From an optimization exercise on the open Yosys and OpenROAD flow, aimed at small area, a short achievable clock period and few clock cycles per item; shortcuts taken in it are not production practice. RTL that was checked went through simulation tests only; none was proved equivalent to the original. The series may have gaps, and a smaller design here may also do less where the tests do not look. The RTL of runs 13 to 16 was laid out without a check of its function. Power is estimated from default activity; no workload was simulated.

**design/flow/config.mk**
```make
export PLATFORM = sky130hd
export DESIGN_NAME = axi_stream_insert_header
export DESIGN_NICKNAME = axi_stream_insert_header
export VERILOG_FILES = /design/flow/design.v
export SDC_FILE = /design/flow/constraint.sdc
export NUM_CORES = 4
export LEC_CHECK = 0
export CAP_MARGIN = 20
export CORE_MARGIN = 2
export CORE_UTILIZATION = 40
export PLACE_DENSITY = 0.6
export SLEW_MARGIN = 20
```
**design/flow/constraint.sdc**
```tcl
create_clock -name core_clock -period 4.5 [get_ports {clk}]
set_input_delay 0.9000 -clock core_clock [delete_from_list [all_inputs] [get_ports {clk}]]
set_output_delay 0.9000 -clock core_clock [all_outputs]
set_load 0.01 [all_outputs]
```
**design/flow/design.v**
```verilog
`timescale 1ns / 1ps
module axi_stream_insert_header#(
    parameter DATA_WD = 32,
    parameter DATA_BYTE_WD = DATA_WD / 8,
    parameter BYTE_CNT_WD = $clog2(DATA_BYTE_WD)
    )(
    input                       clk,
    input                       rst_n,
    input                       valid_in,
    input [DATA_WD-1 : 0]       data_in,
    input [DATA_BYTE_WD-1 : 0]  keep_in,
    input                       last_in,
    output                      ready_in,
    output                      valid_out,
    output [DATA_WD-1 : 0]      data_out,
    output [DATA_BYTE_WD-1 : 0] keep_out,
    output                      last_out,
    input                       ready_out,
    input                       valid_insert,
    input [DATA_WD-1 : 0]       header_insert,
    input [DATA_BYTE_WD-1 : 0]  keep_insert,
    input [BYTE_CNT_WD : 0]     byte_insert_cnt,
    output                      ready_insert
);
localparam NB = DATA_BYTE_WD;
localparam BW = BYTE_CNT_WD;
reg                 in_hdr;
reg                 in_data;
reg                 in_tail;
reg [NB-1:0]        hsel;
reg [NB-2:0]        kfix;
reg [DATA_WD-9:0]   carry;   
wire hdr_full = keep_insert[NB-1];
wire k2 = keep_in[2];
wire k1 = keep_in[1];
wire k0 = keep_in[0];
wire fits = hsel[0] | (hsel[1] & ~k0) | (hsel[2] & ~k1) | (hsel[3] & ~k2);
reg [DATA_WD-1:0] window;
integer k;
always @(*) begin
    window = {DATA_WD{in_hdr}} & header_insert;
    for (k = 0; k < NB; k = k + 1)
        window = window | ({DATA_WD{hsel[k]}} & ({carry, data_in} >> (8 * k)));
end
wire db = in_data & ~last_in;    
assign data_out  = window;
assign last_out  = in_tail | (last_in & fits);
assign keep_out  = {1'b1,
                    kfix[2] | db | (in_data & k2),
                    kfix[1] | db | (in_data & k1) | (in_data & hsel[1] & k2),
                    kfix[0] | db | (in_data & k0) | (in_data & hsel[1] & k1) |
                                                    (in_data & hsel[2] & k2)};
assign valid_out    = in_tail | (in_data & valid_in) | (in_hdr & valid_insert & hdr_full);
assign ready_in     = in_data & ready_out;
assign ready_insert = (in_hdr & ~hdr_full) | (in_hdr & ready_out) |
                      (~hdr_full & ready_out & in_tail) |
                      (~hdr_full & ready_out & valid_in & last_in & fits);
wire take_in  = ready_in & valid_in;
wire take_hdr = ready_insert & valid_insert;
wire end_pkt  = take_in & last_in & fits;
wire to_tail  = take_in & last_in & ~fits;
wire          n_data = take_hdr | (in_data & ~end_pkt & ~to_tail);
wire          n_tail = to_tail | (in_tail & ~ready_out);
wire          n_hdr  = ~n_data & ~n_tail;
wire [NB-1:0] n_hsel = take_hdr ? ({{(NB-1){1'b0}}, 1'b1} << byte_insert_cnt[BW-1:0]) :
                       n_hdr    ? {NB{1'b0}} : hsel;
wire [1:0]    tkeep  = {(hsel[3] & k1) | (hsel[2] & k0), hsel[3] & k0};
wire [NB-2:0] n_kfix = {n_hdr | (n_tail & (to_tail ? tkeep[1] : kfix[2])) |
                            (n_data & ~n_hsel[0]),
                        n_hdr | (n_tail & (to_tail ? tkeep[0] : kfix[1])) |
                            (n_data & (n_hsel[2] | n_hsel[3])),
                        n_hdr | (n_data & n_hsel[3])};
always @(posedge clk or negedge rst_n) begin
    if (!rst_n) begin
        in_hdr  <= 1'b1;
        in_data <= 1'b0;
        in_tail <= 1'b0;
        hsel    <= {NB{1'b0}};
        kfix    <= {(NB-1){1'b1}};
    end else begin
        in_hdr  <= n_hdr;
        in_data <= n_data;
        in_tail <= n_tail;
        hsel    <= n_hsel;
        kfix    <= n_kfix;
    end
end
wire hold = ~take_hdr & ~take_in;
always @(posedge clk)
    carry <= ({(DATA_WD-8){take_hdr}} & header_insert[DATA_WD-9:0]) |
             ({(DATA_WD-8){~take_hdr & take_in}} & data_in[DATA_WD-9:0]) |
             ({(DATA_WD-8){hold}} & carry);
endmodule
```
**design/flow/flow/run.sh**
```bash
#!/bin/bash
# Standard layout, with each port buffered by a small buffer instead of
# the delay cell that buffer_ports picks by default.
set -euo pipefail
export BUFFER_PORTS_ARGS="-buffer_cell sky130_fd_sc_hd__buf_1"
bash standard.sh > standard.log 2>&1
```
**design/flow/standard.sh**
```bash
#!/bin/bash
# synth_recipe.tcl (not shown) runs the flow's synth.tcl, then flattens the netlist and writes it again
# the make line also repeats each setting of config.mk as NAME=value (left out here)
make -C /OpenROAD-flow-scripts/flow DESIGN_CONFIG=/design/flow/config.mk WORK_HOME=/design/flow/orfs CLKGATE_MAP_FILE= SYNTH_SCRIPT=/design/flow/synth_recipe.tcl "${@:-finish}"
```
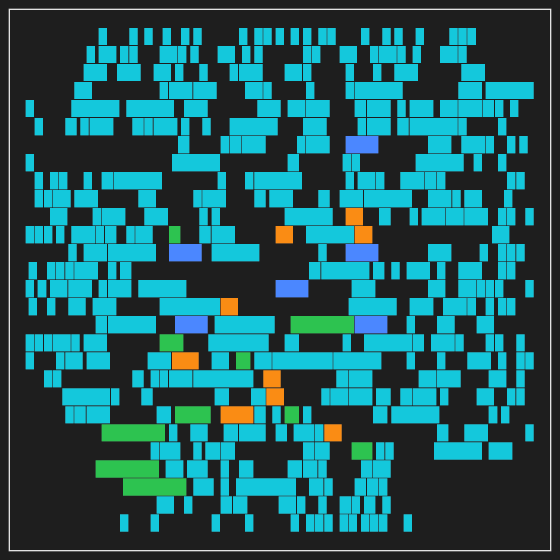
**Above:** run 1 (cell sizes after repair).
Key: cyan = _0 and _1 cells [cells 368, share 94%]; blue = _6 and larger [cells 6, share 1.5%]; orange = _3 and _4 cells [cells 9, share 2.3%]; green = _2 cells [cells 10, share 2.5%]

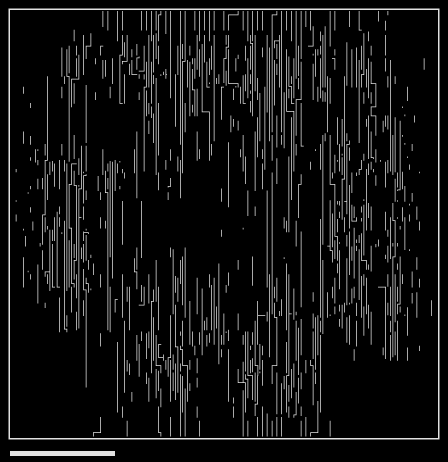
**Above:** run 1 (the metal 2 layer).
Bar = 20 um.
The wires run mostly vertical. The longest straight run is 26.9 um. The layer holds 45% of the routed length. The layer carries 3350 um of wire.

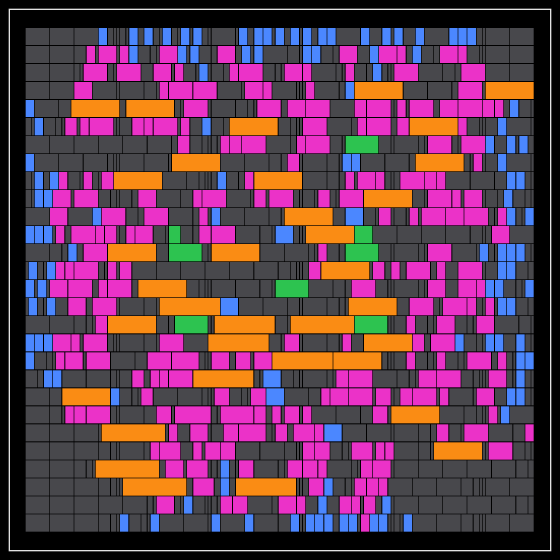
**Above:** run 1 (placed cells, one colour a class).
Fill, decap, tap and diode cells in grey.
Key: green = clock drivers and dummy loads [cells 8]; blue = remaining buffers and delay cells [cells 120]; magenta = combinational and other logic [cells 231]; orange = sequential cells [cells 34]

==> impl_metrics.ini, run 1 <==
[power_and_ir_drop]
ir_drop_mv = 0.2795
leakage_nw = 1.236
total_power_mw = 1.759
power_density_mw_per_mm2 = 600.9

[grt]
grtUsageMet3 = 0.03736
use_met2 = 0.3385
antenna_found_initial = 0
grt_first_pass_wirelength_mm = 11.47
grt-busiest-layer = met2
grt_max_degree = 38

[final_layout]
fill_cells = 632
final_common_cell = buf_1
area_growth_pct = 21.81
final_cell_mix = buf_1, nand2_1, a22oi_1
finalNetCount = 473
insertedDiodeCount = 0

[worst_setup_path]
endpoint_kind = primary output
crit_type = primary input to primary output
start_kind = primary input
r2r_cells = 5

[hold_path]
hold_path_class = register to register
min_to = kfix[2]

[yosys]
yosysWarnings = 1
ys_top_cells_by_area = dfxtp_1, a222oi_1, a22oi_1
synth.distinct_cells = 45
synth_area_mm2 = 0.002404
synth_largest_area_cell = dfxtp_1
synth_edf_count = 0
ys_ff_latch = 34
synth_fp_nets = 376

[routing]
ant_nets = 0
post_drt_wl_per_cell_um = 15.82
dr.pass1.iters = 7
vias = 2797
viasPerCell = 5.976

[clocking]
cts_max_path_buffers = 2
clock-root-buffer = clkbuf_8
clock_latency_ps = 290
clkTransAtPathRegs_ps = 80
hold_buffers = 0
ctsHtreeMaxLevel = 2
cts_tree = built

[status]
status = timing/DRC/antenna clean

[place]
place_inst = 460
dpl_cell_area_mm2 = 0.002833
pre_cts_slack_ps = 1583
hpwlAfterDp_mm = 5.090
portBuffers = 114

[floorplanning]
die_w_um = 81.52
initial_core_util = 0.4108
io_pins = 121
dieHeight_um = 81.52

[sta]
rsz0062_at_grt = false
fin_crit_ps = 2929
timing.hold.ws_ps = 519.0
fin_skew_ps = 8.431
slew_headroom = 0.5261
fin_setup_tns_ps = 0
Testbench counts for the RTL of run 1, summed over its fixed seeds: cycles 8,282, bytes 30,700.
## run 1: layout make-up
cell class	count	area, um^2	share of cell area
multi-input cells	225	1508	0.5150
inverters	6	22.52	0.007692
well taps	75	93.84	0.03205
clock buffers	6	82.58	0.02821
flip-flops and latches	34	735.7	0.2513
clock inverters	2	12.51	0.004274
repair buffers	120	473.0	0.1615
## run 1: worst max-delay path: stages
cell,delay (ps)
buf_1,210
nor2b_4,60
o41a_1,460
o21ai_0,160
o21ai_0,110
buf_1,130
## run 1: layer usage
metal  routed length [um]  part of all wire
met5                    0                 0
met4                   77             0.010
met3                  602             0.081
met2                 3350              0.45
met1                 3375              0.46
## run 1: power by group
part	internal, mW	total (mW)	switching [mW]
sequential	0.461	0.627	0.167
combinational	0.377	0.892	0.514
clock	0.123	0.240	0.117
total	0.961	1.76	0.798
## run 1: logic make-up after synthesis
kind of cell | Yosys count | share of synthesized area
other cells | 1 | 0.001560
simple gates | 87 | 0.1624
buf+inv | 36 | 0.06663
compound gates | 113 | 0.3634
flops | 34 | 0.3061
mux | 24 | 0.09995
## run 1: state kept, by name (all words and copies together) (netlist names)
signal	count
carry	24
hsel	4
kfix	3
in_data	1
in_hdr	1
in_tail	1
**Run 1: routing congestion**

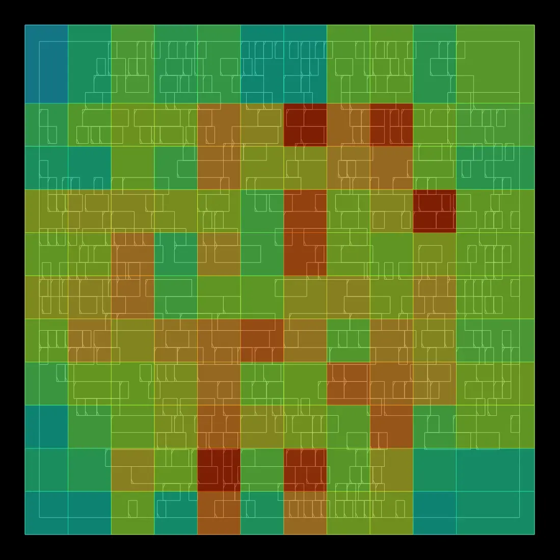

## Run 2: what changed since run 1
--- a/design/flow/config.mk
+++ b/design/flow/config.mk
@@ -9,4 +9,5 @@
 export CORE_MARGIN = 2
 export CORE_UTILIZATION = 40
 export PLACE_DENSITY = 0.6
+export SETUP_SLACK_MARGIN = 2.0
 export SLEW_MARGIN = 20
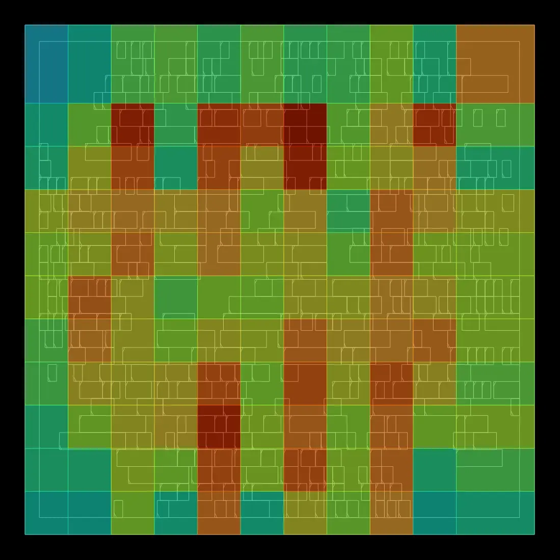
**Above:** run 2 (routing congestion).
gr usage total: 0.2272
drt wl/cell: 17.05 um
met3 global-route usage: 0.04396
met1 Use GR: 0.3036

==> run 2 against run 1 <==
- still clean on timing, DRC and antenna
- clock skew is 1.9 ps lower
- maximum frequency rose by 8.4%
- critical path depth is the same
- critical endpoint unchanged
- largest power group unchanged
==> impl_metrics.ini, run 2 <==
[status]
status = timing/DRC/antenna clean

[yosys]
ys_top_cells_by_count = nand2_1, a22oi_1, a222oi_1
synth_area_mm2 = 0.002404
synth-xor-area-share = 0
yosys.area_share.simple = 0.1624
synth_compound_area_frac = 0.3634
yosysWarnings = 1
ys_top_cells_by_area = dfxtp_1, a222oi_1, a22oi_1
synth_largest_area_cell = dfxtp_1
synth_fa_ha_area_frac = 0
ys_ff_latch = 34
synth_top_family_by_area = compound AO/OA/AOI/OAI gates
synth_edf_count = 0
synth_fp_nets = 376

[routing]
dr.pass1.iters = 9
drtIter0Drc = 422
viasPerCell = 6.069
drcViolationCount = 0
ant_nets = 0

[clocking]
clkTransAtPathRegs_ps = 70
clock_latency_ps = 280
cts_tree = built
ctsHtreeMaxLevel = 2
clock-root-buffer = clkbuf_8
cts_max_path_buffers = 2
hold_buffers = 0

[worst_setup_path]
path_buf_inv = 2
crit_slowest_cell = o41a_1
crit_path_frequent_cell = o21ai_1
r2r_cells = 6
crit_type = primary input to primary output
path_cells = buf_8 -> nor2b_4 -> o41a_1 -> o21ai_1 -> o21ai_1 -> buf_2
start_kind = primary input
endpoint_kind = primary output
crit_family = compound AO/OA/AOI/OAI gates
critPathMaxStageDelay_ps = 430
cp_num_cells = 6

[final_layout]
multiInputGateArea_mm2 = 0.001545
final_cell_mix = buf_1, nand2_1, a222oi_1, a22oi_1
insertedDiodeCount = 0
top_regs = carry: 24 flops, hsel: 4 flops, kfix: 3 flops
area_growth_pct = 33.26
fill_cells = 569
final_common_cell = buf_1
top_register = carry
finalNetCount = 484
largest_reg_flops = 24

[sta]
rsz0062_at_grt = true
report.final.hold_viol_count = 0
fin_skew_ps = 6.545
timing.hold.ws_ps = 516.6
fin_setup_tns_ps = 0
fin_crit_ps = 2703
slew_headroom = 0.6057
setup_violations = 0

[power_and_ir_drop]
ir_drop_mv = 0.2863
powerClk_mw = 0.262
total_power_mw = 1.896
p_comb_mw = 1.03
clkPwrFrac = 0.138
seqPwrFrac = 0.319
leakage_nw = 1.403
combPwrFrac = 0.543
power_density_mw_per_mm2 = 592.0
p_sw_frac = 0.4362
largestPowerGroup = combinational logic
internal_power_mw = 1.069
power.switching_mw = 0.8271

[place]
pre_cts_slack_ps = 1576
hpwlAfterDp_mm = 5.149
portBuffers = 114
place_inst = 459
dpl_cell_area_mm2 = 0.002826

[grt]
grt_pass1_vias = 2658
grt_max_degree = 39
overflow = 0
antenna_found_initial = 0
grt-busiest-layer = met2
grt_first_pass_wirelength_mm = 12.10

[floorplanning]
io_pins = 121
die_w_um = 81.52
initial_core_util = 0.4108
dieHeight_um = 81.52

[hold_path]
hold_path_class = register to register

[run]
drv_cap = 0
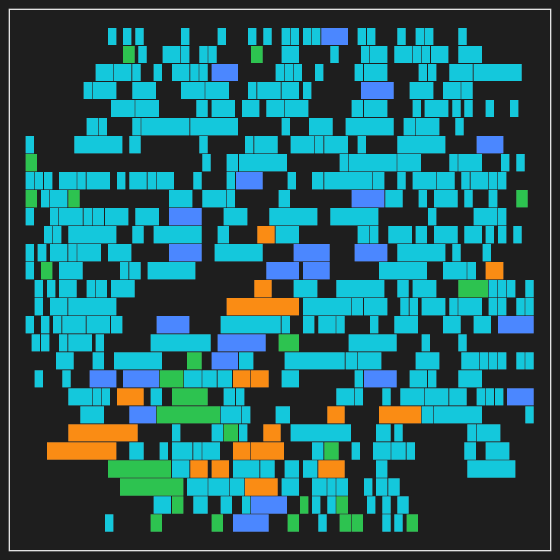
**Above:** run 2 (cell sizes after repair).
Key: orange = _3 and _4 cells [cells 18, share 4.5%]; blue = _6 and larger [cells 23, share 5.7%]; green = _2 cells [cells 26, share 6.4%]; cyan = _0 and _1 cells [cells 337, share 83%]

## run 2: path summary, 6_finish.rpt
check                           startpoint  slack [ps]           end
worst max-delay path            keep_in[0]        1800  ready_insert
worst min-delay path               kfix[2]         520       kfix[2]
worst max register to register      in_hdr        2250      carry[6]
worst min register to register     kfix[2]         520       kfix[2]
max in group asynchronous            rst_n        3470       hsel[1]
min in group asynchronous            rst_n         590       in_tail
## run 2: metal layers
| metal | vias to the layer above | wire [um] |
|---|---|---|
| li1 | 1379 | - |
| met1 | 1363 | 3577 |
| met2 | 159 | 3706 |
| met3 | 6 | 815 |
| met4 | 0 | 67 |
| met5 | - | 0 |
## run 2: worst reg2reg max path: cells and delay by family (launching register included)
| family | cells | cell delay (ps) |
|---|---|---|
| DFF | 1 | 720 |
| AOI/OAI and AO/OA | 3 | 860 |
| and+or+nand+nor | 1 | 80 |
| buffers and inverters | 2 | 480 |
## run 2: cell type report
class                      instances  share of cell area
tap                               75             0.02930
timing repair buffer             130              0.2137
sequential                        34              0.2332
inverter                           6            0.007031
clock buffer                       8             0.03438
multi-input combinational        226              0.4824
**Run 2: wires at chosen ports, followed through buffers**

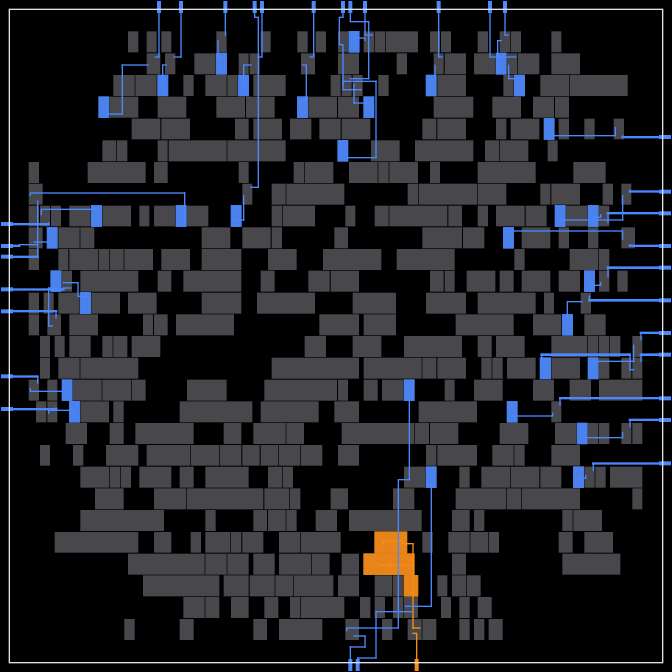

## Run 3: what changed since run 2
--- a/design/flow/config.mk
+++ b/design/flow/config.mk
@@ -5,9 +5,9 @@
 export SDC_FILE = /design/flow/constraint.sdc
 export NUM_CORES = 4
 export LEC_CHECK = 0
+export ABC_CLOCK_PERIOD_IN_PS = 300
 export CAP_MARGIN = 20
 export CORE_MARGIN = 2
 export CORE_UTILIZATION = 40
 export PLACE_DENSITY = 0.6
-export SETUP_SLACK_MARGIN = 2.0
 export SLEW_MARGIN = 20
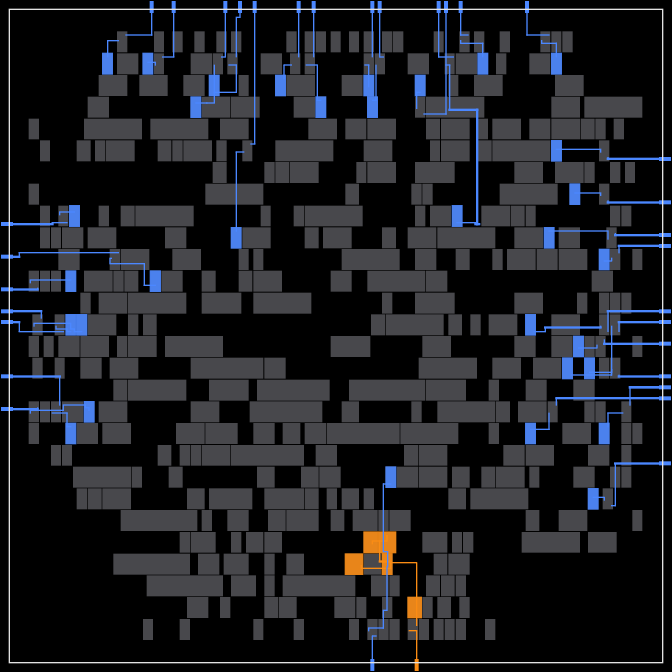
**Above:** run 3 (wires at chosen ports, followed through buffers).
Key: orange = `valid_in` [bits 1, direction input, end cells 5, buffers 1, wire 27.2 um]; blue = `data_out` [bits 32, direction output, end cells 32, buffers 32, wire 432 um]

==> run 3 against run 2 <==
- combinational power down 13%
- clock power shrank 8.4%
- largest power group unchanged
- area after synthesis stayed put
- global-route usage down 0.89 points
- critical path type unchanged
- synthesized cell count unchanged
- utilization is 4.7 points lower
- count of clock-buffer cells in the layout decreased by 2
- first-iteration DRC count down 35%
- via count down 3.8%
==> impl_metrics.ini, run 3 <==
[status]
status = timing/DRC/antenna clean

[grt]
grt-busiest-layer = met2
use_met1 = 0.3076
use_met2 = 0.3385
overflow = 0
grtUsageTotal = 0.2183
grt_pass1_vias = 2447
grt_max_degree = 38
grt_first_pass_wirelength_mm = 11.47
antenna_found_initial = 0
grtUsageMet3 = 0.03736

[power_and_ir_drop]
p_comb_mw = 0.892
ir_drop_mv = 0.2795
power.switching_mw = 0.7985
powerClk_mw = 0.240
seqPwrFrac = 0.357
combPwrFrac = 0.507
largestPowerGroup = combinational logic
power_density_mw_per_mm2 = 600.9
total_power_mw = 1.759
leakage_nw = 1.236
p_seq_mw = 0.627

[final_layout]
largest_reg_flops = 24
finalNetCount = 473
final_common_cell = buf_1
top_regs = carry: 24 flops, hsel: 4 flops, kfix: 3 flops
insertedDiodeCount = 0

[floorplanning]
dieHeight_um = 81.52
die_w_um = 81.52
initial_core_util = 0.4108
io_pins = 121

[yosys]
synth_area_mm2 = 0.002404
synth_largest_area_cell = dfxtp_1
ys_top_cells_by_area = dfxtp_1, a222oi_1, a22oi_1
ys_top_cells_by_count = nand2_1, a22oi_1, a222oi_1
yosysWarnings = 1

[routing]
post_drt_wl_per_cell_um = 15.82
wl_met3_um = 602
drcViolationCount = 0
vias = 2797
ant_nets = 0
drtIter0Drc = 273
viasPerCell = 5.976
dr.max_layer_used = met4
met1_length_mm = 3.375
dr.pass1.iters = 7

[place]
hpwlAfterDp_mm = 5.090
portBuffers = 114
pre_cts_slack_ps = 1583
place_inst = 460
dpl_cell_area_mm2 = 0.002833

[worst_setup_path]
critPathMaxStageDelay_ps = 460
path_cells = buf_1 -> nor2b_4 -> o41a_1 -> o21ai_0 -> o21ai_0 -> buf_1
crit_type = primary input to primary output
endpoint_kind = primary output
path_buf_inv = 2

[clocking]
cts_max_path_buffers = 2
ctsHtreeMaxLevel = 2
clock-root-buffer = clkbuf_8
clock_latency_ps = 290

[sta]
fin_crit_ps = 2929
fin_setup_tns_ps = 0
rsz0062_at_grt = false
report.final.hold_viol_count = 0
setup_violations = 0
slew_headroom = 0.5261

[run]
drv_cap = 0
-- run 3: cell counts after synthesis --
No cell type changed its count.
-- run 3: worst paths after layout --
path                       startpoint           end  depth (start not counted)
max                        keep_in[1]  ready_insert                          6
min in group asynchronous       rst_n       in_tail                          1
max in group asynchronous       rst_n       hsel[3]                          1
min                           kfix[2]       kfix[2]                          2
min reg2reg                   kfix[2]       kfix[2]                          2
max reg2reg                    in_hdr      carry[3]                          5
-- run 3: final cells by class --
class | count | area [um^2]
fillers | 632 | 2923
flip-flops and latches | 34 | 735.7
well taps | 75 | 93.84
clock buffers | 6 | 82.58
inverters | 6 | 22.52
repair buffers | 120 | 473.0
clock inverters | 2 | 12.51
multi-input cells | 225 | 1508
-- run 3: cells by family (layout without fill, tap and decap cells) --
| kind of cell | Yosys count | count (layout) | share of synthesized area |
|---|---|---|---|
| flip-flops | 34 | 34 | 0.3061 |
| multiplexers | 24 | 24 | 0.09995 |
| AO/OA/AOI/OAI | 113 | 113 | 0.3634 |
| other | 1 | 1 | 0.001560 |
| AND/OR/NAND/NOR | 87 | 87 | 0.1624 |
| buffers and inverters | 36 | 134 | 0.06663 |
## Run 4: what changed since run 3
==> design/flow/flow/run.sh (replaced) <==
#!/bin/bash
# Standard layout, with each port buffered by a small buffer instead of
# the delay cell that buffer_ports picks by default, and a clock tree
# without dummy loads.
set -euo pipefail
export BUFFER_PORTS_ARGS="-buffer_cell sky130_fd_sc_hd__buf_1"
export CTS_ARGS="-sink_clustering_enable -repair_clock_nets -dont_use_dummy_load"
bash standard.sh > standard.log 2>&1
--- a/design/flow/config.mk
+++ b/design/flow/config.mk
@@ -5,7 +5,7 @@
 export SDC_FILE = /design/flow/constraint.sdc
 export NUM_CORES = 4
 export LEC_CHECK = 0
-export ABC_CLOCK_PERIOD_IN_PS = 300
+export ABC_AREA = 1
 export CAP_MARGIN = 20
 export CORE_MARGIN = 2
 export CORE_UTILIZATION = 40
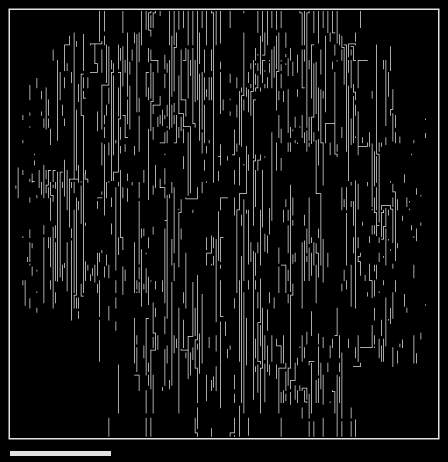
**Above:** run 4 (the metal 2 layer).
Bar = 20 um.
The layer holds 41% of the routed length. The wires run mostly vertical. 448 nets have wire on it. The layer carries 3510 um of wire. The longest straight run is 35.0 um.

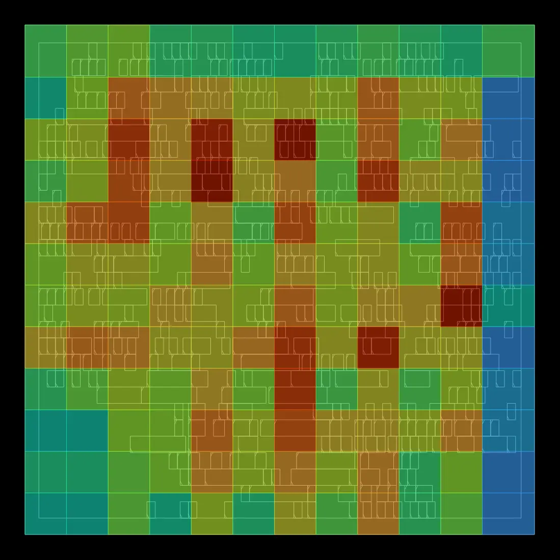
**Above:** run 4 (routing congestion).
gr usage total: 0.2312
fin util: 0.4832

==> run 4 against run 3 <==
- sequential share of layout area fell by 0.93 points
- register-to-register slack improved by 330 ps
- clock power fell by 13%
- power rose by 1.9%
- non-clock buffer count fell by 4
- via count rose by 15%
- critical path type is now register to primary output
- critical endpoint unchanged
- highest routed layer unchanged
==> impl_metrics.ini, run 4 <==
[grt]
use_met1 = 0.3410
antenna_found_initial = 0
grt_max_degree = 37
grtUsageMet3 = 0.06981
overflow = 0
grt-busiest-layer = met1
grt_pass1_vias = 2777

[routing]
dr_wl_met2_mm = 3.506
ant_nets = 0
viasPerCell = 5.347
wl_met3_um = 944
drcViolationCount = 0
met1_length_mm = 3.915

[sta]
fin_crit_ps = 2769
fin_skew_ps = 7.160
fin_setup_tns_ps = 0
report.final.hold_viol_count = 0

[yosys]
synth_mux_area_frac = 0
ys_top_cells_by_area = nand2_1, dfxtp_1, a221oi_1
synth_compound_area_frac = 0.1557
ys_ff_latch = 34
synth.distinct_cells = 31
synth_fp_nets = 513
synth_fa_ha_area_frac = 0
yosysWarnings = 1
synth-xor-area-share = 0
synth_edf_count = 0

[final_layout]
nonClkBufAreaFrac = 0.1452
seq_cells = 34
num-nonclk-buffers = 116
seq_area_um2 = 738.2
multiInputGateArea_mm2 = 0.001628
inv_count = 19
insertedDiodeCount = 0
top_regs = carry: 24 flops, hsel: 4 flops, kfix: 3 flops
largest_class = multi-input combinational cells
area_growth_pct = 17.49

[clocking]
hold_buffers = 0
clock-root-buffer = clkbuf_8
clock_latency_ps = 280

[power_and_ir_drop]
ir_drop_mv = 0.2709
leakage_nw = 1.430

[floorplanning]
dieHeight_um = 84.57
die_w_um = 84.57
io_pins = 121
tap_cells = 77

[status]
status = timing/DRC/antenna clean

[worst_setup_path]
endpoint_kind = primary output
crit_type = register to primary output

[hold_path]
hold_path_class = register to register

[place]
portBuffers = 114
hpwlAfterDp_mm = 5.829
-- run 4: critical path, stage by stage, from the launching register on --
cell and delay [ps]:
dfstp_2 980, a21boi_0 270, a21oi_1 70, nand2_2 100, buf_1 150
-- run 4: stage by stage --
| stage | cells | cell area, um^2 | setup slack (ps) |
|---|---|---|---|
| after CTS | 602 | 3049 | 1477 |
| after global placement | 597 | 2979 | 1796 |
| after global routing | 602 | 3050 | 1587 |
| after floorplan | 432 | 2596 | 2128 |
| final | 602 | 3050 | 1731 |
| after detailed placement | 597 | 2980 | 1785 |
-- run 4: worst paths after layout --
path / start / endpoint / slack (ps) / depth (start not counted)
setup / recovery: in_hdr / ready_insert / 1730 / 4
hold / removal: carry[18] / carry[18] / 460 / 2
min in group asynchronous: rst_n / hsel[3] / 570 / 1
hold reg to reg: carry[18] / carry[18] / 460 / 2
setup reg to reg: in_hdr / carry[9] / 2210 / 8
max in group asynchronous: rst_n / hsel[2] / 3550 / 1
-- run 4: power by group --
part / internal, mW / switching [mW]
Combinational: 0.343 / 0.588
Clock: 0.0998 / 0.108
Sequential: 0.455 / 0.199
**Run 4: cell sizes after repair**

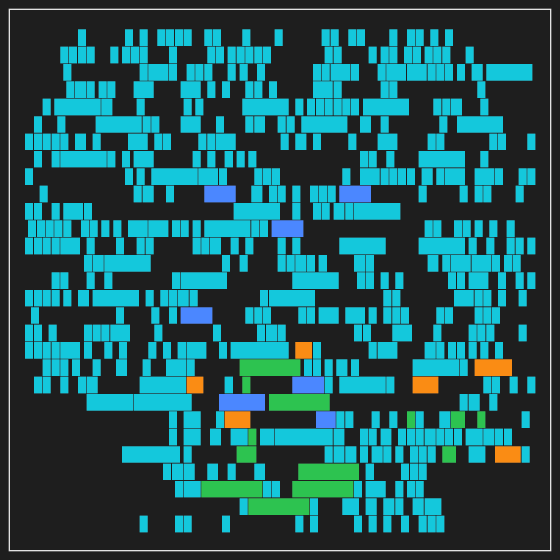

## Run 5: what changed since run 4
--- a/design/flow/config.mk
+++ b/design/flow/config.mk
@@ -10,4 +10,5 @@
 export CORE_MARGIN = 2
 export CORE_UTILIZATION = 40
 export PLACE_DENSITY = 0.6
+export SETUP_SLACK_MARGIN = 1.6
 export SLEW_MARGIN = 20
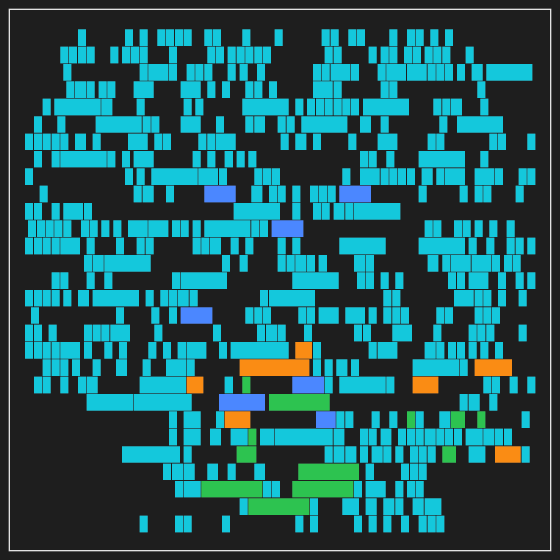
**Above:** run 5 (cell sizes after repair).
post-route cell area: 0.003054 mm^2
Syn-to-layout area delta: 17.64%
Signal buffers: 116
final worst slack: 1853 ps

==> run 5 against run 4 <==
- worst hold slack improved by 1.3 ps
- critical path depth shrank 1
- still clean
- largest power group unchanged
- die area unchanged
- final cell count unchanged
==> impl_metrics.ini, run 5 <==
[sta]
fin_crit_ps = 2647
rsz0062_at_grt = false
timing.hold.ws_ps = 460.4
report.final.hold_viol_count = 0
slew_headroom = 0.5351

[worst_setup_path]
path_buf_inv = 2
start_kind = register
rrSetupSlack_ps = 2250
crit_end = keep_out[0]
r2r-end = carry[20]
endpoint_kind = primary output
crit_type = register to primary output
crit_slowest_cell = dfrtp_2

[yosys]
synth_area_mm2 = 0.002596
ys_top_cells_by_count = nand2_1, nand3_1, a221oi_1, dfxtp_1, clkbuf_1
synth_largest_area_cell = nand2_1
ys_ff_latch = 34

[place]
hpwlAfterDp_mm = 5.829
place_inst = 597
portBuffers = 114

[routing]
dr.pass1.iters = 5
post_drt_wl_per_cell_um = 14.02
drtIter0Drc = 198

[grt]
grt_max_degree = 37
grt_pass1_vias = 2777

[final_layout]
finalNetCount = 608
final_util = 0.4838
final_common_cell = nand2_1
top_regs = carry: 24 flops, hsel: 4 flops, kfix: 3 flops

[clocking]
clock-root-buffer = clkbuf_8
clkTransAtPathRegs_ps = 70
hold_buffers = 0

[floorplanning]
dieHeight_um = 84.57
die_w_um = 84.57
io_pins = 121

[run]
drv_cap = 0

[power_and_ir_drop]
ir_drop_mv = 0.2898
power_density_mw_per_mm2 = 586.6

[hold_path]
hold_path_class = register to register
min_from = carry[18]

[status]
status = timing/DRC/antenna clean
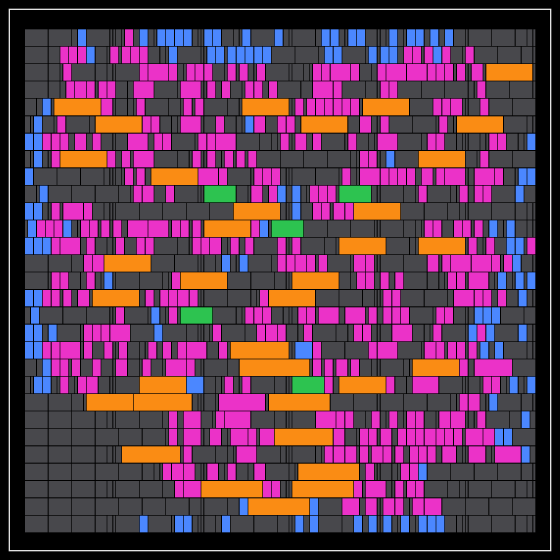
**Above:** run 5 (placed cells, one colour a class).
Fill, decap, tap and diode cells in grey.
Key: orange = sequential cells [cells 34]; blue = remaining buffers and delay cells [cells 116]; magenta = combinational and other logic [cells 370]; green = clock drivers [cells 5]

-- run 5: cell counts after synthesis --
No cell type changed its count.
-- run 5: cell type report --
class                      instances  area [um^2]
sequential                        34        742.0
timing repair buffer             116        442.9
clock buffer                       5        68.82
fill                             720         3259
multi-input combinational        351         1628
inverter                          19        76.32
tap                               77        96.34
-- run 5: where the power goes --
group	internal, mW	switching [mW]	total (mW)
Sequential	0.458	0.198	0.656
Combinational	0.343	0.587	0.929
Clock	0.0998	0.106	0.206
Total	0.900	0.891	1.79
-- run 5: metal layers --
metal,wire length (um),vias up,GRT usage,part of all wire
li1,-,1600,-,-
met5,0,-,0,0
met4,93,0,0.06782,0.011
met3,906,9,0.06981,0.11
met2,3483,151,0.3236,0.41
met1,3958,1455,0.3410,0.47
-- run 5: cell families (layout without fill, tap and decap cells) --
| group | after synthesis | in the layout | share of synthesized area |
|---|---|---|---|
| flip-flops | 34 | 34 | 0.2834 |
| buffers and inverters | 47 | 140 | 0.08963 |
| AO/OA/AOI/OAI | 49 | 49 | 0.1557 |
| other | 1 | 1 | 0.001444 |
| AND/OR/NAND/NOR | 301 | 301 | 0.4699 |
**Run 5: routing congestion**

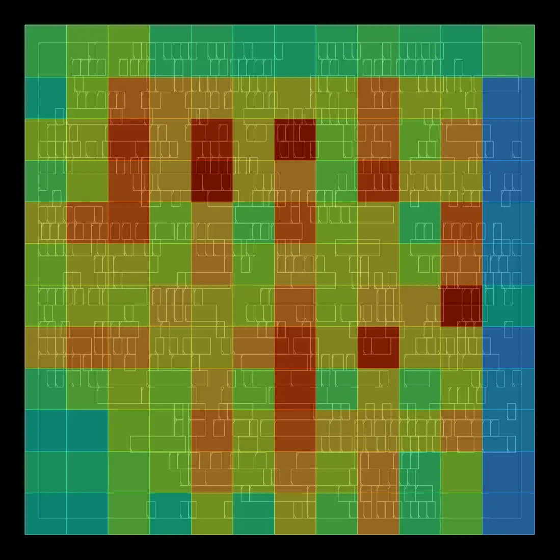

## Run 6: what changed since run 5
--- a/design/flow/config.mk
+++ b/design/flow/config.mk
@@ -5,7 +5,6 @@
 export SDC_FILE = /design/flow/constraint.sdc
 export NUM_CORES = 4
 export LEC_CHECK = 0
-export ABC_AREA = 1
 export CAP_MARGIN = 20
 export CORE_MARGIN = 2
 export CORE_UTILIZATION = 40
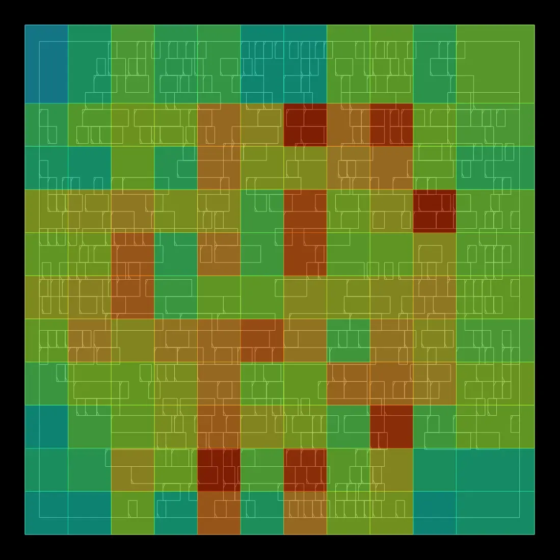
**Above:** run 6 (routing congestion).
met3 global-route usage: 0.03736
gr usage total: 0.2183

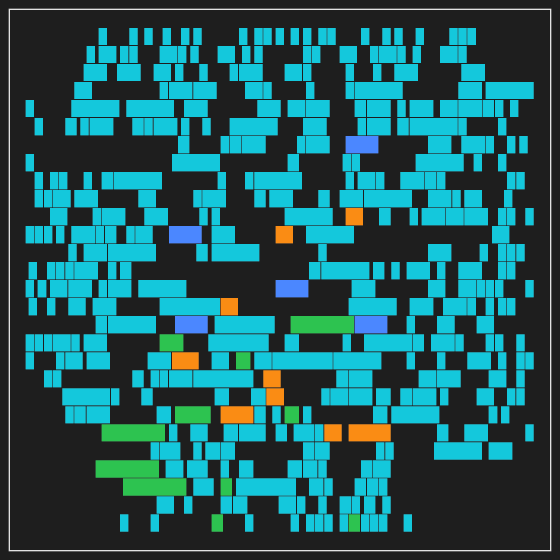
**Above:** run 6 (cell sizes after repair).
Key: green = _2 cells [cells 11, share 2.8%]; orange = _3 and _4 cells [cells 9, share 2.3%]; blue = _6 and larger [cells 5, share 1.3%]; cyan = _0 and _1 cells [cells 365, share 94%]

==> run 6 against run 5 <==
- combinational power decreased by 3.6%
- power decreased by 3.6%
- still clean
- die area decreased by 7.1%
- first-iteration DRC count increased by 54%
- non-clock buffer count increased by 4
- via count decreased by 13%
- critical path depth increased by 3
- utilization increased by 1.4 points
==> impl_metrics.ini, run 6 <==
[status]
status = timing/DRC/antenna clean

[place]
hpwlAfterDp_mm = 5.090
gp_congestion = 0.7989
portBuffers = 114
place_inst = 460

[yosys]
ys_top_cells_by_count = nand2_1, a22oi_1, a222oi_1
ys_ff_latch = 34
yosys.area_share.simple = 0.1624
netlist_instances = 295
synth_mux_area_frac = 0.09995
yosysSeqAreaShare = 0.3061
yosysWarnings = 1
synth_largest_area_cell = dfxtp_1
synth_fa_ha_area_frac = 0
synth_edf_count = 0
ys_top_cells_by_area = dfxtp_1, a222oi_1, a22oi_1
synth.distinct_cells = 45
synthFlopType = dfxtp_1
synth-xor-area-share = 0
synth_compound_area_frac = 0.3634
synth_fp_nets = 376
synth_area_mm2 = 0.002404
synth_top_family_by_area = compound AO/OA/AOI/OAI gates

[sta]
rsz0062_at_grt = false
fin_crit_ps = 2820
fin_setup_tns_ps = 0
fin_skew_ps = 21.61
drv_slew = 0
setup_violations = 0
fmax_ghz = 0.3546
report.final.hold_viol_count = 0
slew_headroom = 0.5326

[routing]
ant_nets = 0
wl_met3_um = 607
drtIter0Drc = 305
drcViolationCount = 0
dr.max_layer_used = met4
vias = 2799
viasPerCell = 6.019
met1_length_mm = 3.384
post_drt_wl_per_cell_um = 15.97
dr_wl_met2_mm = 3.364
dr.pass1.iters = 9

[floorplanning]
initial_core_util = 0.4108
dieHeight_um = 81.52
die_w_um = 81.52
io_pins = 121
rows = 28

[clocking]
cts_tree = built
cts_max_path_buffers = 2
hold_buffers = 0
clock_latency_ps = 280
cts_inserted_buffers = 5
ctsHtreeMaxLevel = 2
clkTransAtPathRegs_ps = 80
clock-root-buffer = clkbuf_8

[worst_setup_path]
endpoint_kind = primary output
crit_type = primary input to primary output
crit_slowest_cell = o41a_1
critPathMaxStageDelay_ps = 460
crit_start = keep_in[1]
path_cells = buf_2 -> nor2b_4 -> o41a_1 -> o21ai_1 -> o21ai_0 -> buf_1
rrSetupSlack_ps = 2100
crit_fanout = 4
cp_num_cells = 6
path_buf_inv = 2
r2r_cells = 5
reg2reg_from = in_hdr
crit_family = compound AO/OA/AOI/OAI gates
start_kind = primary input
r2r-end = carry[8]
crit_end = ready_insert

[power_and_ir_drop]
ir_drop_mv = 0.2774
power_density_mw_per_mm2 = 592.4
leakage_nw = 1.236
seqPwrFrac = 0.364
power.switching_mw = 0.7863
combPwrFrac = 0.519
p_sw_frac = 0.4555
internal_power_mw = 0.9401
clkPwrFrac = 0.117

[grt]
grt_max_degree = 38
overflow = 0
antenna_found_initial = 0
grt-busiest-layer = met2
grt_pass1_vias = 2442
grt_first_pass_wirelength_mm = 11.45
use_met2 = 0.3385
use_met1 = 0.3076

[final_layout]
top_register = carry
final_cell_mix = buf_1, nand2_1, a22oi_1
insertedDiodeCount = 0
largest_reg_flops = 24
finalNetCount = 473
final_util = 0.4981
area_growth_pct = 21.24
top_regs = carry: 24 flops, hsel: 4 flops, kfix: 3 flops
final_common_cell = buf_1
fill_cells = 635
final_cells = 465

[run]
drv_cap = 0

[hold_path]
holdPathStages = 2
min_from = kfix[2]
min_to = kfix[2]
hold_path_class = register to register
## run 6: power groups by stage
| stage | logic, mW | registers, mW | clock network, mW |
|---|---|---|---|
| after global routing | 1.01 | 0.650 | 0.221 |
| after global placement | 0.884 | 0.627 | 0 |
| after floorplan | 0.698 | 0.533 | 0 |
| final | 0.896 | 0.629 | 0.202 |
| after CTS | 0.895 | 0.624 | 0.208 |
| after detailed placement | 0.894 | 0.629 | 0 |
## run 6: area by class of cell
class	count	area [um^2]	area share
Inverter	6	22.52	0.007729
Tap cell	75	93.84	0.03220
Multi-Input combinational cell	225	1516	0.5204
Sequential cell	34	735.7	0.2525
Clock buffer	5	68.82	0.02362
Timing Repair Buffer	120	476.7	0.1636
## run 6: per-stage QoR
stage	hold slack (ps)	worst slack [ps]	power (mW)	instance area [um^2]
6_report	519.6	1680	1.726	2914
5_1_grt	533.6	1606	1.882	2914
4_1_cts	527.2	1629	1.728	2903
3_5_place_dp	515.9	1583	1.523	2833
3_3_place_gp	511.2	1580	1.511	2833
2_1_floorplan	485.4	1974	1.232	2404
## run 6: worst register-to-register path, stage by stage (launching register included)
cell and delay (ps):
dfstp_2 1000, nand2b_1 120, a31oi_1 340, a31o_4 380, buf_4 310, o21ai_0 110
**Run 6: placed cells, one colour a class**

Fill, decap, tap and diode cells in grey.
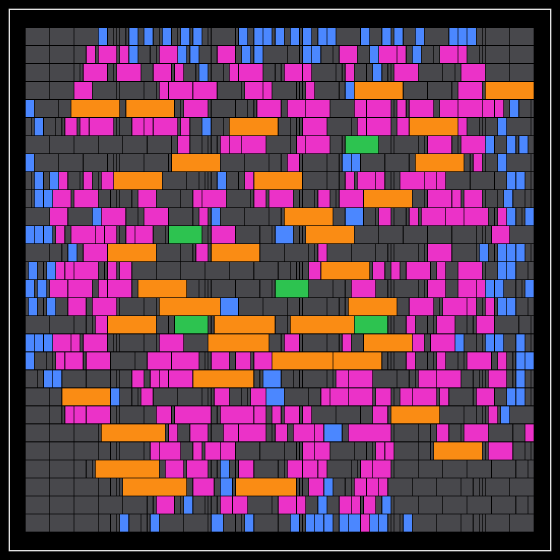

## Run 7: what changed since run 6
--- a/design/flow/config.mk
+++ b/design/flow/config.mk
@@ -5,9 +5,10 @@
 export SDC_FILE = /design/flow/constraint.sdc
 export NUM_CORES = 4
 export LEC_CHECK = 0
+export ABC_AREA = 1
 export CAP_MARGIN = 20
 export CORE_MARGIN = 2
 export CORE_UTILIZATION = 40
 export PLACE_DENSITY = 0.6
-export SETUP_SLACK_MARGIN = 1.6
+export SETUP_SLACK_MARGIN = 2.1
 export SLEW_MARGIN = 20
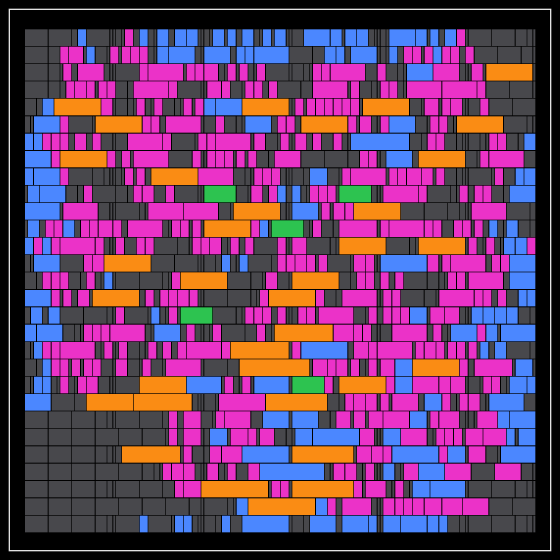
**Above:** run 7 (placed cells, one colour a class).
Fill, decap, tap and diode cells in grey.
Key: blue = remaining buffers and delay cells [cells 139]; green = clock drivers [cells 5]; orange = sequential cells [cells 34]; magenta = combinational and other logic [cells 372]

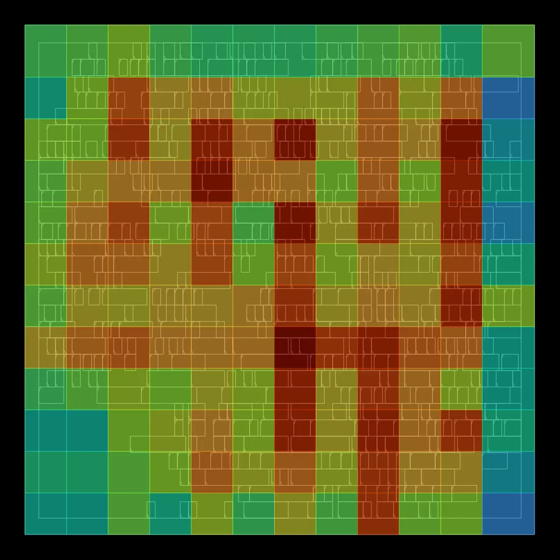
**Above:** run 7 (routing congestion).
met3 global-route usage: 0.07178
met1 Use GR: 0.3775
fin util: 0.6415
global route hottest layer: met2
GR Util met2: 0.4188

==> run 7 against run 6 <==
- final cell count up 35%
- cell area up 39%
- flip-flop and latch count unchanged
- global-route usage up 5.4 points
- via count up 26%
- clock power up 4%
- die area up 7.6%
- critical path depth unchanged
- worst hold slack worse by 59 ps
- first-iteration DRC count down 22%
- largest power group unchanged
- highest routed layer unchanged
==> impl_metrics.ini, run 7 <==
[worst_setup_path]
crit_slowest_cell = a221oi_2
crit_start = data_in[14]
crit_path_frequent_cell = nand2_1
rrSetupSlack_ps = 2190
reg2reg_from = hsel[2]
r2r-end = carry[20]
crit_type = primary input to primary output
endpoint_kind = primary output
crit_end = data_out[14]
start_kind = primary input

[sta]
report.final.hold_viol_count = 0
timing.hold.ws_ps = 460.9
fin_setup_tns_ps = 0
fin_crit_ps = 2482
rsz0062_at_grt = true
slew_headroom = 0.6129
drv_slew = 0

[routing]
dr.pass1.iters = 5
drcViolationCount = 0
post_drt_wl_per_cell_um = 16.97
viasPerCell = 5.619

[power_and_ir_drop]
combPwrFrac = 0.637
ir_drop_mv = 0.3592
p_seq_mw = 0.626
power.switching_mw = 1.095
leakage_nw = 2.024
largestPowerGroup = combinational logic
p_sw_frac = 0.4757
p_comb_mw = 1.47
clkPwrFrac = 0.091

[grt]
grtUsageTotal = 0.2723
grt_pass1_vias = 3193
grt_max_degree = 34
antenna_found_initial = 0
overflow = 0

[status]
status = timing/DRC/antenna clean

[hold_path]
holdPathStages = 2
hold_path_class = register to register
min_to = carry[18]

[clocking]
hold_buffers = 0
clkTransAtPathRegs_ps = 70
ctsHtreeMaxLevel = 2
clock_latency_ps = 290
clock-root-buffer = clkbuf_8
cts_max_path_buffers = 2
cts_inserted_buffers = 5

[yosys]
synthFlopType = dfxtp_1
synth.distinct_cells = 31
synth_largest_area_cell = nand2_1
yosysSeqAreaShare = 0.2834
synth-xor-area-share = 0
ys_top_cells_by_count = nand2_1, nand3_1, a221oi_1, dfxtp_1, clkbuf_1
synth_fp_nets = 513
synth_compound_area_frac = 0.1557
synth_mux_area_frac = 0
synth_area_mm2 = 0.002596

[place]
place_inst = 597
gp_congestion = 0.8426
hpwlAfterDp_mm = 5.829

[final_layout]
multiInputGateArea_mm2 = 0.001957
final_common_cell = nand2_1
final_cell_mix = nand2_1, buf_1, nand3_1
largest_reg_flops = 24
final_cells = 627
fill_cells = 597
finalNetCount = 633
top_register = carry

[floorplanning]
initial_core_util = 0.4112
io_pins = 121

[run]
drv_cap = 0
run 7: through the flow:
step	power [mW]	instance area [um^2]	setup WS (ps)
after CTS	2.157	3820	2068
after detailed placement	1.586	2980	1785
after global routing	2.465	4050	1990
after global placement	1.576	2979	1796
after floorplan	1.282	2596	2128
final	2.302	4050	2018
run 7: routing by layer:
layer	global-route usage	part of all wire	vias to the layer above
li1	-	-	1661
met1	0.3775	0.42	1658
met2	0.4188	0.46	182
met3	0.07178	0.099	22
met4	0.07648	0.019	0
met5	0	0	-
run 7: worst max-delay path: cells and delay by family:
| kind | cells | cell delay [ps] |
|---|---|---|
| buffers and inverters | 2 | 240 |
| and+or+nand+nor | 3 | 220 |
| AOI/OAI and AO/OA | 1 | 210 |
run 7: layout make-up:
cell class | instances | share of cell area
Multi-Input combinational cell | 353 | 0.4832
Tap cell | 77 | 0.02379
Timing Repair Buffer | 139 | 0.2691
Inverter | 19 | 0.02255
Sequential cell | 34 | 0.1844
Clock buffer | 5 | 0.01699
run 7: timing repair:
item | 4_1_cts | 5_1_grt
resized for setup | 172 | 54
cloned | 0 | 3
hold endpoints to repair | 0 | 0
buffers inserted | 18 | 4
setup endpoints to repair | 62 | 65
pin swaps | 71 | 43
**Run 7: cell sizes after repair**

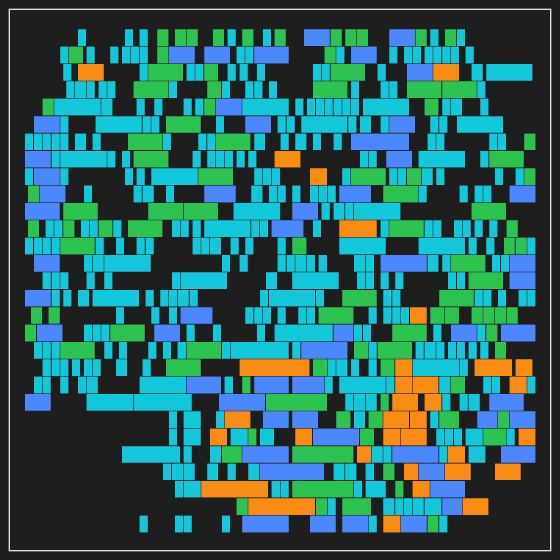

## Run 8: what changed since run 7
--- a/design/flow/config.mk
+++ b/design/flow/config.mk
@@ -10,5 +10,5 @@
 export CORE_MARGIN = 2
 export CORE_UTILIZATION = 40
 export PLACE_DENSITY = 0.6
-export SETUP_SLACK_MARGIN = 2.1
+export SETUP_SLACK_MARGIN = 1.9
 export SLEW_MARGIN = 20
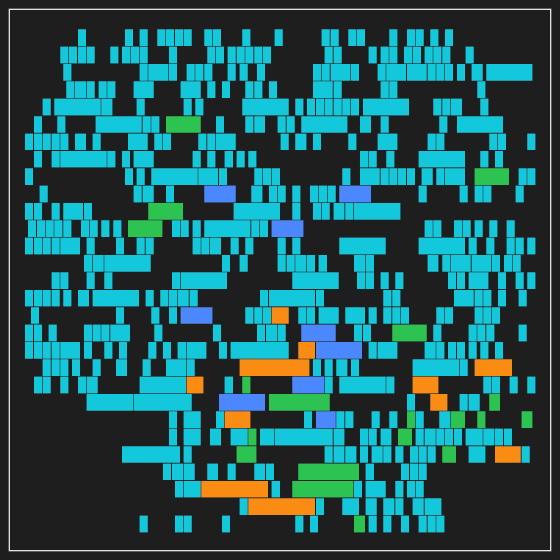
**Above:** run 8 (cell sizes after repair).
Key: cyan = _0 and _1 cells [cells 490, share 93%]; orange = _3 and _4 cells [cells 11, share 2.1%]; green = _2 cells [cells 19, share 3.6%]; blue = _6 and larger [cells 9, share 1.7%]

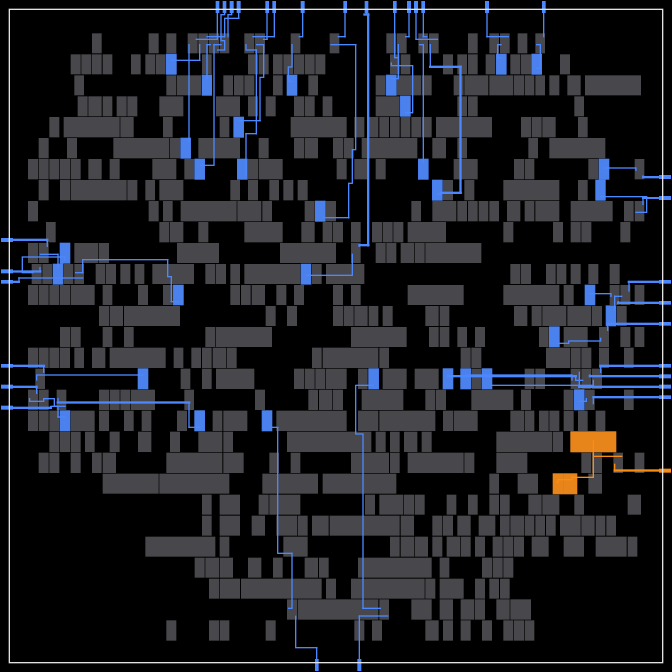
**Above:** run 8 (wires at chosen ports, followed through buffers).
IO Count: 121
I/O Buffers: 114

==> run 8 against run 7 <==
- utilization shrank 14 points
- power shrank 19%
- still clean
- flip-flop and latch count stayed put
- combinational power is 31% lower
- sequential power is 2% higher
- critical endpoint is now data_out[27]
- count of clock-buffer cells in the layout did not move
- cell area is 22% lower
==> impl_metrics.ini, run 8 <==
[clocking]
hold_buffers = 0
ctsHtreeMaxLevel = 2
post_cts_buffers = 1
clock_latency_ps = 290
cts_resized = 4
cts_max_path_buffers = 2
cts_inserted_buffers = 5
clock-root-buffer = clkbuf_8
cts_tree = built

[yosys]
synth_fp_nets = 513
synth_fa_ha_area_frac = 0
synth.distinct_cells = 31
ys_top_cells_by_count = nand2_1, nand3_1, a221oi_1, dfxtp_1, clkbuf_1
synth_area_mm2 = 0.002596
netlist_instances = 432
yosysSeqAreaShare = 0.2834
synth_top_family_by_area = simple AND/OR/NAND/NOR gates
ys_top_cells_by_area = nand2_1, dfxtp_1, a221oi_1
synth_mux_area_frac = 0
yosys.area_share.simple = 0.4699
synth-xor-area-share = 0
synth_largest_area_cell = nand2_1
synthFlopType = dfxtp_1
yosysWarnings = 1

[final_layout]
largest_reg_flops = 24
area_growth_pct = 21.20
insertedDiodeCount = 0
finalNetCount = 612
final_util = 0.4984

[grt]
grt_first_pass_wirelength_mm = 13.66
grtUsageTotal = 0.2359
antenna_found_initial = 0
use_met2 = 0.3278
use_met1 = 0.3543
grt_max_degree = 37
overflow = 0
grtUsageMet3 = 0.06785

[sta]
fmax_ghz = 0.3913
report.final.hold_viol_count = 0
fin_crit_ps = 2556
fin_skew_ps = 6.059
fin_setup_tns_ps = 0
drv_slew = 0
rsz0062_at_grt = true
slew_headroom = 0.5198

[power_and_ir_drop]
p_seq_mw = 0.637
p_sw_frac = 0.4957
clkPwrFrac = 0.111
ir_drop_mv = 0.2764
powerClk_mw = 0.208
leakage_nw = 1.480
seqPwrFrac = 0.341
largestPowerGroup = combinational logic
combPwrFrac = 0.548
internal_power_mw = 0.9420
power_density_mw_per_mm2 = 593.6
p_comb_mw = 1.02
power.switching_mw = 0.9260

[hold_path]
hold_path_class = register to register

[routing]
ant_nets = 0
drtIter0Drc = 239
dr.max_layer_used = met4
dr_wl_met2_mm = 3.631
viasPerCell = 5.391
met1_length_mm = 4.081
post_drt_wl_per_cell_um = 14.45

[floorplanning]
rows = 29
dieHeight_um = 84.57
die_w_um = 84.57

[run]
drv_cap = 0

[worst_setup_path]
crit_fanout = 4
endpoint_kind = primary output

[status]
status = timing/DRC/antenna clean
## run 8: cell counts after synthesis
Identical to the previous run, type by type.
## run 8: final cells by class
cell class                 instances  area (um^2)
sequential                        34        747.0
inverter                          19        76.32
timing repair buffer             120        496.7
multi-input combinational        351         1662
tap                               77        96.34
fill                             716         3167
clock buffer                       5        68.82
## run 8: path summary, 6_finish.rpt
path	startpoint	end	slack, ps	cells past startpoint
max	data_in[27]	data_out[27]	1940	6
max in group asynchronous	rst_n	hsel[2]	3530	1
min reg2reg	carry[18]	carry[18]	460	2
min in group asynchronous	rst_n	hsel[3]	570	1
min	carry[18]	carry[18]	460	2
max reg2reg	hsel[1]	carry[23]	2220	11
## run 8: through the flow
step	hold slack [ps]	cell area, um^2	power (mW)	cells	worst slack [ps]
floorplan	429.2	2596	1.282	432	2128
global placement	439.3	2979	1.576	597	1796
detailed placement	444.3	2980	1.586	597	1785
CTS	461.7	3074	1.817	603	1919
global route	481.3	3147	2.032	606	1869
finish	460.5	3147	1.868	606	1944
## run 8: critical path, stage by stage
cell      delay [ps]
buf_1            130
nand2_1           90
nand2_1           50
a221oi_1         230
nand2_1          110
buf_1            140
**Run 8: the metal 2 layer**

Bar = 20 um.
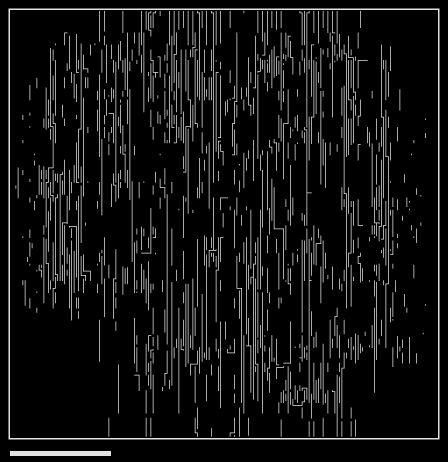

## Run 9: what changed since run 8
--- a/design/flow/design.v
+++ b/design/flow/design.v
@@ -34,7 +34,7 @@
 wire k2 = keep_in[2];
 wire k1 = keep_in[1];
 wire k0 = keep_in[0];
-wire fits = hsel[0] | (hsel[1] & ~k0) | (hsel[2] & ~k1) | (hsel[3] & ~k2);
+wire fits = ~((hsel[1] & k0) | (hsel[2] & k1) | (hsel[3] & k2));
 reg [DATA_WD-1:0] window;
 integer k;
 always @(*) begin
@@ -44,7 +44,7 @@
 end
 wire db = in_data & ~last_in;    
 assign data_out  = window;
-assign last_out  = in_tail | (last_in & fits);
+assign last_out  = in_tail | (in_data & last_in & fits);
 assign keep_out  = {1'b1,
                     kfix[2] | db | (in_data & k2),
                     kfix[1] | db | (in_data & k1) | (in_data & hsel[1] & k2),
@@ -52,9 +52,7 @@
                                                     (in_data & hsel[2] & k2)};
 assign valid_out    = in_tail | (in_data & valid_in) | (in_hdr & valid_insert & hdr_full);
 assign ready_in     = in_data & ready_out;
-assign ready_insert = (in_hdr & ~hdr_full) | (in_hdr & ready_out) |
-                      (~hdr_full & ready_out & in_tail) |
-                      (~hdr_full & ready_out & valid_in & last_in & fits);
+assign ready_insert = ready_out & (in_hdr | (~hdr_full & (in_tail | (valid_in & last_in & fits))));
 wire take_in  = ready_in & valid_in;
 wire take_hdr = ready_insert & valid_insert;
 wire end_pkt  = take_in & last_in & fits;
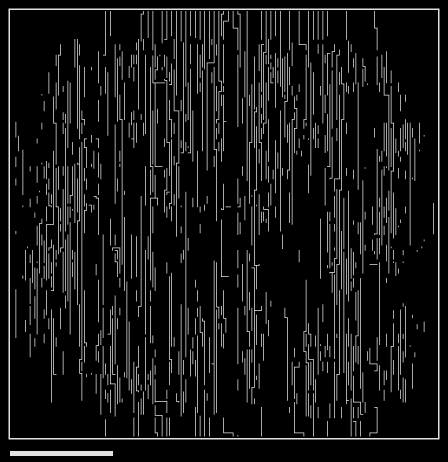
**Above:** run 9 (the metal 2 layer).
Bar = 20 um.
GR Util met2: 0.3988
via count: 3204

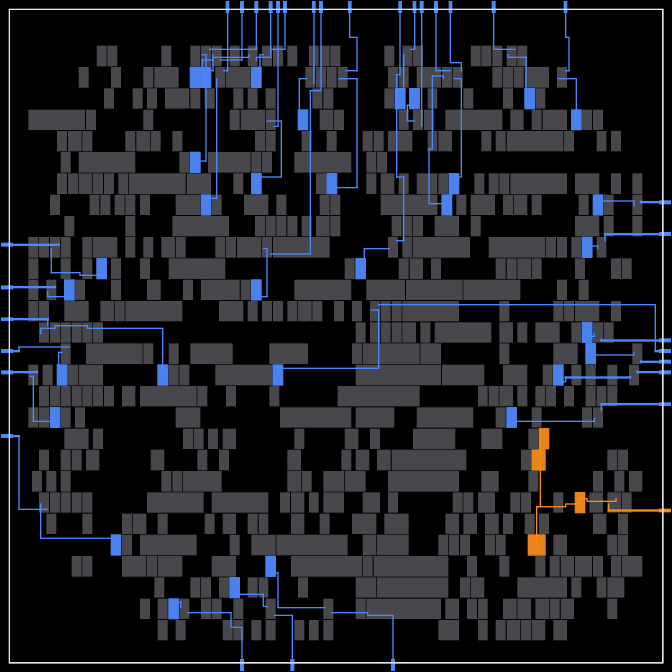
**Above:** run 9 (wires at chosen ports, followed through buffers).
Key: blue = `data_out` [bits 32, direction output, end cells 32, buffers 32, wire 644 um]; orange = `valid_in` [bits 1, direction input, end cells 4, buffers 1, wire 33.7 um]

==> run 9 against run 8 <==
- clock power is 6% lower
- flip-flop and latch count stayed put
- register-to-register slack better by 210 ps
- non-clock buffer count is 5 higher
- cell area is 0.20% lower
- sequential share of layout area is 0.072 points lower
- power is 8.7% lower
- sequential power is 7.2% lower
- maximum frequency is 1.3% higher
- critical endpoint is now data_out[26]
- largest cell class unchanged
- largest power group unchanged
==> impl_metrics.ini, run 9 <==
[clocking]
clkTransAtPathRegs_ps = 50
post_cts_buffers = 0
cts_inserted_buffers = 5
clock-root-buffer = clkbuf_8
hold_buffers = 0
clock_latency_ps = 280
cts_max_path_buffers = 2

[routing]
dr_wl_met2_mm = 4.096
dr.max_layer_used = met4
drcViolationCount = 0
ant_nets = 0
drtIter0Drc = 160

[final_layout]
area_growth_pct = 24.50
insertedDiodeCount = 0
largest_reg_flops = 24
fill_cells = 679
finalNetCount = 614
final_common_cell = nand2_1

[status]
status = timing/DRC/antenna clean

[hold_path]
min_to = carry[16]
hold_path_class = register to register

[run]
drv_cap = 0

[grt]
grt_pass1_vias = 2890
grt-busiest-layer = met2
antenna_found_initial = 0
grt_max_degree = 37
grt_first_pass_wirelength_mm = 13.72
use_met1 = 0.3175

[yosys]
synth_top_family_by_area = simple AND/OR/NAND/NOR gates
yosys.area_share.simple = 0.4871
synth.distinct_cells = 28
synth_edf_count = 0
synth_mux_area_frac = 0
synth_compound_area_frac = 0.1404
ys_ff_latch = 34
synthFlopType = dfxtp_1
yosysSeqAreaShare = 0.2917
synth_fp_nets = 510
yosysWarnings = 1
synth-xor-area-share = 0
ys_top_cells_by_area = nand2_1, dfxtp_1, a221oi_1

[power_and_ir_drop]
power_density_mw_per_mm2 = 542.9
clkPwrFrac = 0.115
internal_power_mw = 0.9087
p_comb_mw = 0.918
largestPowerGroup = combinational logic
power.switching_mw = 0.7963
ir_drop_mv = 0.2374
p_seq_mw = 0.591
powerClk_mw = 0.196
p_sw_frac = 0.4670
leakage_nw = 1.506
seqPwrFrac = 0.347

[worst_setup_path]
reg2reg_from = hsel[2]
crit_end = data_out[26]
endpoint_kind = primary output
crit_type = primary input to primary output
crit_start = data_in[26]

[floorplanning]
initial_core_util = 0.4211
rows = 28
die_w_um = 83.41
io_pins = 121

[sta]
fin_crit_ps = 2522
slew_headroom = 0.6507
report.final.hold_viol_count = 0
fmax_ghz = 0.3965
rsz0062_at_grt = true

[place]
portBuffers = 114
hpwlAfterDp_mm = 5.840
Testbench counts for the RTL of run 9, summed over its fixed seeds: cycles 8,282, bytes 30,700.
## run 9: cell count changes after synthesis, sizes merged, moves of 2 or more
| cell | delta |
|---|---|
| inv | -5 |
| nand2 | +5 |
| nand3 | +7 |
| nor2 | -5 |
| o211ai | -2 |
## run 9: worst max-delay path, stage by stage
cell      delay (ps)
buf_1            120
nand2_1           80
nand2_1           50
a221oi_1         240
nand2_1           80
buf_1            150
## run 9: area by class of cell
| type | count | area, um^2 | share of cell area |
|---|---|---|---|
| multi-input cells | 352 | 1602 | 0.5100 |
| flip-flops and latches | 34 | 743.2 | 0.2367 |
| inverters | 15 | 58.81 | 0.01873 |
| well taps | 75 | 93.84 | 0.02988 |
| repair buffers | 125 | 574.3 | 0.1829 |
| clock buffers | 5 | 68.82 | 0.02191 |
## run 9: through the flow
stage               utilization  instances  instance area (um^2)  hold slack, ps  worst slack, ps
finish                   0.5242        606                  3141           468.5             1978
global route             0.5242        606                  3141           491.6             1867
CTS                      0.5008        598                  3000           470.2             1907
detailed placement       0.4885        593                  2927           456.7             1861
global placement         0.4883        593                  2925           452.9             1892
floorplan                     -        429                  2522           442.1             2239
**Run 9: cell sizes after repair**

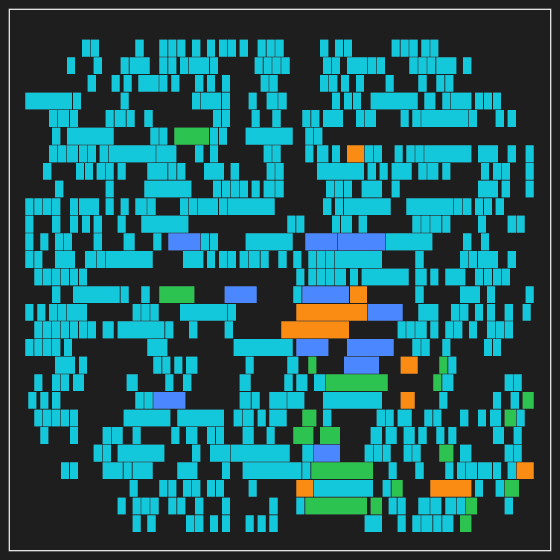

## Run 10: what changed since run 9
--- a/design/flow/config.mk
+++ b/design/flow/config.mk
@@ -10,5 +10,5 @@
 export CORE_MARGIN = 2
 export CORE_UTILIZATION = 40
 export PLACE_DENSITY = 0.6
-export SETUP_SLACK_MARGIN = 1.9
+export SETUP_SLACK_MARGIN = 1.6
 export SLEW_MARGIN = 20
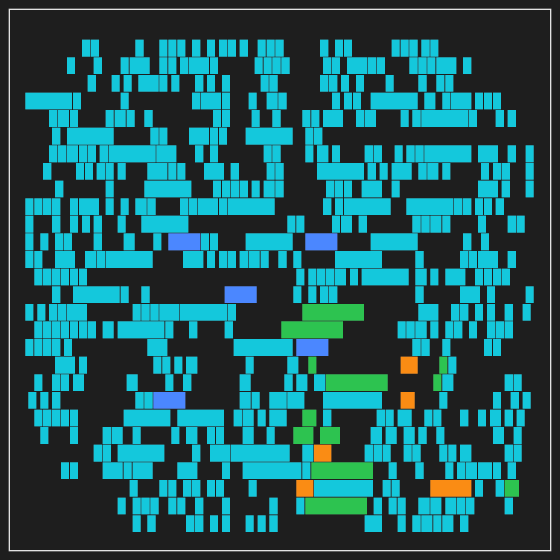
**Above:** run 10 (cell sizes after repair).
Signal buffers: 117
final worst slack: 1792 ps
post-route cell area: 0.002995 mm^2

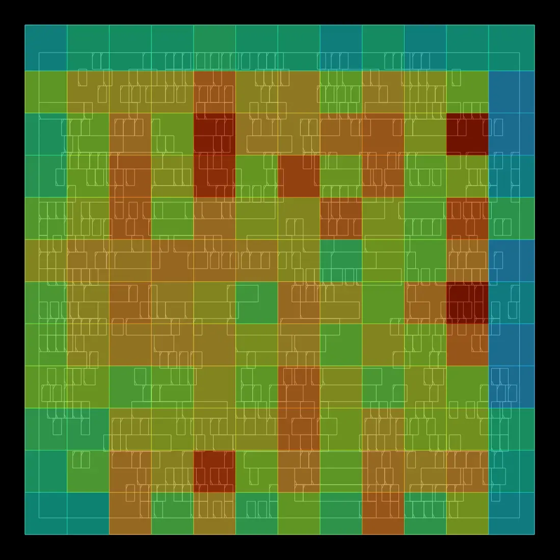
**Above:** run 10 (routing congestion).
met3 global-route usage: 0.04871
gr usage total: 0.2374
drt wl/cell: 14.21 um

==> run 10 against run 9 <==
- area after synthesis is the same
- sequential power grew 7.3%
- final cell count shrank 1.3%
- largest cell class unchanged
==> impl_metrics.ini, run 10 <==
[yosys]
synth_area_mm2 = 0.002522
ys_ff_latch = 34
synth_fa_ha_area_frac = 0
yosysWarnings = 1
synth_edf_count = 0
synth.distinct_cells = 28
synth_compound_area_frac = 0.1404
synth_mux_area_frac = 0
yosys.area_share.simple = 0.4871
netlist_instances = 429
synth_top_family_by_area = simple AND/OR/NAND/NOR gates
synth_largest_area_cell = nand2_1
synth_fp_nets = 510
ys_top_cells_by_area = nand2_1, dfxtp_1, a221oi_1
ys_top_cells_by_count = nand2_1, nand3_1, a221oi_1, dfxtp_1, clkbuf_1
yosysSeqAreaShare = 0.2917

[grt]
grt_max_degree = 37
grt_first_pass_wirelength_mm = 13.72
grt_pass1_vias = 2882
antenna_found_initial = 0

[place]
place_inst = 593
hpwlAfterDp_mm = 5.840
dpl_cell_area_mm2 = 0.002927
gp_congestion = 0.8572
pre_cts_slack_ps = 1861
portBuffers = 114

[floorplanning]
rows = 28
die_w_um = 83.41
io_pins = 121
initial_core_util = 0.4211

[final_layout]
finalNetCount = 606
insertedDiodeCount = 0
top_regs = carry: 24 flops, hsel: 4 flops, kfix: 3 flops
largest_reg_flops = 24
multiInputGateArea_mm2 = 0.001587
area_growth_pct = 18.75
seq_share = 0.2460
multi_input_area_share = 0.5297
largest_class = multi-input combinational cells
multi_input_cells = 352
seq_area_um2 = 737.0
final_cell_mix = nand2_1, buf_1, nand3_1
fill_cells = 697
final_common_cell = nand2_1
top_register = carry
nonClkBufAreaFrac = 0.1504
final_util = 0.5000

[clocking]
cts_resized = 0
cts_max_path_buffers = 2
clock_latency_ps = 280
post_cts_buffers = 0
hold_buffers = 0
clock-root-buffer = clkbuf_8
cts_inserted_buffers = 5
cts_tree = built
clkTransAtPathRegs_ps = 60

[worst_setup_path]
critPathMaxStageDelay_ps = 990
crit_family = flip-flops
r2r_cells = 8
start_kind = register
path_buf_inv = 1
endpoint_kind = primary output
crit_slowest_cell = dfstp_2
cp_num_cells = 5
path_cells = nand2_1 -> nand2_1 -> a221oi_1 -> nand2_1 -> buf_1
crit_fanout = 34
crit_path_frequent_cell = nand2_1
crit_type = register to primary output

[power_and_ir_drop]
ir_drop_mv = 0.2377
power_density_mw_per_mm2 = 540.6

[routing]
drtIter0Drc = 189
dr.pass1.iters = 5
vias = 3151
drcViolationCount = 0
ant_nets = 0

[hold_path]
hold_path_class = register to register

[sta]
fmax_ghz = 0.3692
fin_skew_ps = 21.09
slew_headroom = 0.5303
report.final.hold_viol_count = 0
fin_setup_tns_ps = 0
timing.hold.ws_ps = 468.4
rsz0062_at_grt = false
fin_crit_ps = 2708
setup_violations = 0

[status]
status = timing/DRC/antenna clean
-- run 10: cell types whose count changed in the layout (fill, tap and decap cells not counted), sizes merged --
cell / before / now
buf: 120 / 117
clkbuf: 10 / 5
-- run 10: final timing paths --
| check | endpoint | slack, ps | start |
|---|---|---|---|
| worst max-delay path | data_out[25] | 1790 | in_hdr |
| worst min-delay path | carry[16] | 470 | carry[16] |
| worst max register to register | kfix[1] | 2420 | in_hdr |
| worst min register to register | carry[16] | 470 | carry[16] |
| max in group asynchronous | hsel[0] | 3550 | rst_n |
| min in group asynchronous | hsel[3] | 570 | rst_n |
-- run 10: per-layer routing --
metal | vias to the layer above | GRT usage | wire (um) | share of wire
met5 | - | 0 | 0 | 0
met4 | 0 | 0.04399 | 34 | 0.0040
met3 | 2 | 0.04871 | 625 | 0.074
met2 | 121 | 0.3988 | 3859 | 0.45
met1 | 1433 | 0.3181 | 3981 | 0.47
li1 | 1595 | - | - | -
-- run 10: where the power goes --
part	total, mW	internal [mW]	switching [mW]
clock	0.197	0.0995	0.0972
combinational	0.789	0.293	0.495
sequential	0.634	0.458	0.176
total	1.62	0.851	0.768
**Run 10: wires at chosen ports, followed through buffers**

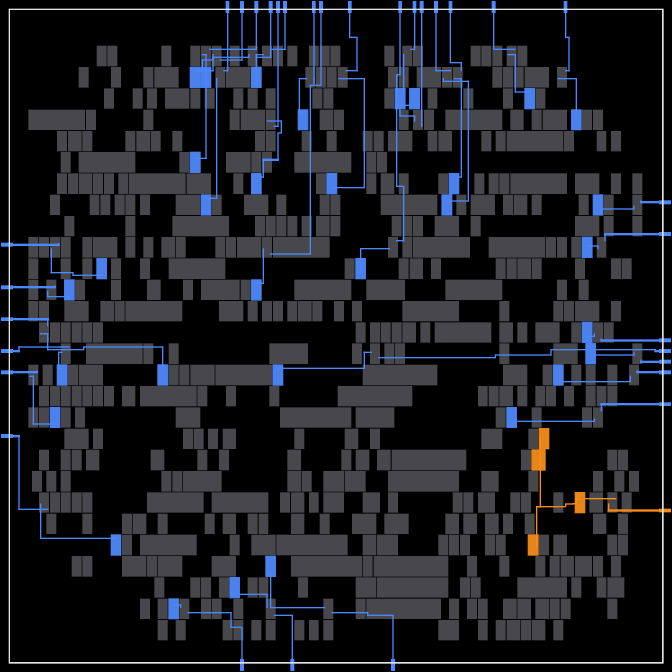

## Run 11: what changed since run 10
--- a/design/flow/config.mk
+++ b/design/flow/config.mk
@@ -10,5 +10,5 @@
 export CORE_MARGIN = 2
 export CORE_UTILIZATION = 40
 export PLACE_DENSITY = 0.6
-export SETUP_SLACK_MARGIN = 1.6
+export SETUP_SLACK_MARGIN = 2.0
 export SLEW_MARGIN = 20
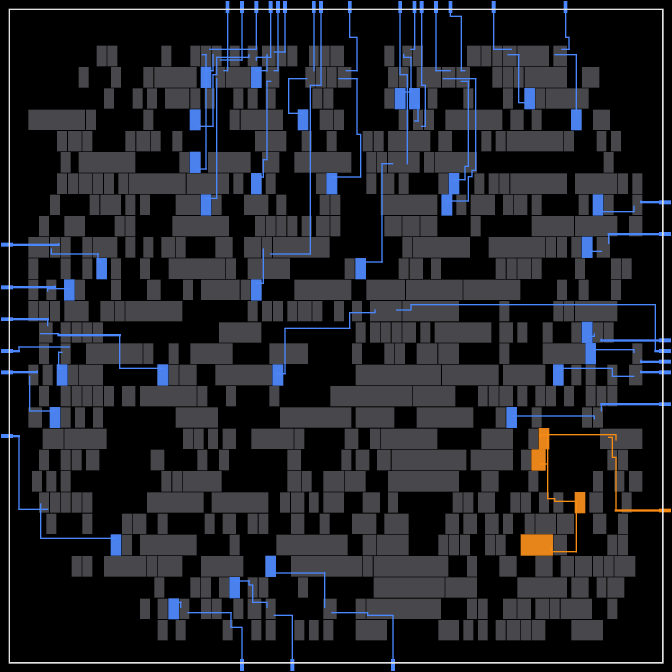
**Above:** run 11 (wires at chosen ports, followed through buffers).

==> run 11 against run 10 <==
- first-iteration DRC count shrank 11%
- largest cell class unchanged
- utilization rose by 7.2 points
- register-to-register slack gained 50 ps
- worst setup slack improved by 220 ps
- still clean
==> impl_metrics.ini, run 11 <==
[status]
status = timing/DRC/antenna clean

[worst_setup_path]
r2r_cells = 12
crit_family = buffers and inverters
cp_num_cells = 6
endpoint_kind = primary output
crit_path_frequent_cell = nand2_1
crit_type = primary input to primary output
crit_slowest_cell = a221oi_1
crit_fanout = 4
path_cells = buf_1 -> nand2_1 -> nand2_1 -> a221oi_1 -> nand2_1 -> clkbuf_2
start_kind = primary input

[final_layout]
seq_area_um2 = 743.2
seq_share = 0.2169
area_growth_pct = 35.86
final_common_cell = nand2_1
finalNetCount = 615
fill_cells = 655
final_util = 0.5721
seq_cells = 34
multi_input_cells = 352
largest_reg_flops = 24
largest_class = multi-input combinational cells
final_cells = 607
top_register = carry
top_regs = carry: 24 flops, hsel: 4 flops, kfix: 3 flops
final_cell_mix = nand2_1, buf_1, nand3_1
stdcell_area_mm2 = 0.003427
inv_count = 15
insertedDiodeCount = 0
num-nonclk-buffers = 126
multi_input_area_share = 0.5141

[yosys]
synthFlopType = dfxtp_1
synth_edf_count = 0
synth_fp_nets = 510
yosysSeqAreaShare = 0.2917
netlist_instances = 429
synth_area_mm2 = 0.002522
yosysWarnings = 1
synth.distinct_cells = 28
ys_top_cells_by_area = nand2_1, dfxtp_1, a221oi_1

[floorplanning]
io_pins = 121
rows = 28
initial_core_util = 0.4211
dieHeight_um = 83.41
die_w_um = 83.41
tap_cells = 75

[sta]
worst_slack_ps = 2010
slew_headroom = 0.6521
fin_skew_ps = 20.22
drv_slew = 0
fmax_ghz = 0.4016
timing.hold.ws_ps = 469.5
fin_crit_ps = 2490
report.final.hold_viol_count = 0
setup_violations = 0
rsz0062_at_grt = true

[power_and_ir_drop]
power_density_mw_per_mm2 = 534.0
total_power_mw = 1.830
ir_drop_mv = 0.2466

[grt]
grtUsageMet3 = 0.04871
grt_max_degree = 37
overflow = 0
grtUsageTotal = 0.2390
grt_first_pass_wirelength_mm = 13.81
antenna_found_initial = 0

[clocking]
clock_latency_ps = 290
clock-root-buffer = clkbuf_8
cts_tree = built
hold_buffers = 0
cts_inserted_buffers = 5

[hold_path]
holdPathStages = 2

[place]
pre_cts_slack_ps = 1861
dpl_cell_area_mm2 = 0.002927
portBuffers = 114

[routing]
vias = 3218
drcViolationCount = 0
ant_nets = 0
viasPerCell = 5.301
dr.pass1.iters = 5

[run]
drv_cap = 0
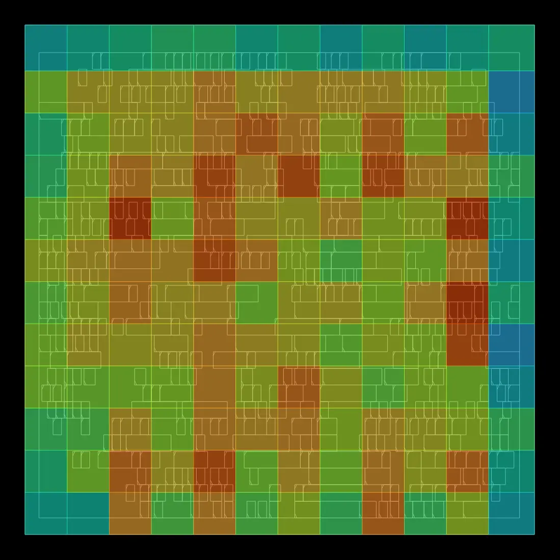
**Above:** run 11 (routing congestion).
met1 Use GR: 0.3212
GR Util met2: 0.4018
drt wl/cell: 15.01 um

[run 11: power breakdown]
group          leakage [nW]  switching [mW]  internal (mW)  total, mW
logic                  1.33           0.604          0.416       1.02
registers             0.322           0.149          0.461      0.610
clock network        0.0359          0.0995         0.0995      0.199
total                  1.68           0.853          0.977       1.83
[run 11: timing repair]
item / 4_1_cts / 5_1_grt
buffers inserted: 2 / 7
pin swaps: 4 / 23
resized for setup: 20 / 89
endpoints found under the setup margin: 34 / 33
[run 11: cell families after synthesis]
group                  after synthesis  synth area share
AO/OA/AOI/OAI                       43            0.1404
flip-flops                          34            0.2917
other                                1          0.001487
AND/OR/NAND/NOR                    308            0.4871
buffers and inverters               43           0.07936
[run 11: worst paths after layout]
kind / start / endpoint / slack, ps
setup / recovery: data_in[19] / data_out[19] / 2010
hold / removal: carry[16] / carry[16] / 470
setup reg to reg: hsel[2] / carry[1] / 2470
hold reg to reg: carry[16] / carry[16] / 470
max in group asynchronous: rst_n / hsel[0] / 3540
min in group asynchronous: rst_n / hsel[3] / 570
[run 11: per-layer routing]
metal  share of wire  wire length, um
met5               0                0
met2            0.46             4220
met4          0.0075               68
met3           0.072              655
met1            0.46             4168
**Run 11: placed cells, one colour a class**

Fill, decap, tap and diode cells in grey.
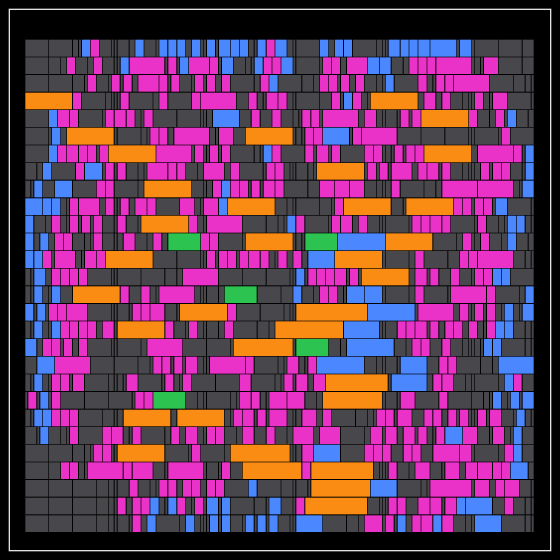

## Run 12: what changed since run 11
--- a/design/flow/design.v
+++ b/design/flow/design.v
@@ -34,7 +34,7 @@
 wire k2 = keep_in[2];
 wire k1 = keep_in[1];
 wire k0 = keep_in[0];
-wire fits = ~((hsel[1] & k0) | (hsel[2] & k1) | (hsel[3] & k2));
+wire fits = hsel[0] | (hsel[1] & ~k0) | (hsel[2] & ~k1) | (hsel[3] & ~k2);
 reg [DATA_WD-1:0] window;
 integer k;
 always @(*) begin
@@ -44,7 +44,7 @@
 end
 wire db = in_data & ~last_in;    
 assign data_out  = window;
-assign last_out  = in_tail | (in_data & last_in & fits);
+assign last_out  = in_tail | (last_in & fits);
 assign keep_out  = {1'b1,
                     kfix[2] | db | (in_data & k2),
                     kfix[1] | db | (in_data & k1) | (in_data & hsel[1] & k2),
@@ -52,7 +52,9 @@
                                                     (in_data & hsel[2] & k2)};
 assign valid_out    = in_tail | (in_data & valid_in) | (in_hdr & valid_insert & hdr_full);
 assign ready_in     = in_data & ready_out;
-assign ready_insert = ready_out & (in_hdr | (~hdr_full & (in_tail | (valid_in & last_in & fits))));
+assign ready_insert = (in_hdr & ~hdr_full) | (in_hdr & ready_out) |
+                      (~hdr_full & ready_out & in_tail) |
+                      (~hdr_full & ready_out & valid_in & last_in & fits);
 wire take_in  = ready_in & valid_in;
 wire take_hdr = ready_insert & valid_insert;
 wire end_pkt  = take_in & last_in & fits;
==> design/flow/flow/run.sh (replaced) <==
#!/bin/bash
# Standard layout, with each port buffered by a small buffer instead of
# the delay cell that buffer_ports picks by default, and a clock tree of
# one sink cluster without dummy loads.
set -euo pipefail
export BUFFER_PORTS_ARGS="-buffer_cell sky130_fd_sc_hd__buf_1"
export CTS_ARGS="-sink_clustering_enable -repair_clock_nets -dont_use_dummy_load -sink_clustering_size 50 -sink_clustering_max_diameter 200 -buf_list sky130_fd_sc_hd__clkbuf_8"
bash standard.sh > standard.log 2>&1
==> design/flow/config.mk (replaced) <==
export PLATFORM = sky130hd
export DESIGN_NAME = axi_stream_insert_header
export DESIGN_NICKNAME = axi_stream_insert_header
export VERILOG_FILES = /design/flow/design.v
export SDC_FILE = /design/flow/constraint.sdc
export NUM_CORES = 4
export LEC_CHECK = 0
export CAP_MARGIN = 20
export CORE_MARGIN = 2
export CORE_UTILIZATION = 70
export PLACE_DENSITY = 0.8
export SLEW_MARGIN = 20
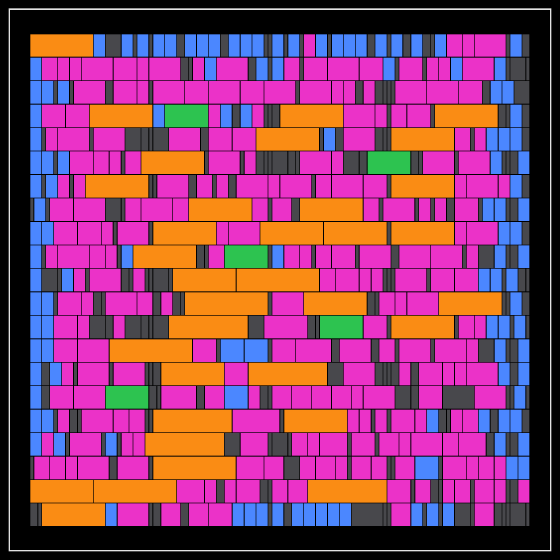
**Above:** run 12 (placed cells, one colour a class).
Fill, decap, tap and diode cells in grey.
Key: orange = sequential cells [cells 34]; magenta = combinational and other logic [cells 231]; blue = remaining buffers and delay cells [cells 118]; green = clock drivers [cells 5]

==> run 12 against run 11 <==
- utilization grew 29 points
- critical path type unchanged
- first-iteration DRC count increased to 3.3 times the previous value
- worst hold slack gained 51 ps
- via count shrank 6.7%
==> impl_metrics.ini, run 12 <==
[yosys]
yosysWarnings = 1
synth_area_mm2 = 0.002404
yosysSeqAreaShare = 0.3061
synth.distinct_cells = 45
synth_largest_area_cell = dfxtp_1
netlist_instances = 295

[sta]
fin_skew_ps = 11.64
rsz0062_at_grt = false
worst_slack_ps = 1484
report.final.hold_viol_count = 0
setup_violations = 0
slew_headroom = 0.3271
timing.hold.ws_ps = 520.1
fin_crit_ps = 3016

[place]
portBuffers = 114
hpwlAfterDp_mm = 5.042
dpl_cell_area_mm2 = 0.002781

[floorplanning]
rows = 21
initial_core_util = 0.7260
io_pins = 121

[grt]
overflow = 0
antenna_found_initial = 0

[clocking]
clock-root-buffer = clkbuf_8
cts_inserted_buffers = 5
cts_resized = 0
clock_latency_ps = 290
clkTransAtPathRegs_ps = 70
ctsHtreeMaxLevel = 2
cts_tree = built
hold_buffers = 0

[final_layout]
finalNetCount = 471
top_register = carry
final_common_cell = buf_1
stdcell_area_mm2 = 0.002851
insertedDiodeCount = 0
final_cell_mix = buf_1, nand2_1, a22oi_1

[power_and_ir_drop]
seqPwrFrac = 0.378
leakage_nw = 1.212
p_comb_mw = 0.882
ir_drop_mv = 0.4150
internal_power_mw = 0.9338
p_seq_mw = 0.656
p_sw_frac = 0.4621
power.switching_mw = 0.8022
largestPowerGroup = combinational logic

[hold_path]
hold_path_class = register to register
min_to = kfix[1]

[routing]
drcViolationCount = 0
post_drt_wl_per_cell_um = 16.88
viasPerCell = 6.922

[status]
status = timing/DRC/antenna clean

[worst_setup_path]
rrSetupSlack_ps = 1700
crit_start = keep_in[1]
crit_type = primary input to primary output
critPathMaxStageDelay_ps = 470

[run]
drv_cap = 0
Testbench counts for the RTL of run 12, summed over its fixed seeds: cycles 8,282, bytes 30,700.
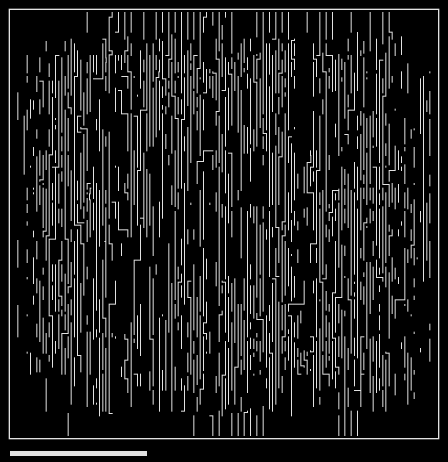
**Above:** run 12 (the metal 2 layer).
Bar = 20 um.
total wire length: 7.325 mm
via count: 3004
GR Util met2: 0.6573

## run 12: cell count changes after synthesis, moves of 24 or more
cell      before  now
a221oi_1      32    0
a222oi_1       0   32
a22oi_1        0   33
mux2i_1        0   24
nand2_1      258   62
nand3_1       41    3
## run 12: cell families (layout without fill, tap and decap cells)
group / after synthesis / in the layout / synth area share
and+or+nand+nor: 87 / 87 / 0.1624
DFF: 34 / 34 / 0.3061
AOI/OAI and AO/OA: 113 / 113 / 0.3634
muxes: 24 / 24 / 0.09995
buffers and inverters: 36 / 129 / 0.06663
other: 1 / 1 / 0.001560
## run 12: final cells by class
type	instances	area, um^2	share of cell area
Clock buffer	5	68.82	0.02413
Inverter	6	22.52	0.007898
Multi-Input combinational cell	225	1508	0.5287
Sequential cell	34	737.0	0.2584
Tap cell	46	57.56	0.02018
Timing Repair Buffer	118	457.9	0.1606
## run 12: critical path, delay by kind of cell
family | cells | cell delay (ps)
compound gates | 3 | 760
buf+inv | 2 | 380
simple gates | 1 | 70
## run 12: metal layers
metal,part of all wire,vias up,wire length (um),track usage
met5,0,-,0,0
met4,0.018,0,131,0.1639
met3,0.12,18,845,0.07568
met2,0.48,254,3540,0.6573
met1,0.38,1392,2808,0.4674
li1,-,1340,-,-
**Run 12: wires at chosen ports, followed through buffers**

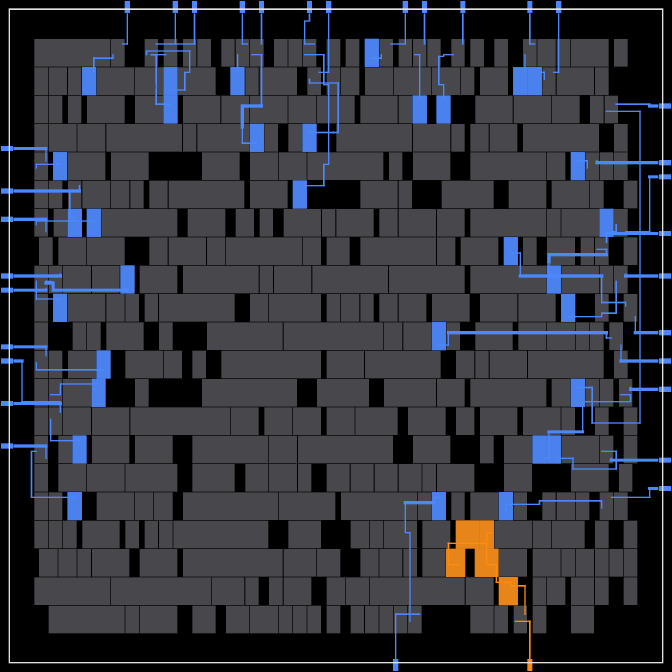

## Run 13: what changed since run 12
==> design/flow/design.v (replaced) <==
`timescale 1ns / 1ps
module axi_stream_insert_header#(
    parameter DATA_WD = 32,
    parameter DATA_BYTE_WD = DATA_WD / 8,
    parameter BYTE_CNT_WD = $clog2(DATA_BYTE_WD)
    )(
    input                       clk,
    input                       rst_n,
    input                       valid_in,
    input [DATA_WD-1 : 0]       data_in,
    input [DATA_BYTE_WD-1 : 0]  keep_in,
    input                       last_in,
    output                      ready_in,
    output                      valid_out,
    output [DATA_WD-1 : 0]      data_out,
    output [DATA_BYTE_WD-1 : 0] keep_out,
    output                      last_out,
    input                       ready_out,
    input                       valid_insert,
    input [DATA_WD-1 : 0]       header_insert,
    input [DATA_BYTE_WD-1 : 0]  keep_insert,
    input [BYTE_CNT_WD : 0]     byte_insert_cnt,
    output                      ready_insert
);
localparam NB = DATA_BYTE_WD;
localparam BW = BYTE_CNT_WD;
localparam S_HDR  = 2'd0;    
localparam S_DATA = 2'd1;    
localparam S_TAIL = 2'd2;    
reg [1:0]           state;
reg [BW-1:0]        hcnt;    
reg [BW-1:0]        tcnt;    
reg [DATA_WD-9:0]   carry;   
wire in_hdr  = (state == S_HDR);
wire in_data = (state == S_DATA);
wire in_tail = (state == S_TAIL);
wire hdr_full = keep_insert[NB-1];
reg [BW-1:0] kin;
integer i;
always @(*) begin
    kin = 0;
    for (i = 0; i < NB - 1; i = i + 1)
        kin = kin + keep_in[i];
end
wire [BW:0] tot = hcnt + kin;
wire        ovf = tot[BW];
wire [2*DATA_WD-9:0] joined = {carry, data_in} << (8 * (NB - 1 - hcnt));
wire [DATA_WD-1:0]   window = joined[2*DATA_WD-9 -: DATA_WD];
function [NB-1:0] hmask(input [BW-1:0] n);
    hmask = ~({NB{1'b1}} >> (n + 1));
endfunction
wire end_pkt = in_data & valid_in & last_in & ~ovf;    
assign valid_out    = in_tail | (in_data & valid_in) | (in_hdr & valid_insert & hdr_full);
assign ready_in     = in_data & ready_out;
assign ready_insert = in_hdr ? (~hdr_full | ready_out)
                             : (~hdr_full & ready_out & (in_tail | end_pkt));
assign data_out = in_hdr ? header_insert : window;
assign last_out = in_tail | (in_data & last_in & ~ovf);
assign keep_out = in_tail ? hmask(tcnt) :
                  (in_data & last_in & ~ovf) ? hmask(tot[BW-1:0]) : {NB{1'b1}};
wire take_in  = ready_in & valid_in;
wire take_hdr = ready_insert & valid_insert;
always @(posedge clk or negedge rst_n) begin
    if (!rst_n) begin
        state <= S_HDR;
    end else begin
        case (state)
        S_HDR:
            if (take_hdr)
                state <= S_DATA;
        S_DATA:
            if (take_in && last_in)
                state <= ovf ? S_TAIL : take_hdr ? S_DATA : S_HDR;
        S_TAIL:
            if (ready_out)
                state <= take_hdr ? S_DATA : S_HDR;
        default:
            state <= S_HDR;
        endcase
    end
end
always @(posedge clk) begin
    if (take_hdr) begin
        carry <= header_insert[DATA_WD-9:0];
        hcnt  <= byte_insert_cnt[BW-1:0];
    end else if (take_in) begin
        carry <= data_in[DATA_WD-9:0];
        tcnt  <= tot[BW-1:0];
    end
end
endmodule
==> design/flow/run.sh (new file) <==
#!/bin/bash
# synth_recipe.tcl (not shown) runs the flow's synth.tcl, then flattens the netlist and writes it again
# the make line also repeats each setting of config.mk as NAME=value (left out here)
make -C /OpenROAD-flow-scripts/flow DESIGN_CONFIG=/design/flow/config.mk WORK_HOME=/design/flow/orfs CLKGATE_MAP_FILE= SYNTH_SCRIPT=/design/flow/synth_recipe.tcl finish
--- a/design/flow/config.mk
+++ b/design/flow/config.mk
@@ -7,6 +7,6 @@
 export LEC_CHECK = 0
 export CAP_MARGIN = 20
 export CORE_MARGIN = 2
-export CORE_UTILIZATION = 70
-export PLACE_DENSITY = 0.8
+export CORE_UTILIZATION = 40
+export PLACE_DENSITY = 0.6
 export SLEW_MARGIN = 20
removed: design/flow/flow/run.sh
removed: design/flow/standard.sh
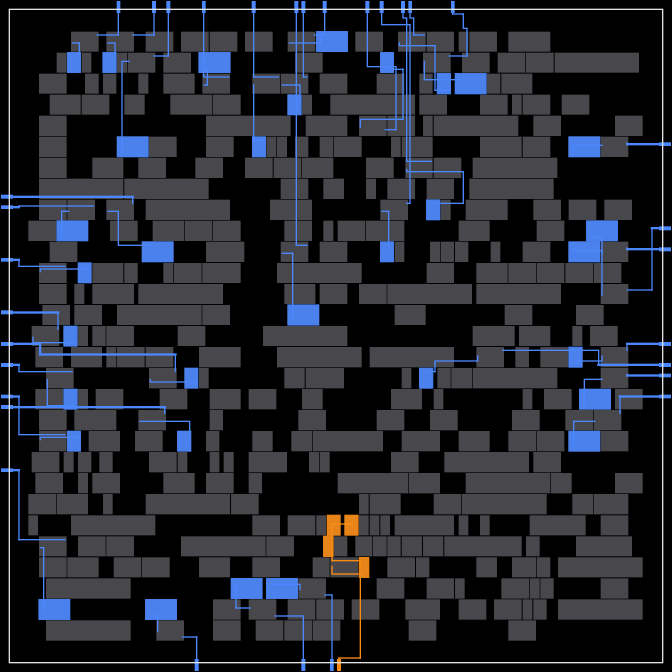
**Above:** run 13 (wires at chosen ports, followed through buffers).
Key: blue = `data_out` [bits 32, direction output, end cells 32, buffers 32, wire 599 um]; orange = `valid_in` [bits 1, direction input, end cells 4, buffers 1, wire 30.9 um]

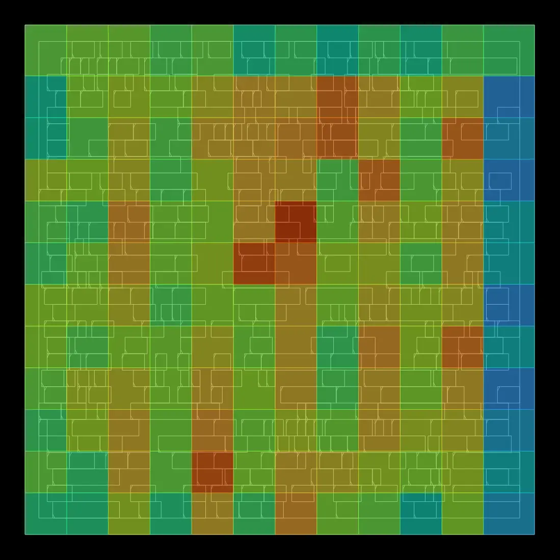
**Above:** run 13 (routing congestion).
met1 Use GR: 0.2237
met3 global-route usage: 0.05310

==> run 13 against run 12 <==
- still clean on timing, DRC and antenna
- sequential share of layout area decreased by 3.1 points
- worst hold slack better by 220 ps
- die area is 82% higher
- critical path depth up 3
- worst setup slack got worse by 1400 ps
- count of clock-buffer cells in the layout up 2
- first-iteration DRC count shrank 78%
- routed wire length down 12%
- area after synthesis grew 7.4%
- largest power group unchanged
==> impl_metrics.ini, run 13 <==
[final_layout]
final_cells = 437
seq_cells = 30
multi_input_area_share = 0.4090
final_cell_mix = clkdlybuf4s50_1, mux2i_1, nand2_1
seq_area_um2 = 890.9
num-nonclk-buffers = 125
nonClkBufAreaFrac = 0.3134
largest_class = multi-input combinational cells

[worst_setup_path]
crit_slowest_cell = clkdlybuf4s50_1
r2r_cells = 9
path_buf_inv = 3
crit_family = buffers and inverters
rrSetupSlack_ps = 1580
crit_fanout = 4

[routing]
viasPerCell = 5.078
vias = 2219
ant_nets = 0
drtIter0Drc = 124

[power_and_ir_drop]
leakage_nw = 1.586
seqPwrFrac = 0.250
total_power_mw = 1.723
p_sw_frac = 0.3521
clkPwrFrac = 0.132

[status]
status = timing/DRC/antenna clean

[grt]
grt_first_pass_wirelength_mm = 10.68
grt_max_degree = 49
overflow = 0

[clocking]
cts_resized = 0
post_cts_buffers = 0
clock-root-buffer = clkbuf_8

[hold_path]
min_from = state[1]

[place]
dpl_cell_area_mm2 = 0.003819
gp_congestion = 0.7831

[yosys]
ys_top_cells_by_area = edfxtp_1, mux2i_1, mux2_2
synth_mux_area_frac = 0.4101
yosys.area_share.simple = 0.09937

[floorplanning]
rows = 29
tap_cells = 77
io_pins = 121

[sta]
fin_setup_tns_ps = 0
drv_slew = 0
fin_crit_ps = 4395
-- run 13: routing by layer --
layer  GRT usage  share of wire
met5           0              0
met4     0.04762          0.010
met3     0.05310          0.070
met2      0.3283           0.48
met1      0.2237           0.44
-- run 13: power by group through the flow --
| stage | registers (mW) | logic [mW] | clock network [mW] |
|---|---|---|---|
| 6_report | 0.431 | 1.06 | 0.228 |
| 5_1_grt | 0.440 | 1.16 | 0.250 |
| 4_1_cts | 0.432 | 1.08 | 0.235 |
| 3_5_place_dp | 0.437 | 1.08 | 0 |
| 3_3_place_gp | 0.435 | 1.07 | 0 |
| 2_1_floorplan | 0.426 | 0.588 | 0 |
-- run 13: logic make-up after synthesis --
| kind of cell | count (synthesis) |
|---|---|
| adders and majority gates | 3 |
| muxes | 96 |
| DFF | 30 |
| buffers and inverters | 20 |
| and+or+nand+nor | 55 |
| other | 1 |
| AOI/OAI and AO/OA | 40 |
-- run 13: worst max path at each step --
stage	start	to	slack (ps)
after global routing	keep_in[0]	keep_out[2]	9
after floorplan	keep_in[0]	carry[0]	840
final	keep_in[1]	keep_out[2]	100
after global placement	keep_in[0]	ready_insert	90
after detailed placement	keep_in[0]	ready_insert	90
after CTS	keep_in[0]	ready_insert	70
**Run 13: placed cells, one colour a class**

Fill, decap, tap and diode cells in grey.
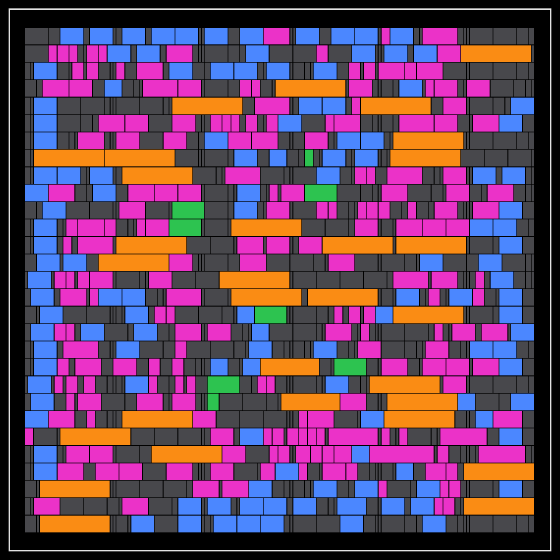

## Run 14: what changed since run 13
--- a/design/flow/design.v
+++ b/design/flow/design.v
@@ -29,35 +29,35 @@
 localparam S_TAIL = 2'd2;    
 reg [1:0]           state;
 reg [BW-1:0]        hcnt;    
-reg [BW-1:0]        tcnt;    
+reg [1:0]           tkeep;   
 reg [DATA_WD-9:0]   carry;   
 wire in_hdr  = (state == S_HDR);
 wire in_data = (state == S_DATA);
 wire in_tail = (state == S_TAIL);
 wire hdr_full = keep_insert[NB-1];
-reg [BW-1:0] kin;
-integer i;
-always @(*) begin
-    kin = 0;
-    for (i = 0; i < NB - 1; i = i + 1)
-        kin = kin + keep_in[i];
-end
-wire [BW:0] tot = hcnt + kin;
-wire        ovf = tot[BW];
+wire h1 = (hcnt == 2'd1);
+wire h2 = (hcnt == 2'd2);
+wire h3 = (hcnt == 2'd3);
+wire k2 = keep_in[2];
+wire k1 = keep_in[1];
+wire k0 = keep_in[0];
+wire ovf = (h1 & k0) | (h2 & k1) | (h3 & k2);
+wire [NB-2:0] lkeep = {h1 | h2 | h3 | k2,
+                       h2 | h3 | (h1 & k2) | k1,
+                       h3 | (h2 & k2) | (h1 & k1) | k0};
+wire [1:0] nkeep = {(h3 & k1) | (h2 & k0), h3 & k0};
 wire [2*DATA_WD-9:0] joined = {carry, data_in} << (8 * (NB - 1 - hcnt));
 wire [DATA_WD-1:0]   window = joined[2*DATA_WD-9 -: DATA_WD];
-function [NB-1:0] hmask(input [BW-1:0] n);
-    hmask = ~({NB{1'b1}} >> (n + 1));
-endfunction
-wire end_pkt = in_data & valid_in & last_in & ~ovf;    
+wire last_beat = in_data & last_in & ~ovf;      
+wire end_pkt   = last_beat & valid_in;
 assign valid_out    = in_tail | (in_data & valid_in) | (in_hdr & valid_insert & hdr_full);
 assign ready_in     = in_data & ready_out;
 assign ready_insert = in_hdr ? (~hdr_full | ready_out)
                              : (~hdr_full & ready_out & (in_tail | end_pkt));
 assign data_out = in_hdr ? header_insert : window;
-assign last_out = in_tail | (in_data & last_in & ~ovf);
-assign keep_out = in_tail ? hmask(tcnt) :
-                  (in_data & last_in & ~ovf) ? hmask(tot[BW-1:0]) : {NB{1'b1}};
+assign last_out = in_tail | last_beat;
+assign keep_out = in_tail   ? {1'b1, tkeep, 1'b0} :
+                  last_beat ? {1'b1, lkeep} : {NB{1'b1}};
 wire take_in  = ready_in & valid_in;
 wire take_hdr = ready_insert & valid_insert;
 always @(posedge clk or negedge rst_n) begin
@@ -85,7 +85,7 @@
         hcnt  <= byte_insert_cnt[BW-1:0];
     end else if (take_in) begin
         carry <= data_in[DATA_WD-9:0];
-        tcnt  <= tot[BW-1:0];
+        tkeep <= nkeep;
     end
 end
 endmodule
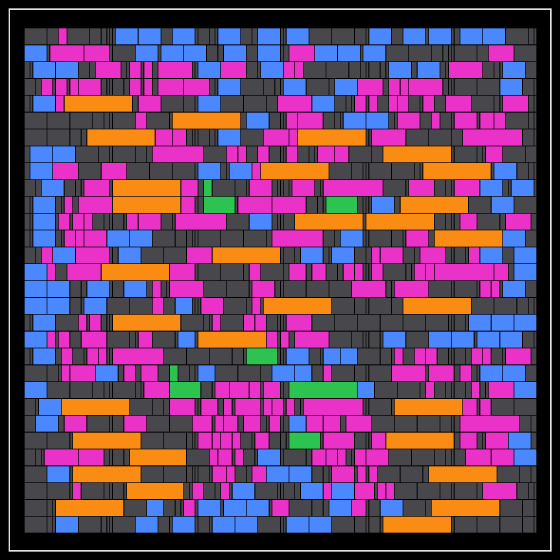
**Above:** run 14 (placed cells, one colour a class).
Fill, decap, tap and diode cells in grey.
Key: orange = sequential cells [cells 30]; magenta = combinational and other logic [cells 213]; blue = remaining buffers and delay cells [cells 123]; green = clock drivers and dummy loads [cells 8]

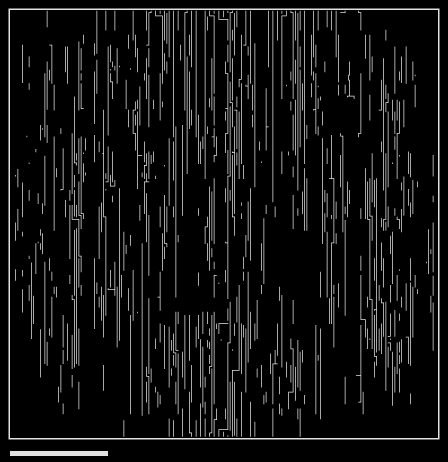
**Above:** run 14 (the metal 2 layer).
Bar = 20 um.
The longest straight run is 38.9 um. The layer carries 3610 um of wire. 379 nets have wire on it. The wires run mostly vertical.

==> run 14 against run 13 <==
- still clean
- clock power grew 19%
- synthesized cell count grew 8.2%
- die area grew 7.0%
- critical path depth shrank 3
- register-to-register slack gained 370 ps
- count of clock-buffer cells in the layout is the same
- sequential power shrank 4%
- flip-flop and latch count is the same
- sequential share of layout area shrank 0.71 points
- cell area grew 3.2%
- final cell count grew 3.9%
- highest routed layer unchanged
==> impl_metrics.ini, run 14 <==
[status]
status = timing/DRC/antenna clean

[worst_setup_path]
crit_start = keep_in[2]
r2r_cells = 6
rrSetupSlack_ps = 1950
crit_type = primary input to primary output
reg2reg_from = hcnt[1]
start_kind = primary input
worstPathArrival_ps = 2830
crit_end = keep_out[1]
r2r-end = carry[9]
endpoint_kind = primary output
crit_fanout = 6

[final_layout]
final_cell_mix = clkdlybuf4s50_1, nand2_1, mux2_2
final_common_cell = clkdlybuf4s50_1
largest_reg_flops = 24
area_growth_pct = 45.73
insertedDiodeCount = 0
final_cells = 454
top_register = carry
final_util = 0.5978

[grt]
grt_max_degree = 37
use_met2 = 0.3248
grtUsageMet3 = 0.04265
use_met1 = 0.2588
grt_pass1_vias = 2302
antenna_found_initial = 0
grt_first_pass_wirelength_mm = 11.55
grtUsageTotal = 0.1970

[place]
place_inst = 446
portBuffers = 114
pre_cts_slack_ps = 791.0
gp_congestion = 0.7834
hpwlAfterDp_mm = 5.633

[sta]
worst_slack_ps = 768.5
fmax_ghz = 0.2680
fin_crit_ps = 3731
rsz0062_at_grt = false
report.final.hold_viol_count = 0
fin_setup_tns_ps = 0
drv_slew = 0

[clocking]
cts_tree = built
cts_max_path_buffers = 2
cts_resized = 0
post_cts_buffers = 0
clkTransAtPathRegs_ps = 70
cts_inserted_buffers = 5
clock_latency_ps = 280
clock-root-buffer = clkbuf_8

[yosys]
ys_top_cells_by_area = edfxtp_1, mux2_2, mux2_4
synthFlopType = edfxtp_1
ys_top_cells_by_count = nand2_1, mux2_2, edfxtp_1, o21ai_0, a21oi_1
synth_top_area_share = 0.3034
netlist_instances = 265
synth_area_mm2 = 0.002771
synth_fp_nets = 346
yosysWarnings = 1
synth.distinct_cells = 43
ys_ff_latch = 30
synth_largest_area_cell = edfxtp_1
synth_edf_count = 28

[power_and_ir_drop]
leakage_nw = 1.563
power_density_mw_per_mm2 = 415.2
ir_drop_mv = 0.1666

[routing]
wl_met3_um = 434
met1_length_mm = 3.256
post_drt_wl_per_cell_um = 16.36
dr.pass1.iters = 6
drcViolationCount = 0
viasPerCell = 5.339
ant_nets = 0
dr_wl_met2_mm = 3.609
dr.max_layer_used = met4
drtIter0Drc = 81

[floorplanning]
initial_core_util = 0.4102
die_w_um = 87.24
io_pins = 121
rows = 30

[hold_path]
hold_path_class = primary input to asynchronous set/reset pin

[run]
drv_cap = 0
-- run 14: power by group --
group          total, mW  internal [mW]  switching [mW]  leakage (nW)
clock              0.271          0.166           0.105        0.0524
sequential         0.414          0.384          0.0302         0.286
combinational      0.992          0.553           0.439          1.22
-- run 14: worst max-delay path, cell delays in order --
cell	delay (ps)
clkdlybuf4s50_1	480
mux2i_2	290
o2111ai_4	190
a2111oi_0	410
nor2_1	70
clkdlybuf4s50_1	490
-- run 14: kinds of logic (layout without fill, tap and decap cells) --
family                 count (synthesis)  after routing  synth area share
other                                  1              1          0.001353
muxes                                 74             74            0.3562
and+or+nand+nor                       69             69            0.1165
AOI/OAI and AO/OA                     65             65            0.1427
DFF                                   30             30            0.3214
buffers and inverters                 26            135           0.06185
-- run 14: final cells by class --
cell class	count	area, um^2
fillers	600	2718
multi-input cells	209	1718
repair buffers	123	1209
flip-flops and latches	30	890.9
well taps	80	100.1
clock buffers	7	76.32
clock inverters	1	30.03
inverters	4	15.01
-- run 14: through the flow --
step | hold slack, ps | instance area, um^2
global placement | 826.7 | 3933
global route | 775.3 | 4039
CTS | 768.7 | 4039
floorplan | 604.4 | 2771
detailed placement | 809.5 | 3933
finish | 773.6 | 4039
**Run 14: routing congestion**

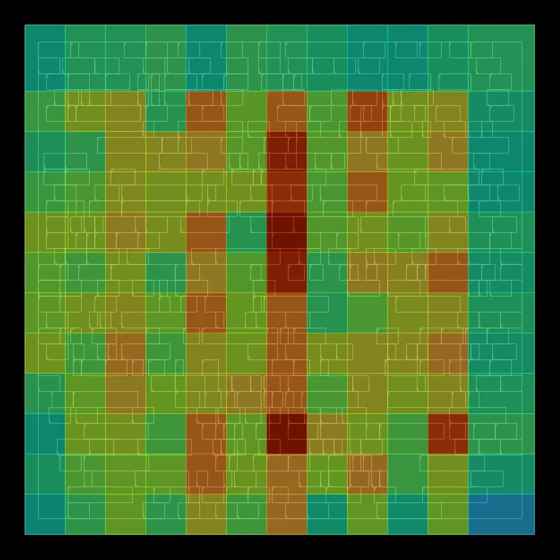

## Run 15: what changed since run 14
==> design/flow/flow/run.sh (new file) <==
#!/bin/bash
# Standard layout, with each port buffered by a small buffer instead of
# the delay cell that buffer_ports picks by default.
set -euo pipefail
export BUFFER_PORTS_ARGS="-buffer_cell sky130_fd_sc_hd__buf_1"
bash standard.sh > standard.log 2>&1
==> design/flow/standard.sh (new file) <==
#!/bin/bash
# synth_recipe.tcl (not shown) runs the flow's synth.tcl, then flattens the netlist and writes it again
# the make line also repeats each setting of config.mk as NAME=value (left out here)
make -C /OpenROAD-flow-scripts/flow DESIGN_CONFIG=/design/flow/config.mk WORK_HOME=/design/flow/orfs CLKGATE_MAP_FILE= SYNTH_SCRIPT=/design/flow/synth_recipe.tcl "${@:-finish}"
removed: design/flow/run.sh
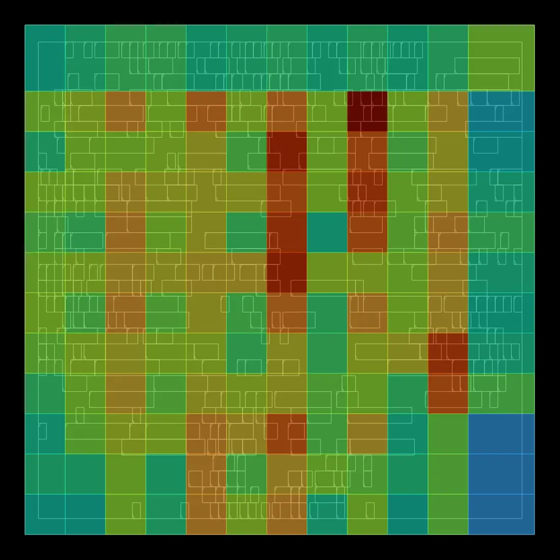
**Above:** run 15 (routing congestion).
met1 Use GR: 0.2336
gr usage total: 0.1685
drt wl/cell: 14.65 um
met3 global-route usage: 0.03507
fin util: 0.4861

==> run 15 against run 14 <==
- still clean on timing, DRC and antenna
- final cell count down 0.66%
- highest routed layer unchanged
- register-to-register slack worse by 310 ps
- clock power down 25%
==> impl_metrics.ini, run 15 <==
[status]
status = timing/DRC/antenna clean

[yosys]
synth_edf_count = 28
yosys.area_share.simple = 0.1165
synth_fa_ha_area_frac = 0
ys_top_cells_by_count = nand2_1, mux2_2, edfxtp_1, o21ai_0, a21oi_1
synth_top_area_share = 0.3034
yosysWarnings = 1
synth_largest_area_cell = edfxtp_1
synthFlopType = edfxtp_1
synth.distinct_cells = 43
ys_top_cells_by_area = edfxtp_1, mux2_2, mux2_4
netlist_instances = 265
synth_area_mm2 = 0.002771

[routing]
ant_nets = 0
drtIter0Drc = 94
drcViolationCount = 0
dr.pass1.iters = 4

[worst_setup_path]
crit_family = compound AO/OA/AOI/OAI gates
crit_fanout = 46
crit_slowest_cell = a2111oi_0
path_buf_inv = 2
start_kind = register
endpoint_kind = primary output

[final_layout]
final_cell_mix = buf_1, nand2_1, mux2_2
largest_reg_flops = 24
final_cells = 451
final_common_cell = buf_1
top_register = carry
insertedDiodeCount = 0

[sta]
worst_slack_ps = 1417
fin_setup_tns_ps = 0
slew_headroom = 0.5478
timing.hold.ws_ps = 408.1
rsz0062_at_grt = false
fmax_ghz = 0.3243

[power_and_ir_drop]
total_power_mw = 1.383
ir_drop_mv = 0.1543
leakage_nw = 1.227

[floorplanning]
rows = 30
die_w_um = 87.24

[clocking]
post_cts_buffers = 0
clkTransAtPathRegs_ps = 60
cts_max_path_buffers = 2
ctsHtreeMaxLevel = 2

[place]
pre_cts_slack_ps = 1418
hpwlAfterDp_mm = 4.818
dpl_cell_area_mm2 = 0.003189
place_inst = 442
portBuffers = 114

[grt]
overflow = 0
grt_pass1_vias = 2114
grt_first_pass_wirelength_mm = 10.03
grt_max_degree = 49

[run]
drv_cap = 0
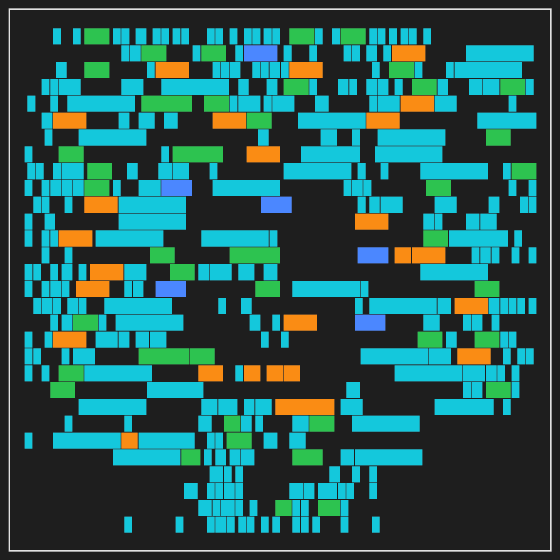
**Above:** run 15 (cell sizes after repair).
Syn-to-layout area delta: 18.51%
post-route cell area: 0.003284 mm^2
Signal buffers: 120

[run 15: where the power goes]
group	total, mW	switching, mW	internal (mW)
registers	0.414	0.0298	0.384
logic	0.766	0.429	0.337
clock network	0.204	0.0939	0.110
[run 15: final cells by class]
class                           count  area [um^2]
Fill cell                         693         3472
Multi-Input combinational cell    209         1718
Sequential cell                    30        890.9
Timing Repair Buffer              120        480.5
Tap cell                           80        100.1
Clock buffer                        8        80.08
Inverter                            4        15.01
[run 15: layer usage]
metal / track usage / wire length [um] / share of wire
met1: 0.2336 / 3102 / 0.47
met4: 0.03217 / 50 / 0.0076
met3: 0.03507 / 329 / 0.050
met2: 0.2748 / 3123 / 0.47
met5: 0 / 0 / 0
[run 15: worst paths after layout]
path / slack [ps] / depth (start not counted) / startpoint / endpoint
setup / recovery: 1420 / 6 / hcnt[0] / keep_out[1]
hold / removal: 410 / 1 / rst_n / state[1]
setup reg to reg: 1640 / 5 / hcnt[0] / carry[21]
hold reg to reg: 810 / 2 / state[1] / state[1]
max in group asynchronous: 3960 / 1 / rst_n / state[0]
min in group core_clock: 800 / 1 / byte_insert_cnt[0] / hcnt[0]
**Run 15: wires at chosen ports, followed through buffers**

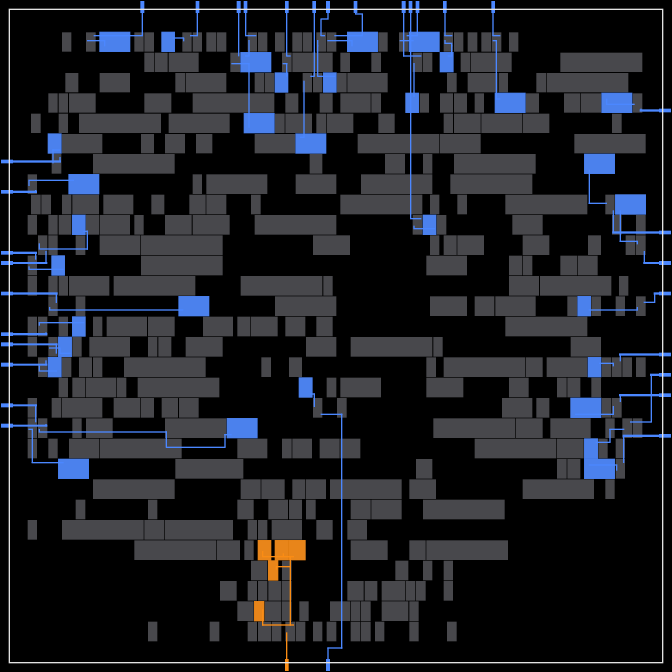

## Run 16: what changed since run 15
--- a/design/flow/config.mk
+++ b/design/flow/config.mk
@@ -9,4 +9,5 @@
 export CORE_MARGIN = 2
 export CORE_UTILIZATION = 40
 export PLACE_DENSITY = 0.6
+export SETUP_SLACK_MARGIN = 2.4
 export SLEW_MARGIN = 20
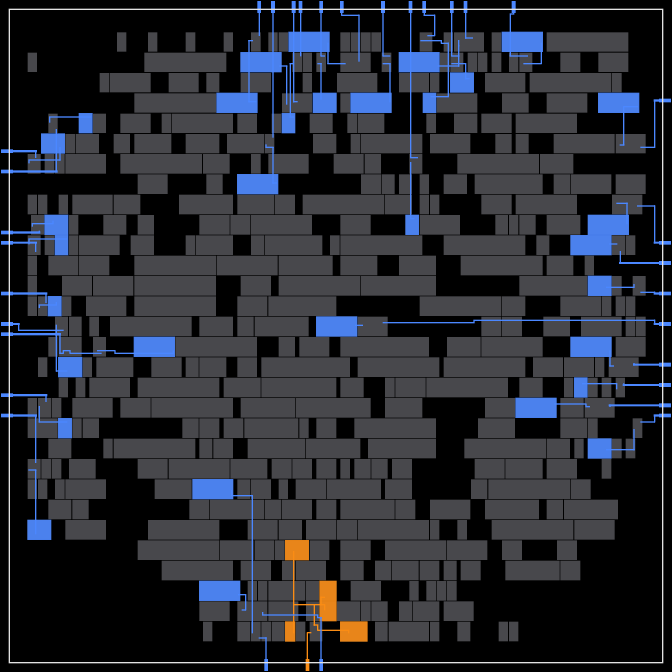
**Above:** run 16 (wires at chosen ports, followed through buffers).
Key: blue = `data_out` [bits 32, direction output, end cells 32, buffers 32, wire 476 um]; orange = `valid_in` [bits 1, direction input, end cells 5, buffers 1, wire 29.6 um]

==> run 16 against run 15 <==
- still clean
- critical path depth fell by 2
- sequential power rose by 1%
- critical endpoint is now data_out[31]
- non-clock buffer count rose by 43
- routed wire length rose by 41%
- largest cell class unchanged
- clock power rose by 12%
==> impl_metrics.ini, run 16 <==
[status]
status = timing/DRC/antenna clean

[worst_setup_path]
path_cells = buf_12 -> mux4_2 -> mux2_4 -> buf_6
r2r-end = carry[15]
critPathMaxStageDelay_ps = 520
cp_num_cells = 4
r2r_cells = 11
start_kind = register
rrSetupSlack_ps = 1910
crit_fanout = 12
path_buf_inv = 2
crit_type = register to primary output
reg2reg_from = hcnt[1]
crit_family = multiplexers
crit_end = data_out[31]
crit_slowest_cell = mux4_2
crit_start = hcnt[0]
endpoint_kind = primary output
worstPathArrival_ps = 1870

[yosys]
synth.distinct_cells = 43
synth_top_area_share = 0.3034
yosysWarnings = 1
synth_largest_area_cell = edfxtp_1
synthFlopType = edfxtp_1
yosysSeqAreaShare = 0.3214
synth_fp_nets = 346
netlist_instances = 265
synth_area_mm2 = 0.002771
ys_top_cells_by_count = nand2_1, mux2_2, edfxtp_1, o21ai_0, a21oi_1
synth_edf_count = 28
ys_ff_latch = 30

[sta]
fin_setup_tns_ps = 0
drv_slew = 0
report.final.hold_viol_count = 0
setup_violations = 0
fin_crit_ps = 2770
fmax_ghz = 0.3610
timing.hold.ws_ps = 391.0

[clocking]
clkTransAtPathRegs_ps = 60
clock_latency_ps = 280
clock-root-buffer = clkbuf_8
ctsHtreeMaxLevel = 2
hold_buffers = 0
cts_max_path_buffers = 2
cts_resized = 109
post_cts_buffers = 28

[routing]
dr.pass1.iters = 4
viasPerCell = 5.421
finalWirelength_mm = 9.341
post_drt_wl_per_cell_um = 18.72
drtIter0Drc = 73
ant_nets = 0
vias = 2705
dr.max_layer_used = met4

[grt]
overflow = 0
grt_max_degree = 47
antenna_found_initial = 0
grt_first_pass_wirelength_mm = 13.18
grtUsageTotal = 0.2290

[final_layout]
final_util = 0.6744
stdcell_area_mm2 = 0.004557
finalNetCount = 499
final_cell_mix = buf_1, mux2_4, buf_6
top_register = carry
final_common_cell = buf_1
final_cells = 499
largest_reg_flops = 24

[place]
gp_congestion = 0.7638
pre_cts_slack_ps = 1313
dpl_cell_area_mm2 = 0.003348
portBuffers = 114
place_inst = 442

[power_and_ir_drop]
leakage_nw = 1.896
total_power_mw = 1.930

[floorplanning]
io_pins = 121
die_w_um = 87.24
dieHeight_um = 87.24
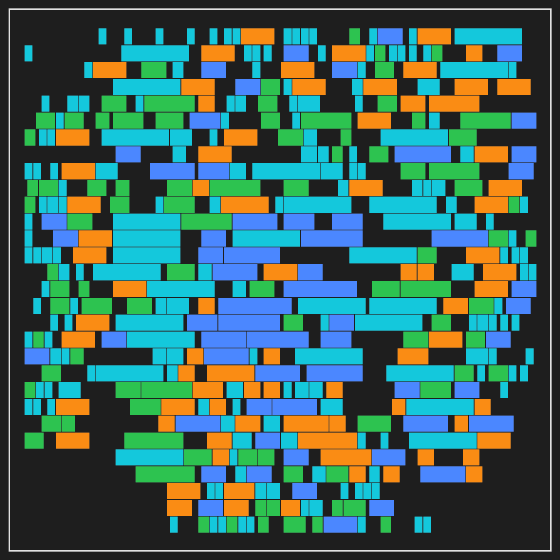
**Above:** run 16 (cell sizes after repair).
Key: cyan = _0 and _1 cells [cells 193, share 46%]; blue = _6 and larger [cells 59, share 14%]; orange = _3 and _4 cells [cells 77, share 18%]; green = _2 cells [cells 90, share 21%]

run 16: cell count changes in the layout (fill, tap and decap cells not counted), moves of 12 or more:
cell	before	now
buf_2	0	17
buf_4	5	22
o21ai_1	0	12
o21ai_2	0	14
mux2_4	18	37
mux2_2	30	11
buf_1	114	72
buf_6	0	31
o21ai_0	26	0
run 16: power breakdown:
part	switching, mW	internal (mW)	total, mW
registers	0.0346	0.385	0.420
clock network	0.106	0.123	0.229
logic	0.605	0.676	1.28
run 16: routing by layer:
metal  vias up  global-route usage
li1       1312                   -
met1      1293              0.2857
met2        87              0.4060
met3        13             0.03223
met4         0             0.07552
met5         -                   0
run 16: cell type report:
cell class / instances / area [um^2]
clock buffer: 7 / 86.33
clock inverter: 1 / 5.005
fill: 512 / 2200
inverter: 4 / 20.02
multi-input combinational: 214 / 2150
sequential: 30 / 893.4
tap: 80 / 100.1
timing repair buffer: 163 / 1303
run 16: cell families (layout without fill, tap and decap cells):
family          after synthesis  count (layout)  synth area share
compound gates               65              67            0.1427
buf+inv                      26             175           0.06185
other cells                   1               1          0.001353
mux                          74              74            0.3562
simple gates                 69              72            0.1165
flops                        30              30            0.3214

==> gallery <==
Placed cells, one colour a class.
Fill, decap, tap and diode cells in grey.
(a)
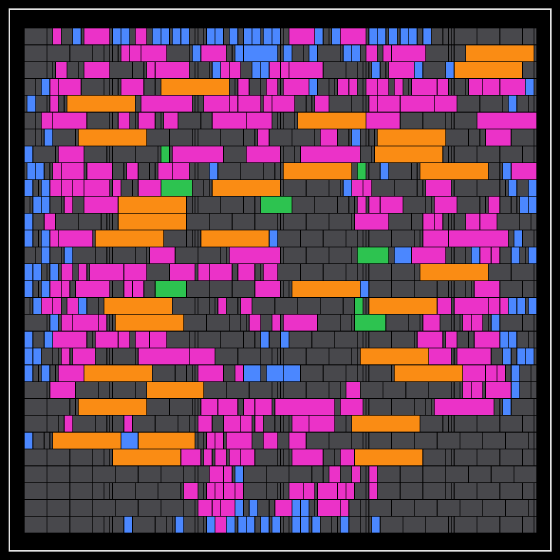
(b)
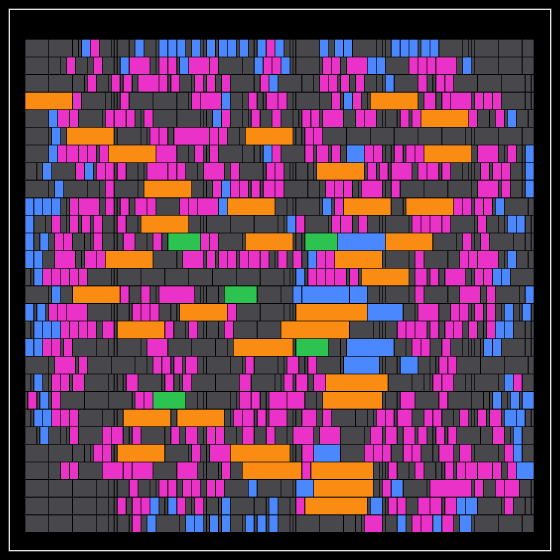
(c)
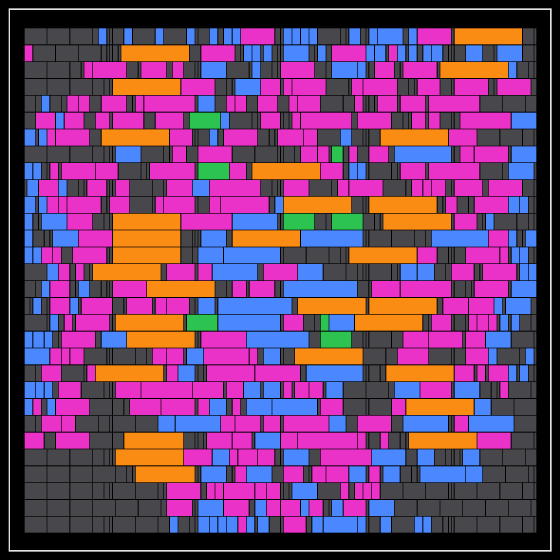
(d)
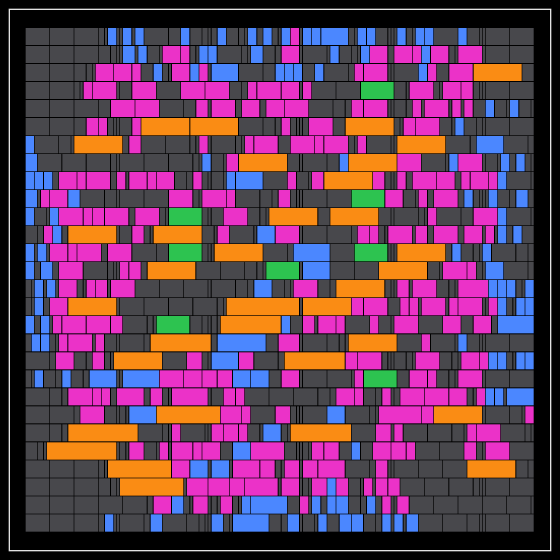
(b) comes from run 9.
(c) comes from run 16.
(d) comes from run 2.
(a) comes from run 15.
The one with the most cells is (b).
The one with the highest utilization is (c).

Key to (d):
Key: blue = remaining buffers and delay cells [cells 130]; orange = sequential cells [cells 34]; green = clock drivers and dummy loads [cells 8]; magenta = combinational and other logic [cells 232]

## port drivers added, routing unchanged
How much do the figures lean on ideal ports? The routed layouts below were timed once more, with nothing changed but the port constraints.
Step 1 assumes that a clkbuf_16 drives the clock port and a buf_2 every other input.
Step 2 also shifts input and output timing later by t, the mid clock arrival at the registers, as if the neighbouring blocks saw the same clock.
Slacks: ideal / step 1 / step 2; pairs: ideal / step 1.
run	t, ns	slack for setup (ns)	hold slack, ns	latest minus earliest clock arrival (ns)
run 1	0.311	1.571 / 1.543 / 1.543	0.519 / 0.519 / 0.519	0.009 / 0.008
run 2	0.300	1.797 / 1.743 / 1.743	0.517 / 0.517 / 0.517	0.006 / 0.007
run 3	0.311	1.571 / 1.543 / 1.543	0.519 / 0.519 / 0.519	0.009 / 0.008
run 4	0.310	1.731 / 1.701 / 1.892	0.459 / 0.459 / 0.459	0.008 / 0.007
run 5	0.309	1.853 / 1.825 / 1.906	0.460 / 0.460 / 0.460	0.006 / 0.006
run 6	0.303	1.680 / 1.653 / 1.653	0.520 / 0.520 / 0.520	0.022 / 0.021
run 7	0.311	2.018 / 1.976 / 1.836	0.461 / 0.461 / 0.461	0.007 / 0.006
run 8	0.311	1.944 / 1.923 / 1.851	0.461 / 0.461 / 0.461	0.006 / 0.007
run 9	0.301	1.978 / 1.958 / 1.958	0.468 / 0.468 / 0.468	0.022 / 0.022
run 10	0.299	1.792 / 1.762 / 1.845	0.468 / 0.468 / 0.468	0.021 / 0.021
run 11	0.305	2.010 / 1.977 / 1.977	0.469 / 0.469 / 0.469	0.020 / 0.021
run 12	0.308	1.484 / 1.459 / 1.445	0.520 / 0.520 / 0.520	0.011 / 0.011
run 13	0.311	0.105 / 0.078 / 0.078	0.742 / 0.742 / 0.742	0.010 / 0.009
run 14	0.311	0.769 / 0.746 / 0.746	0.774 / 0.770 / 0.815	0.011 / 0.011
run 15	0.296	1.417 / 1.391 / 1.406	0.408 / 0.408 / 0.704	0.007 / 0.007
run 16	0.308	1.730 / 1.703 / 1.591	0.391 / 0.386 / 0.695	0.003 / 0.003
After both steps setup and hold are still met in every run listed. The setup slack of run 7, which loses most, moves by -0.042 ns with the drivers and by -0.182 ns with both steps.
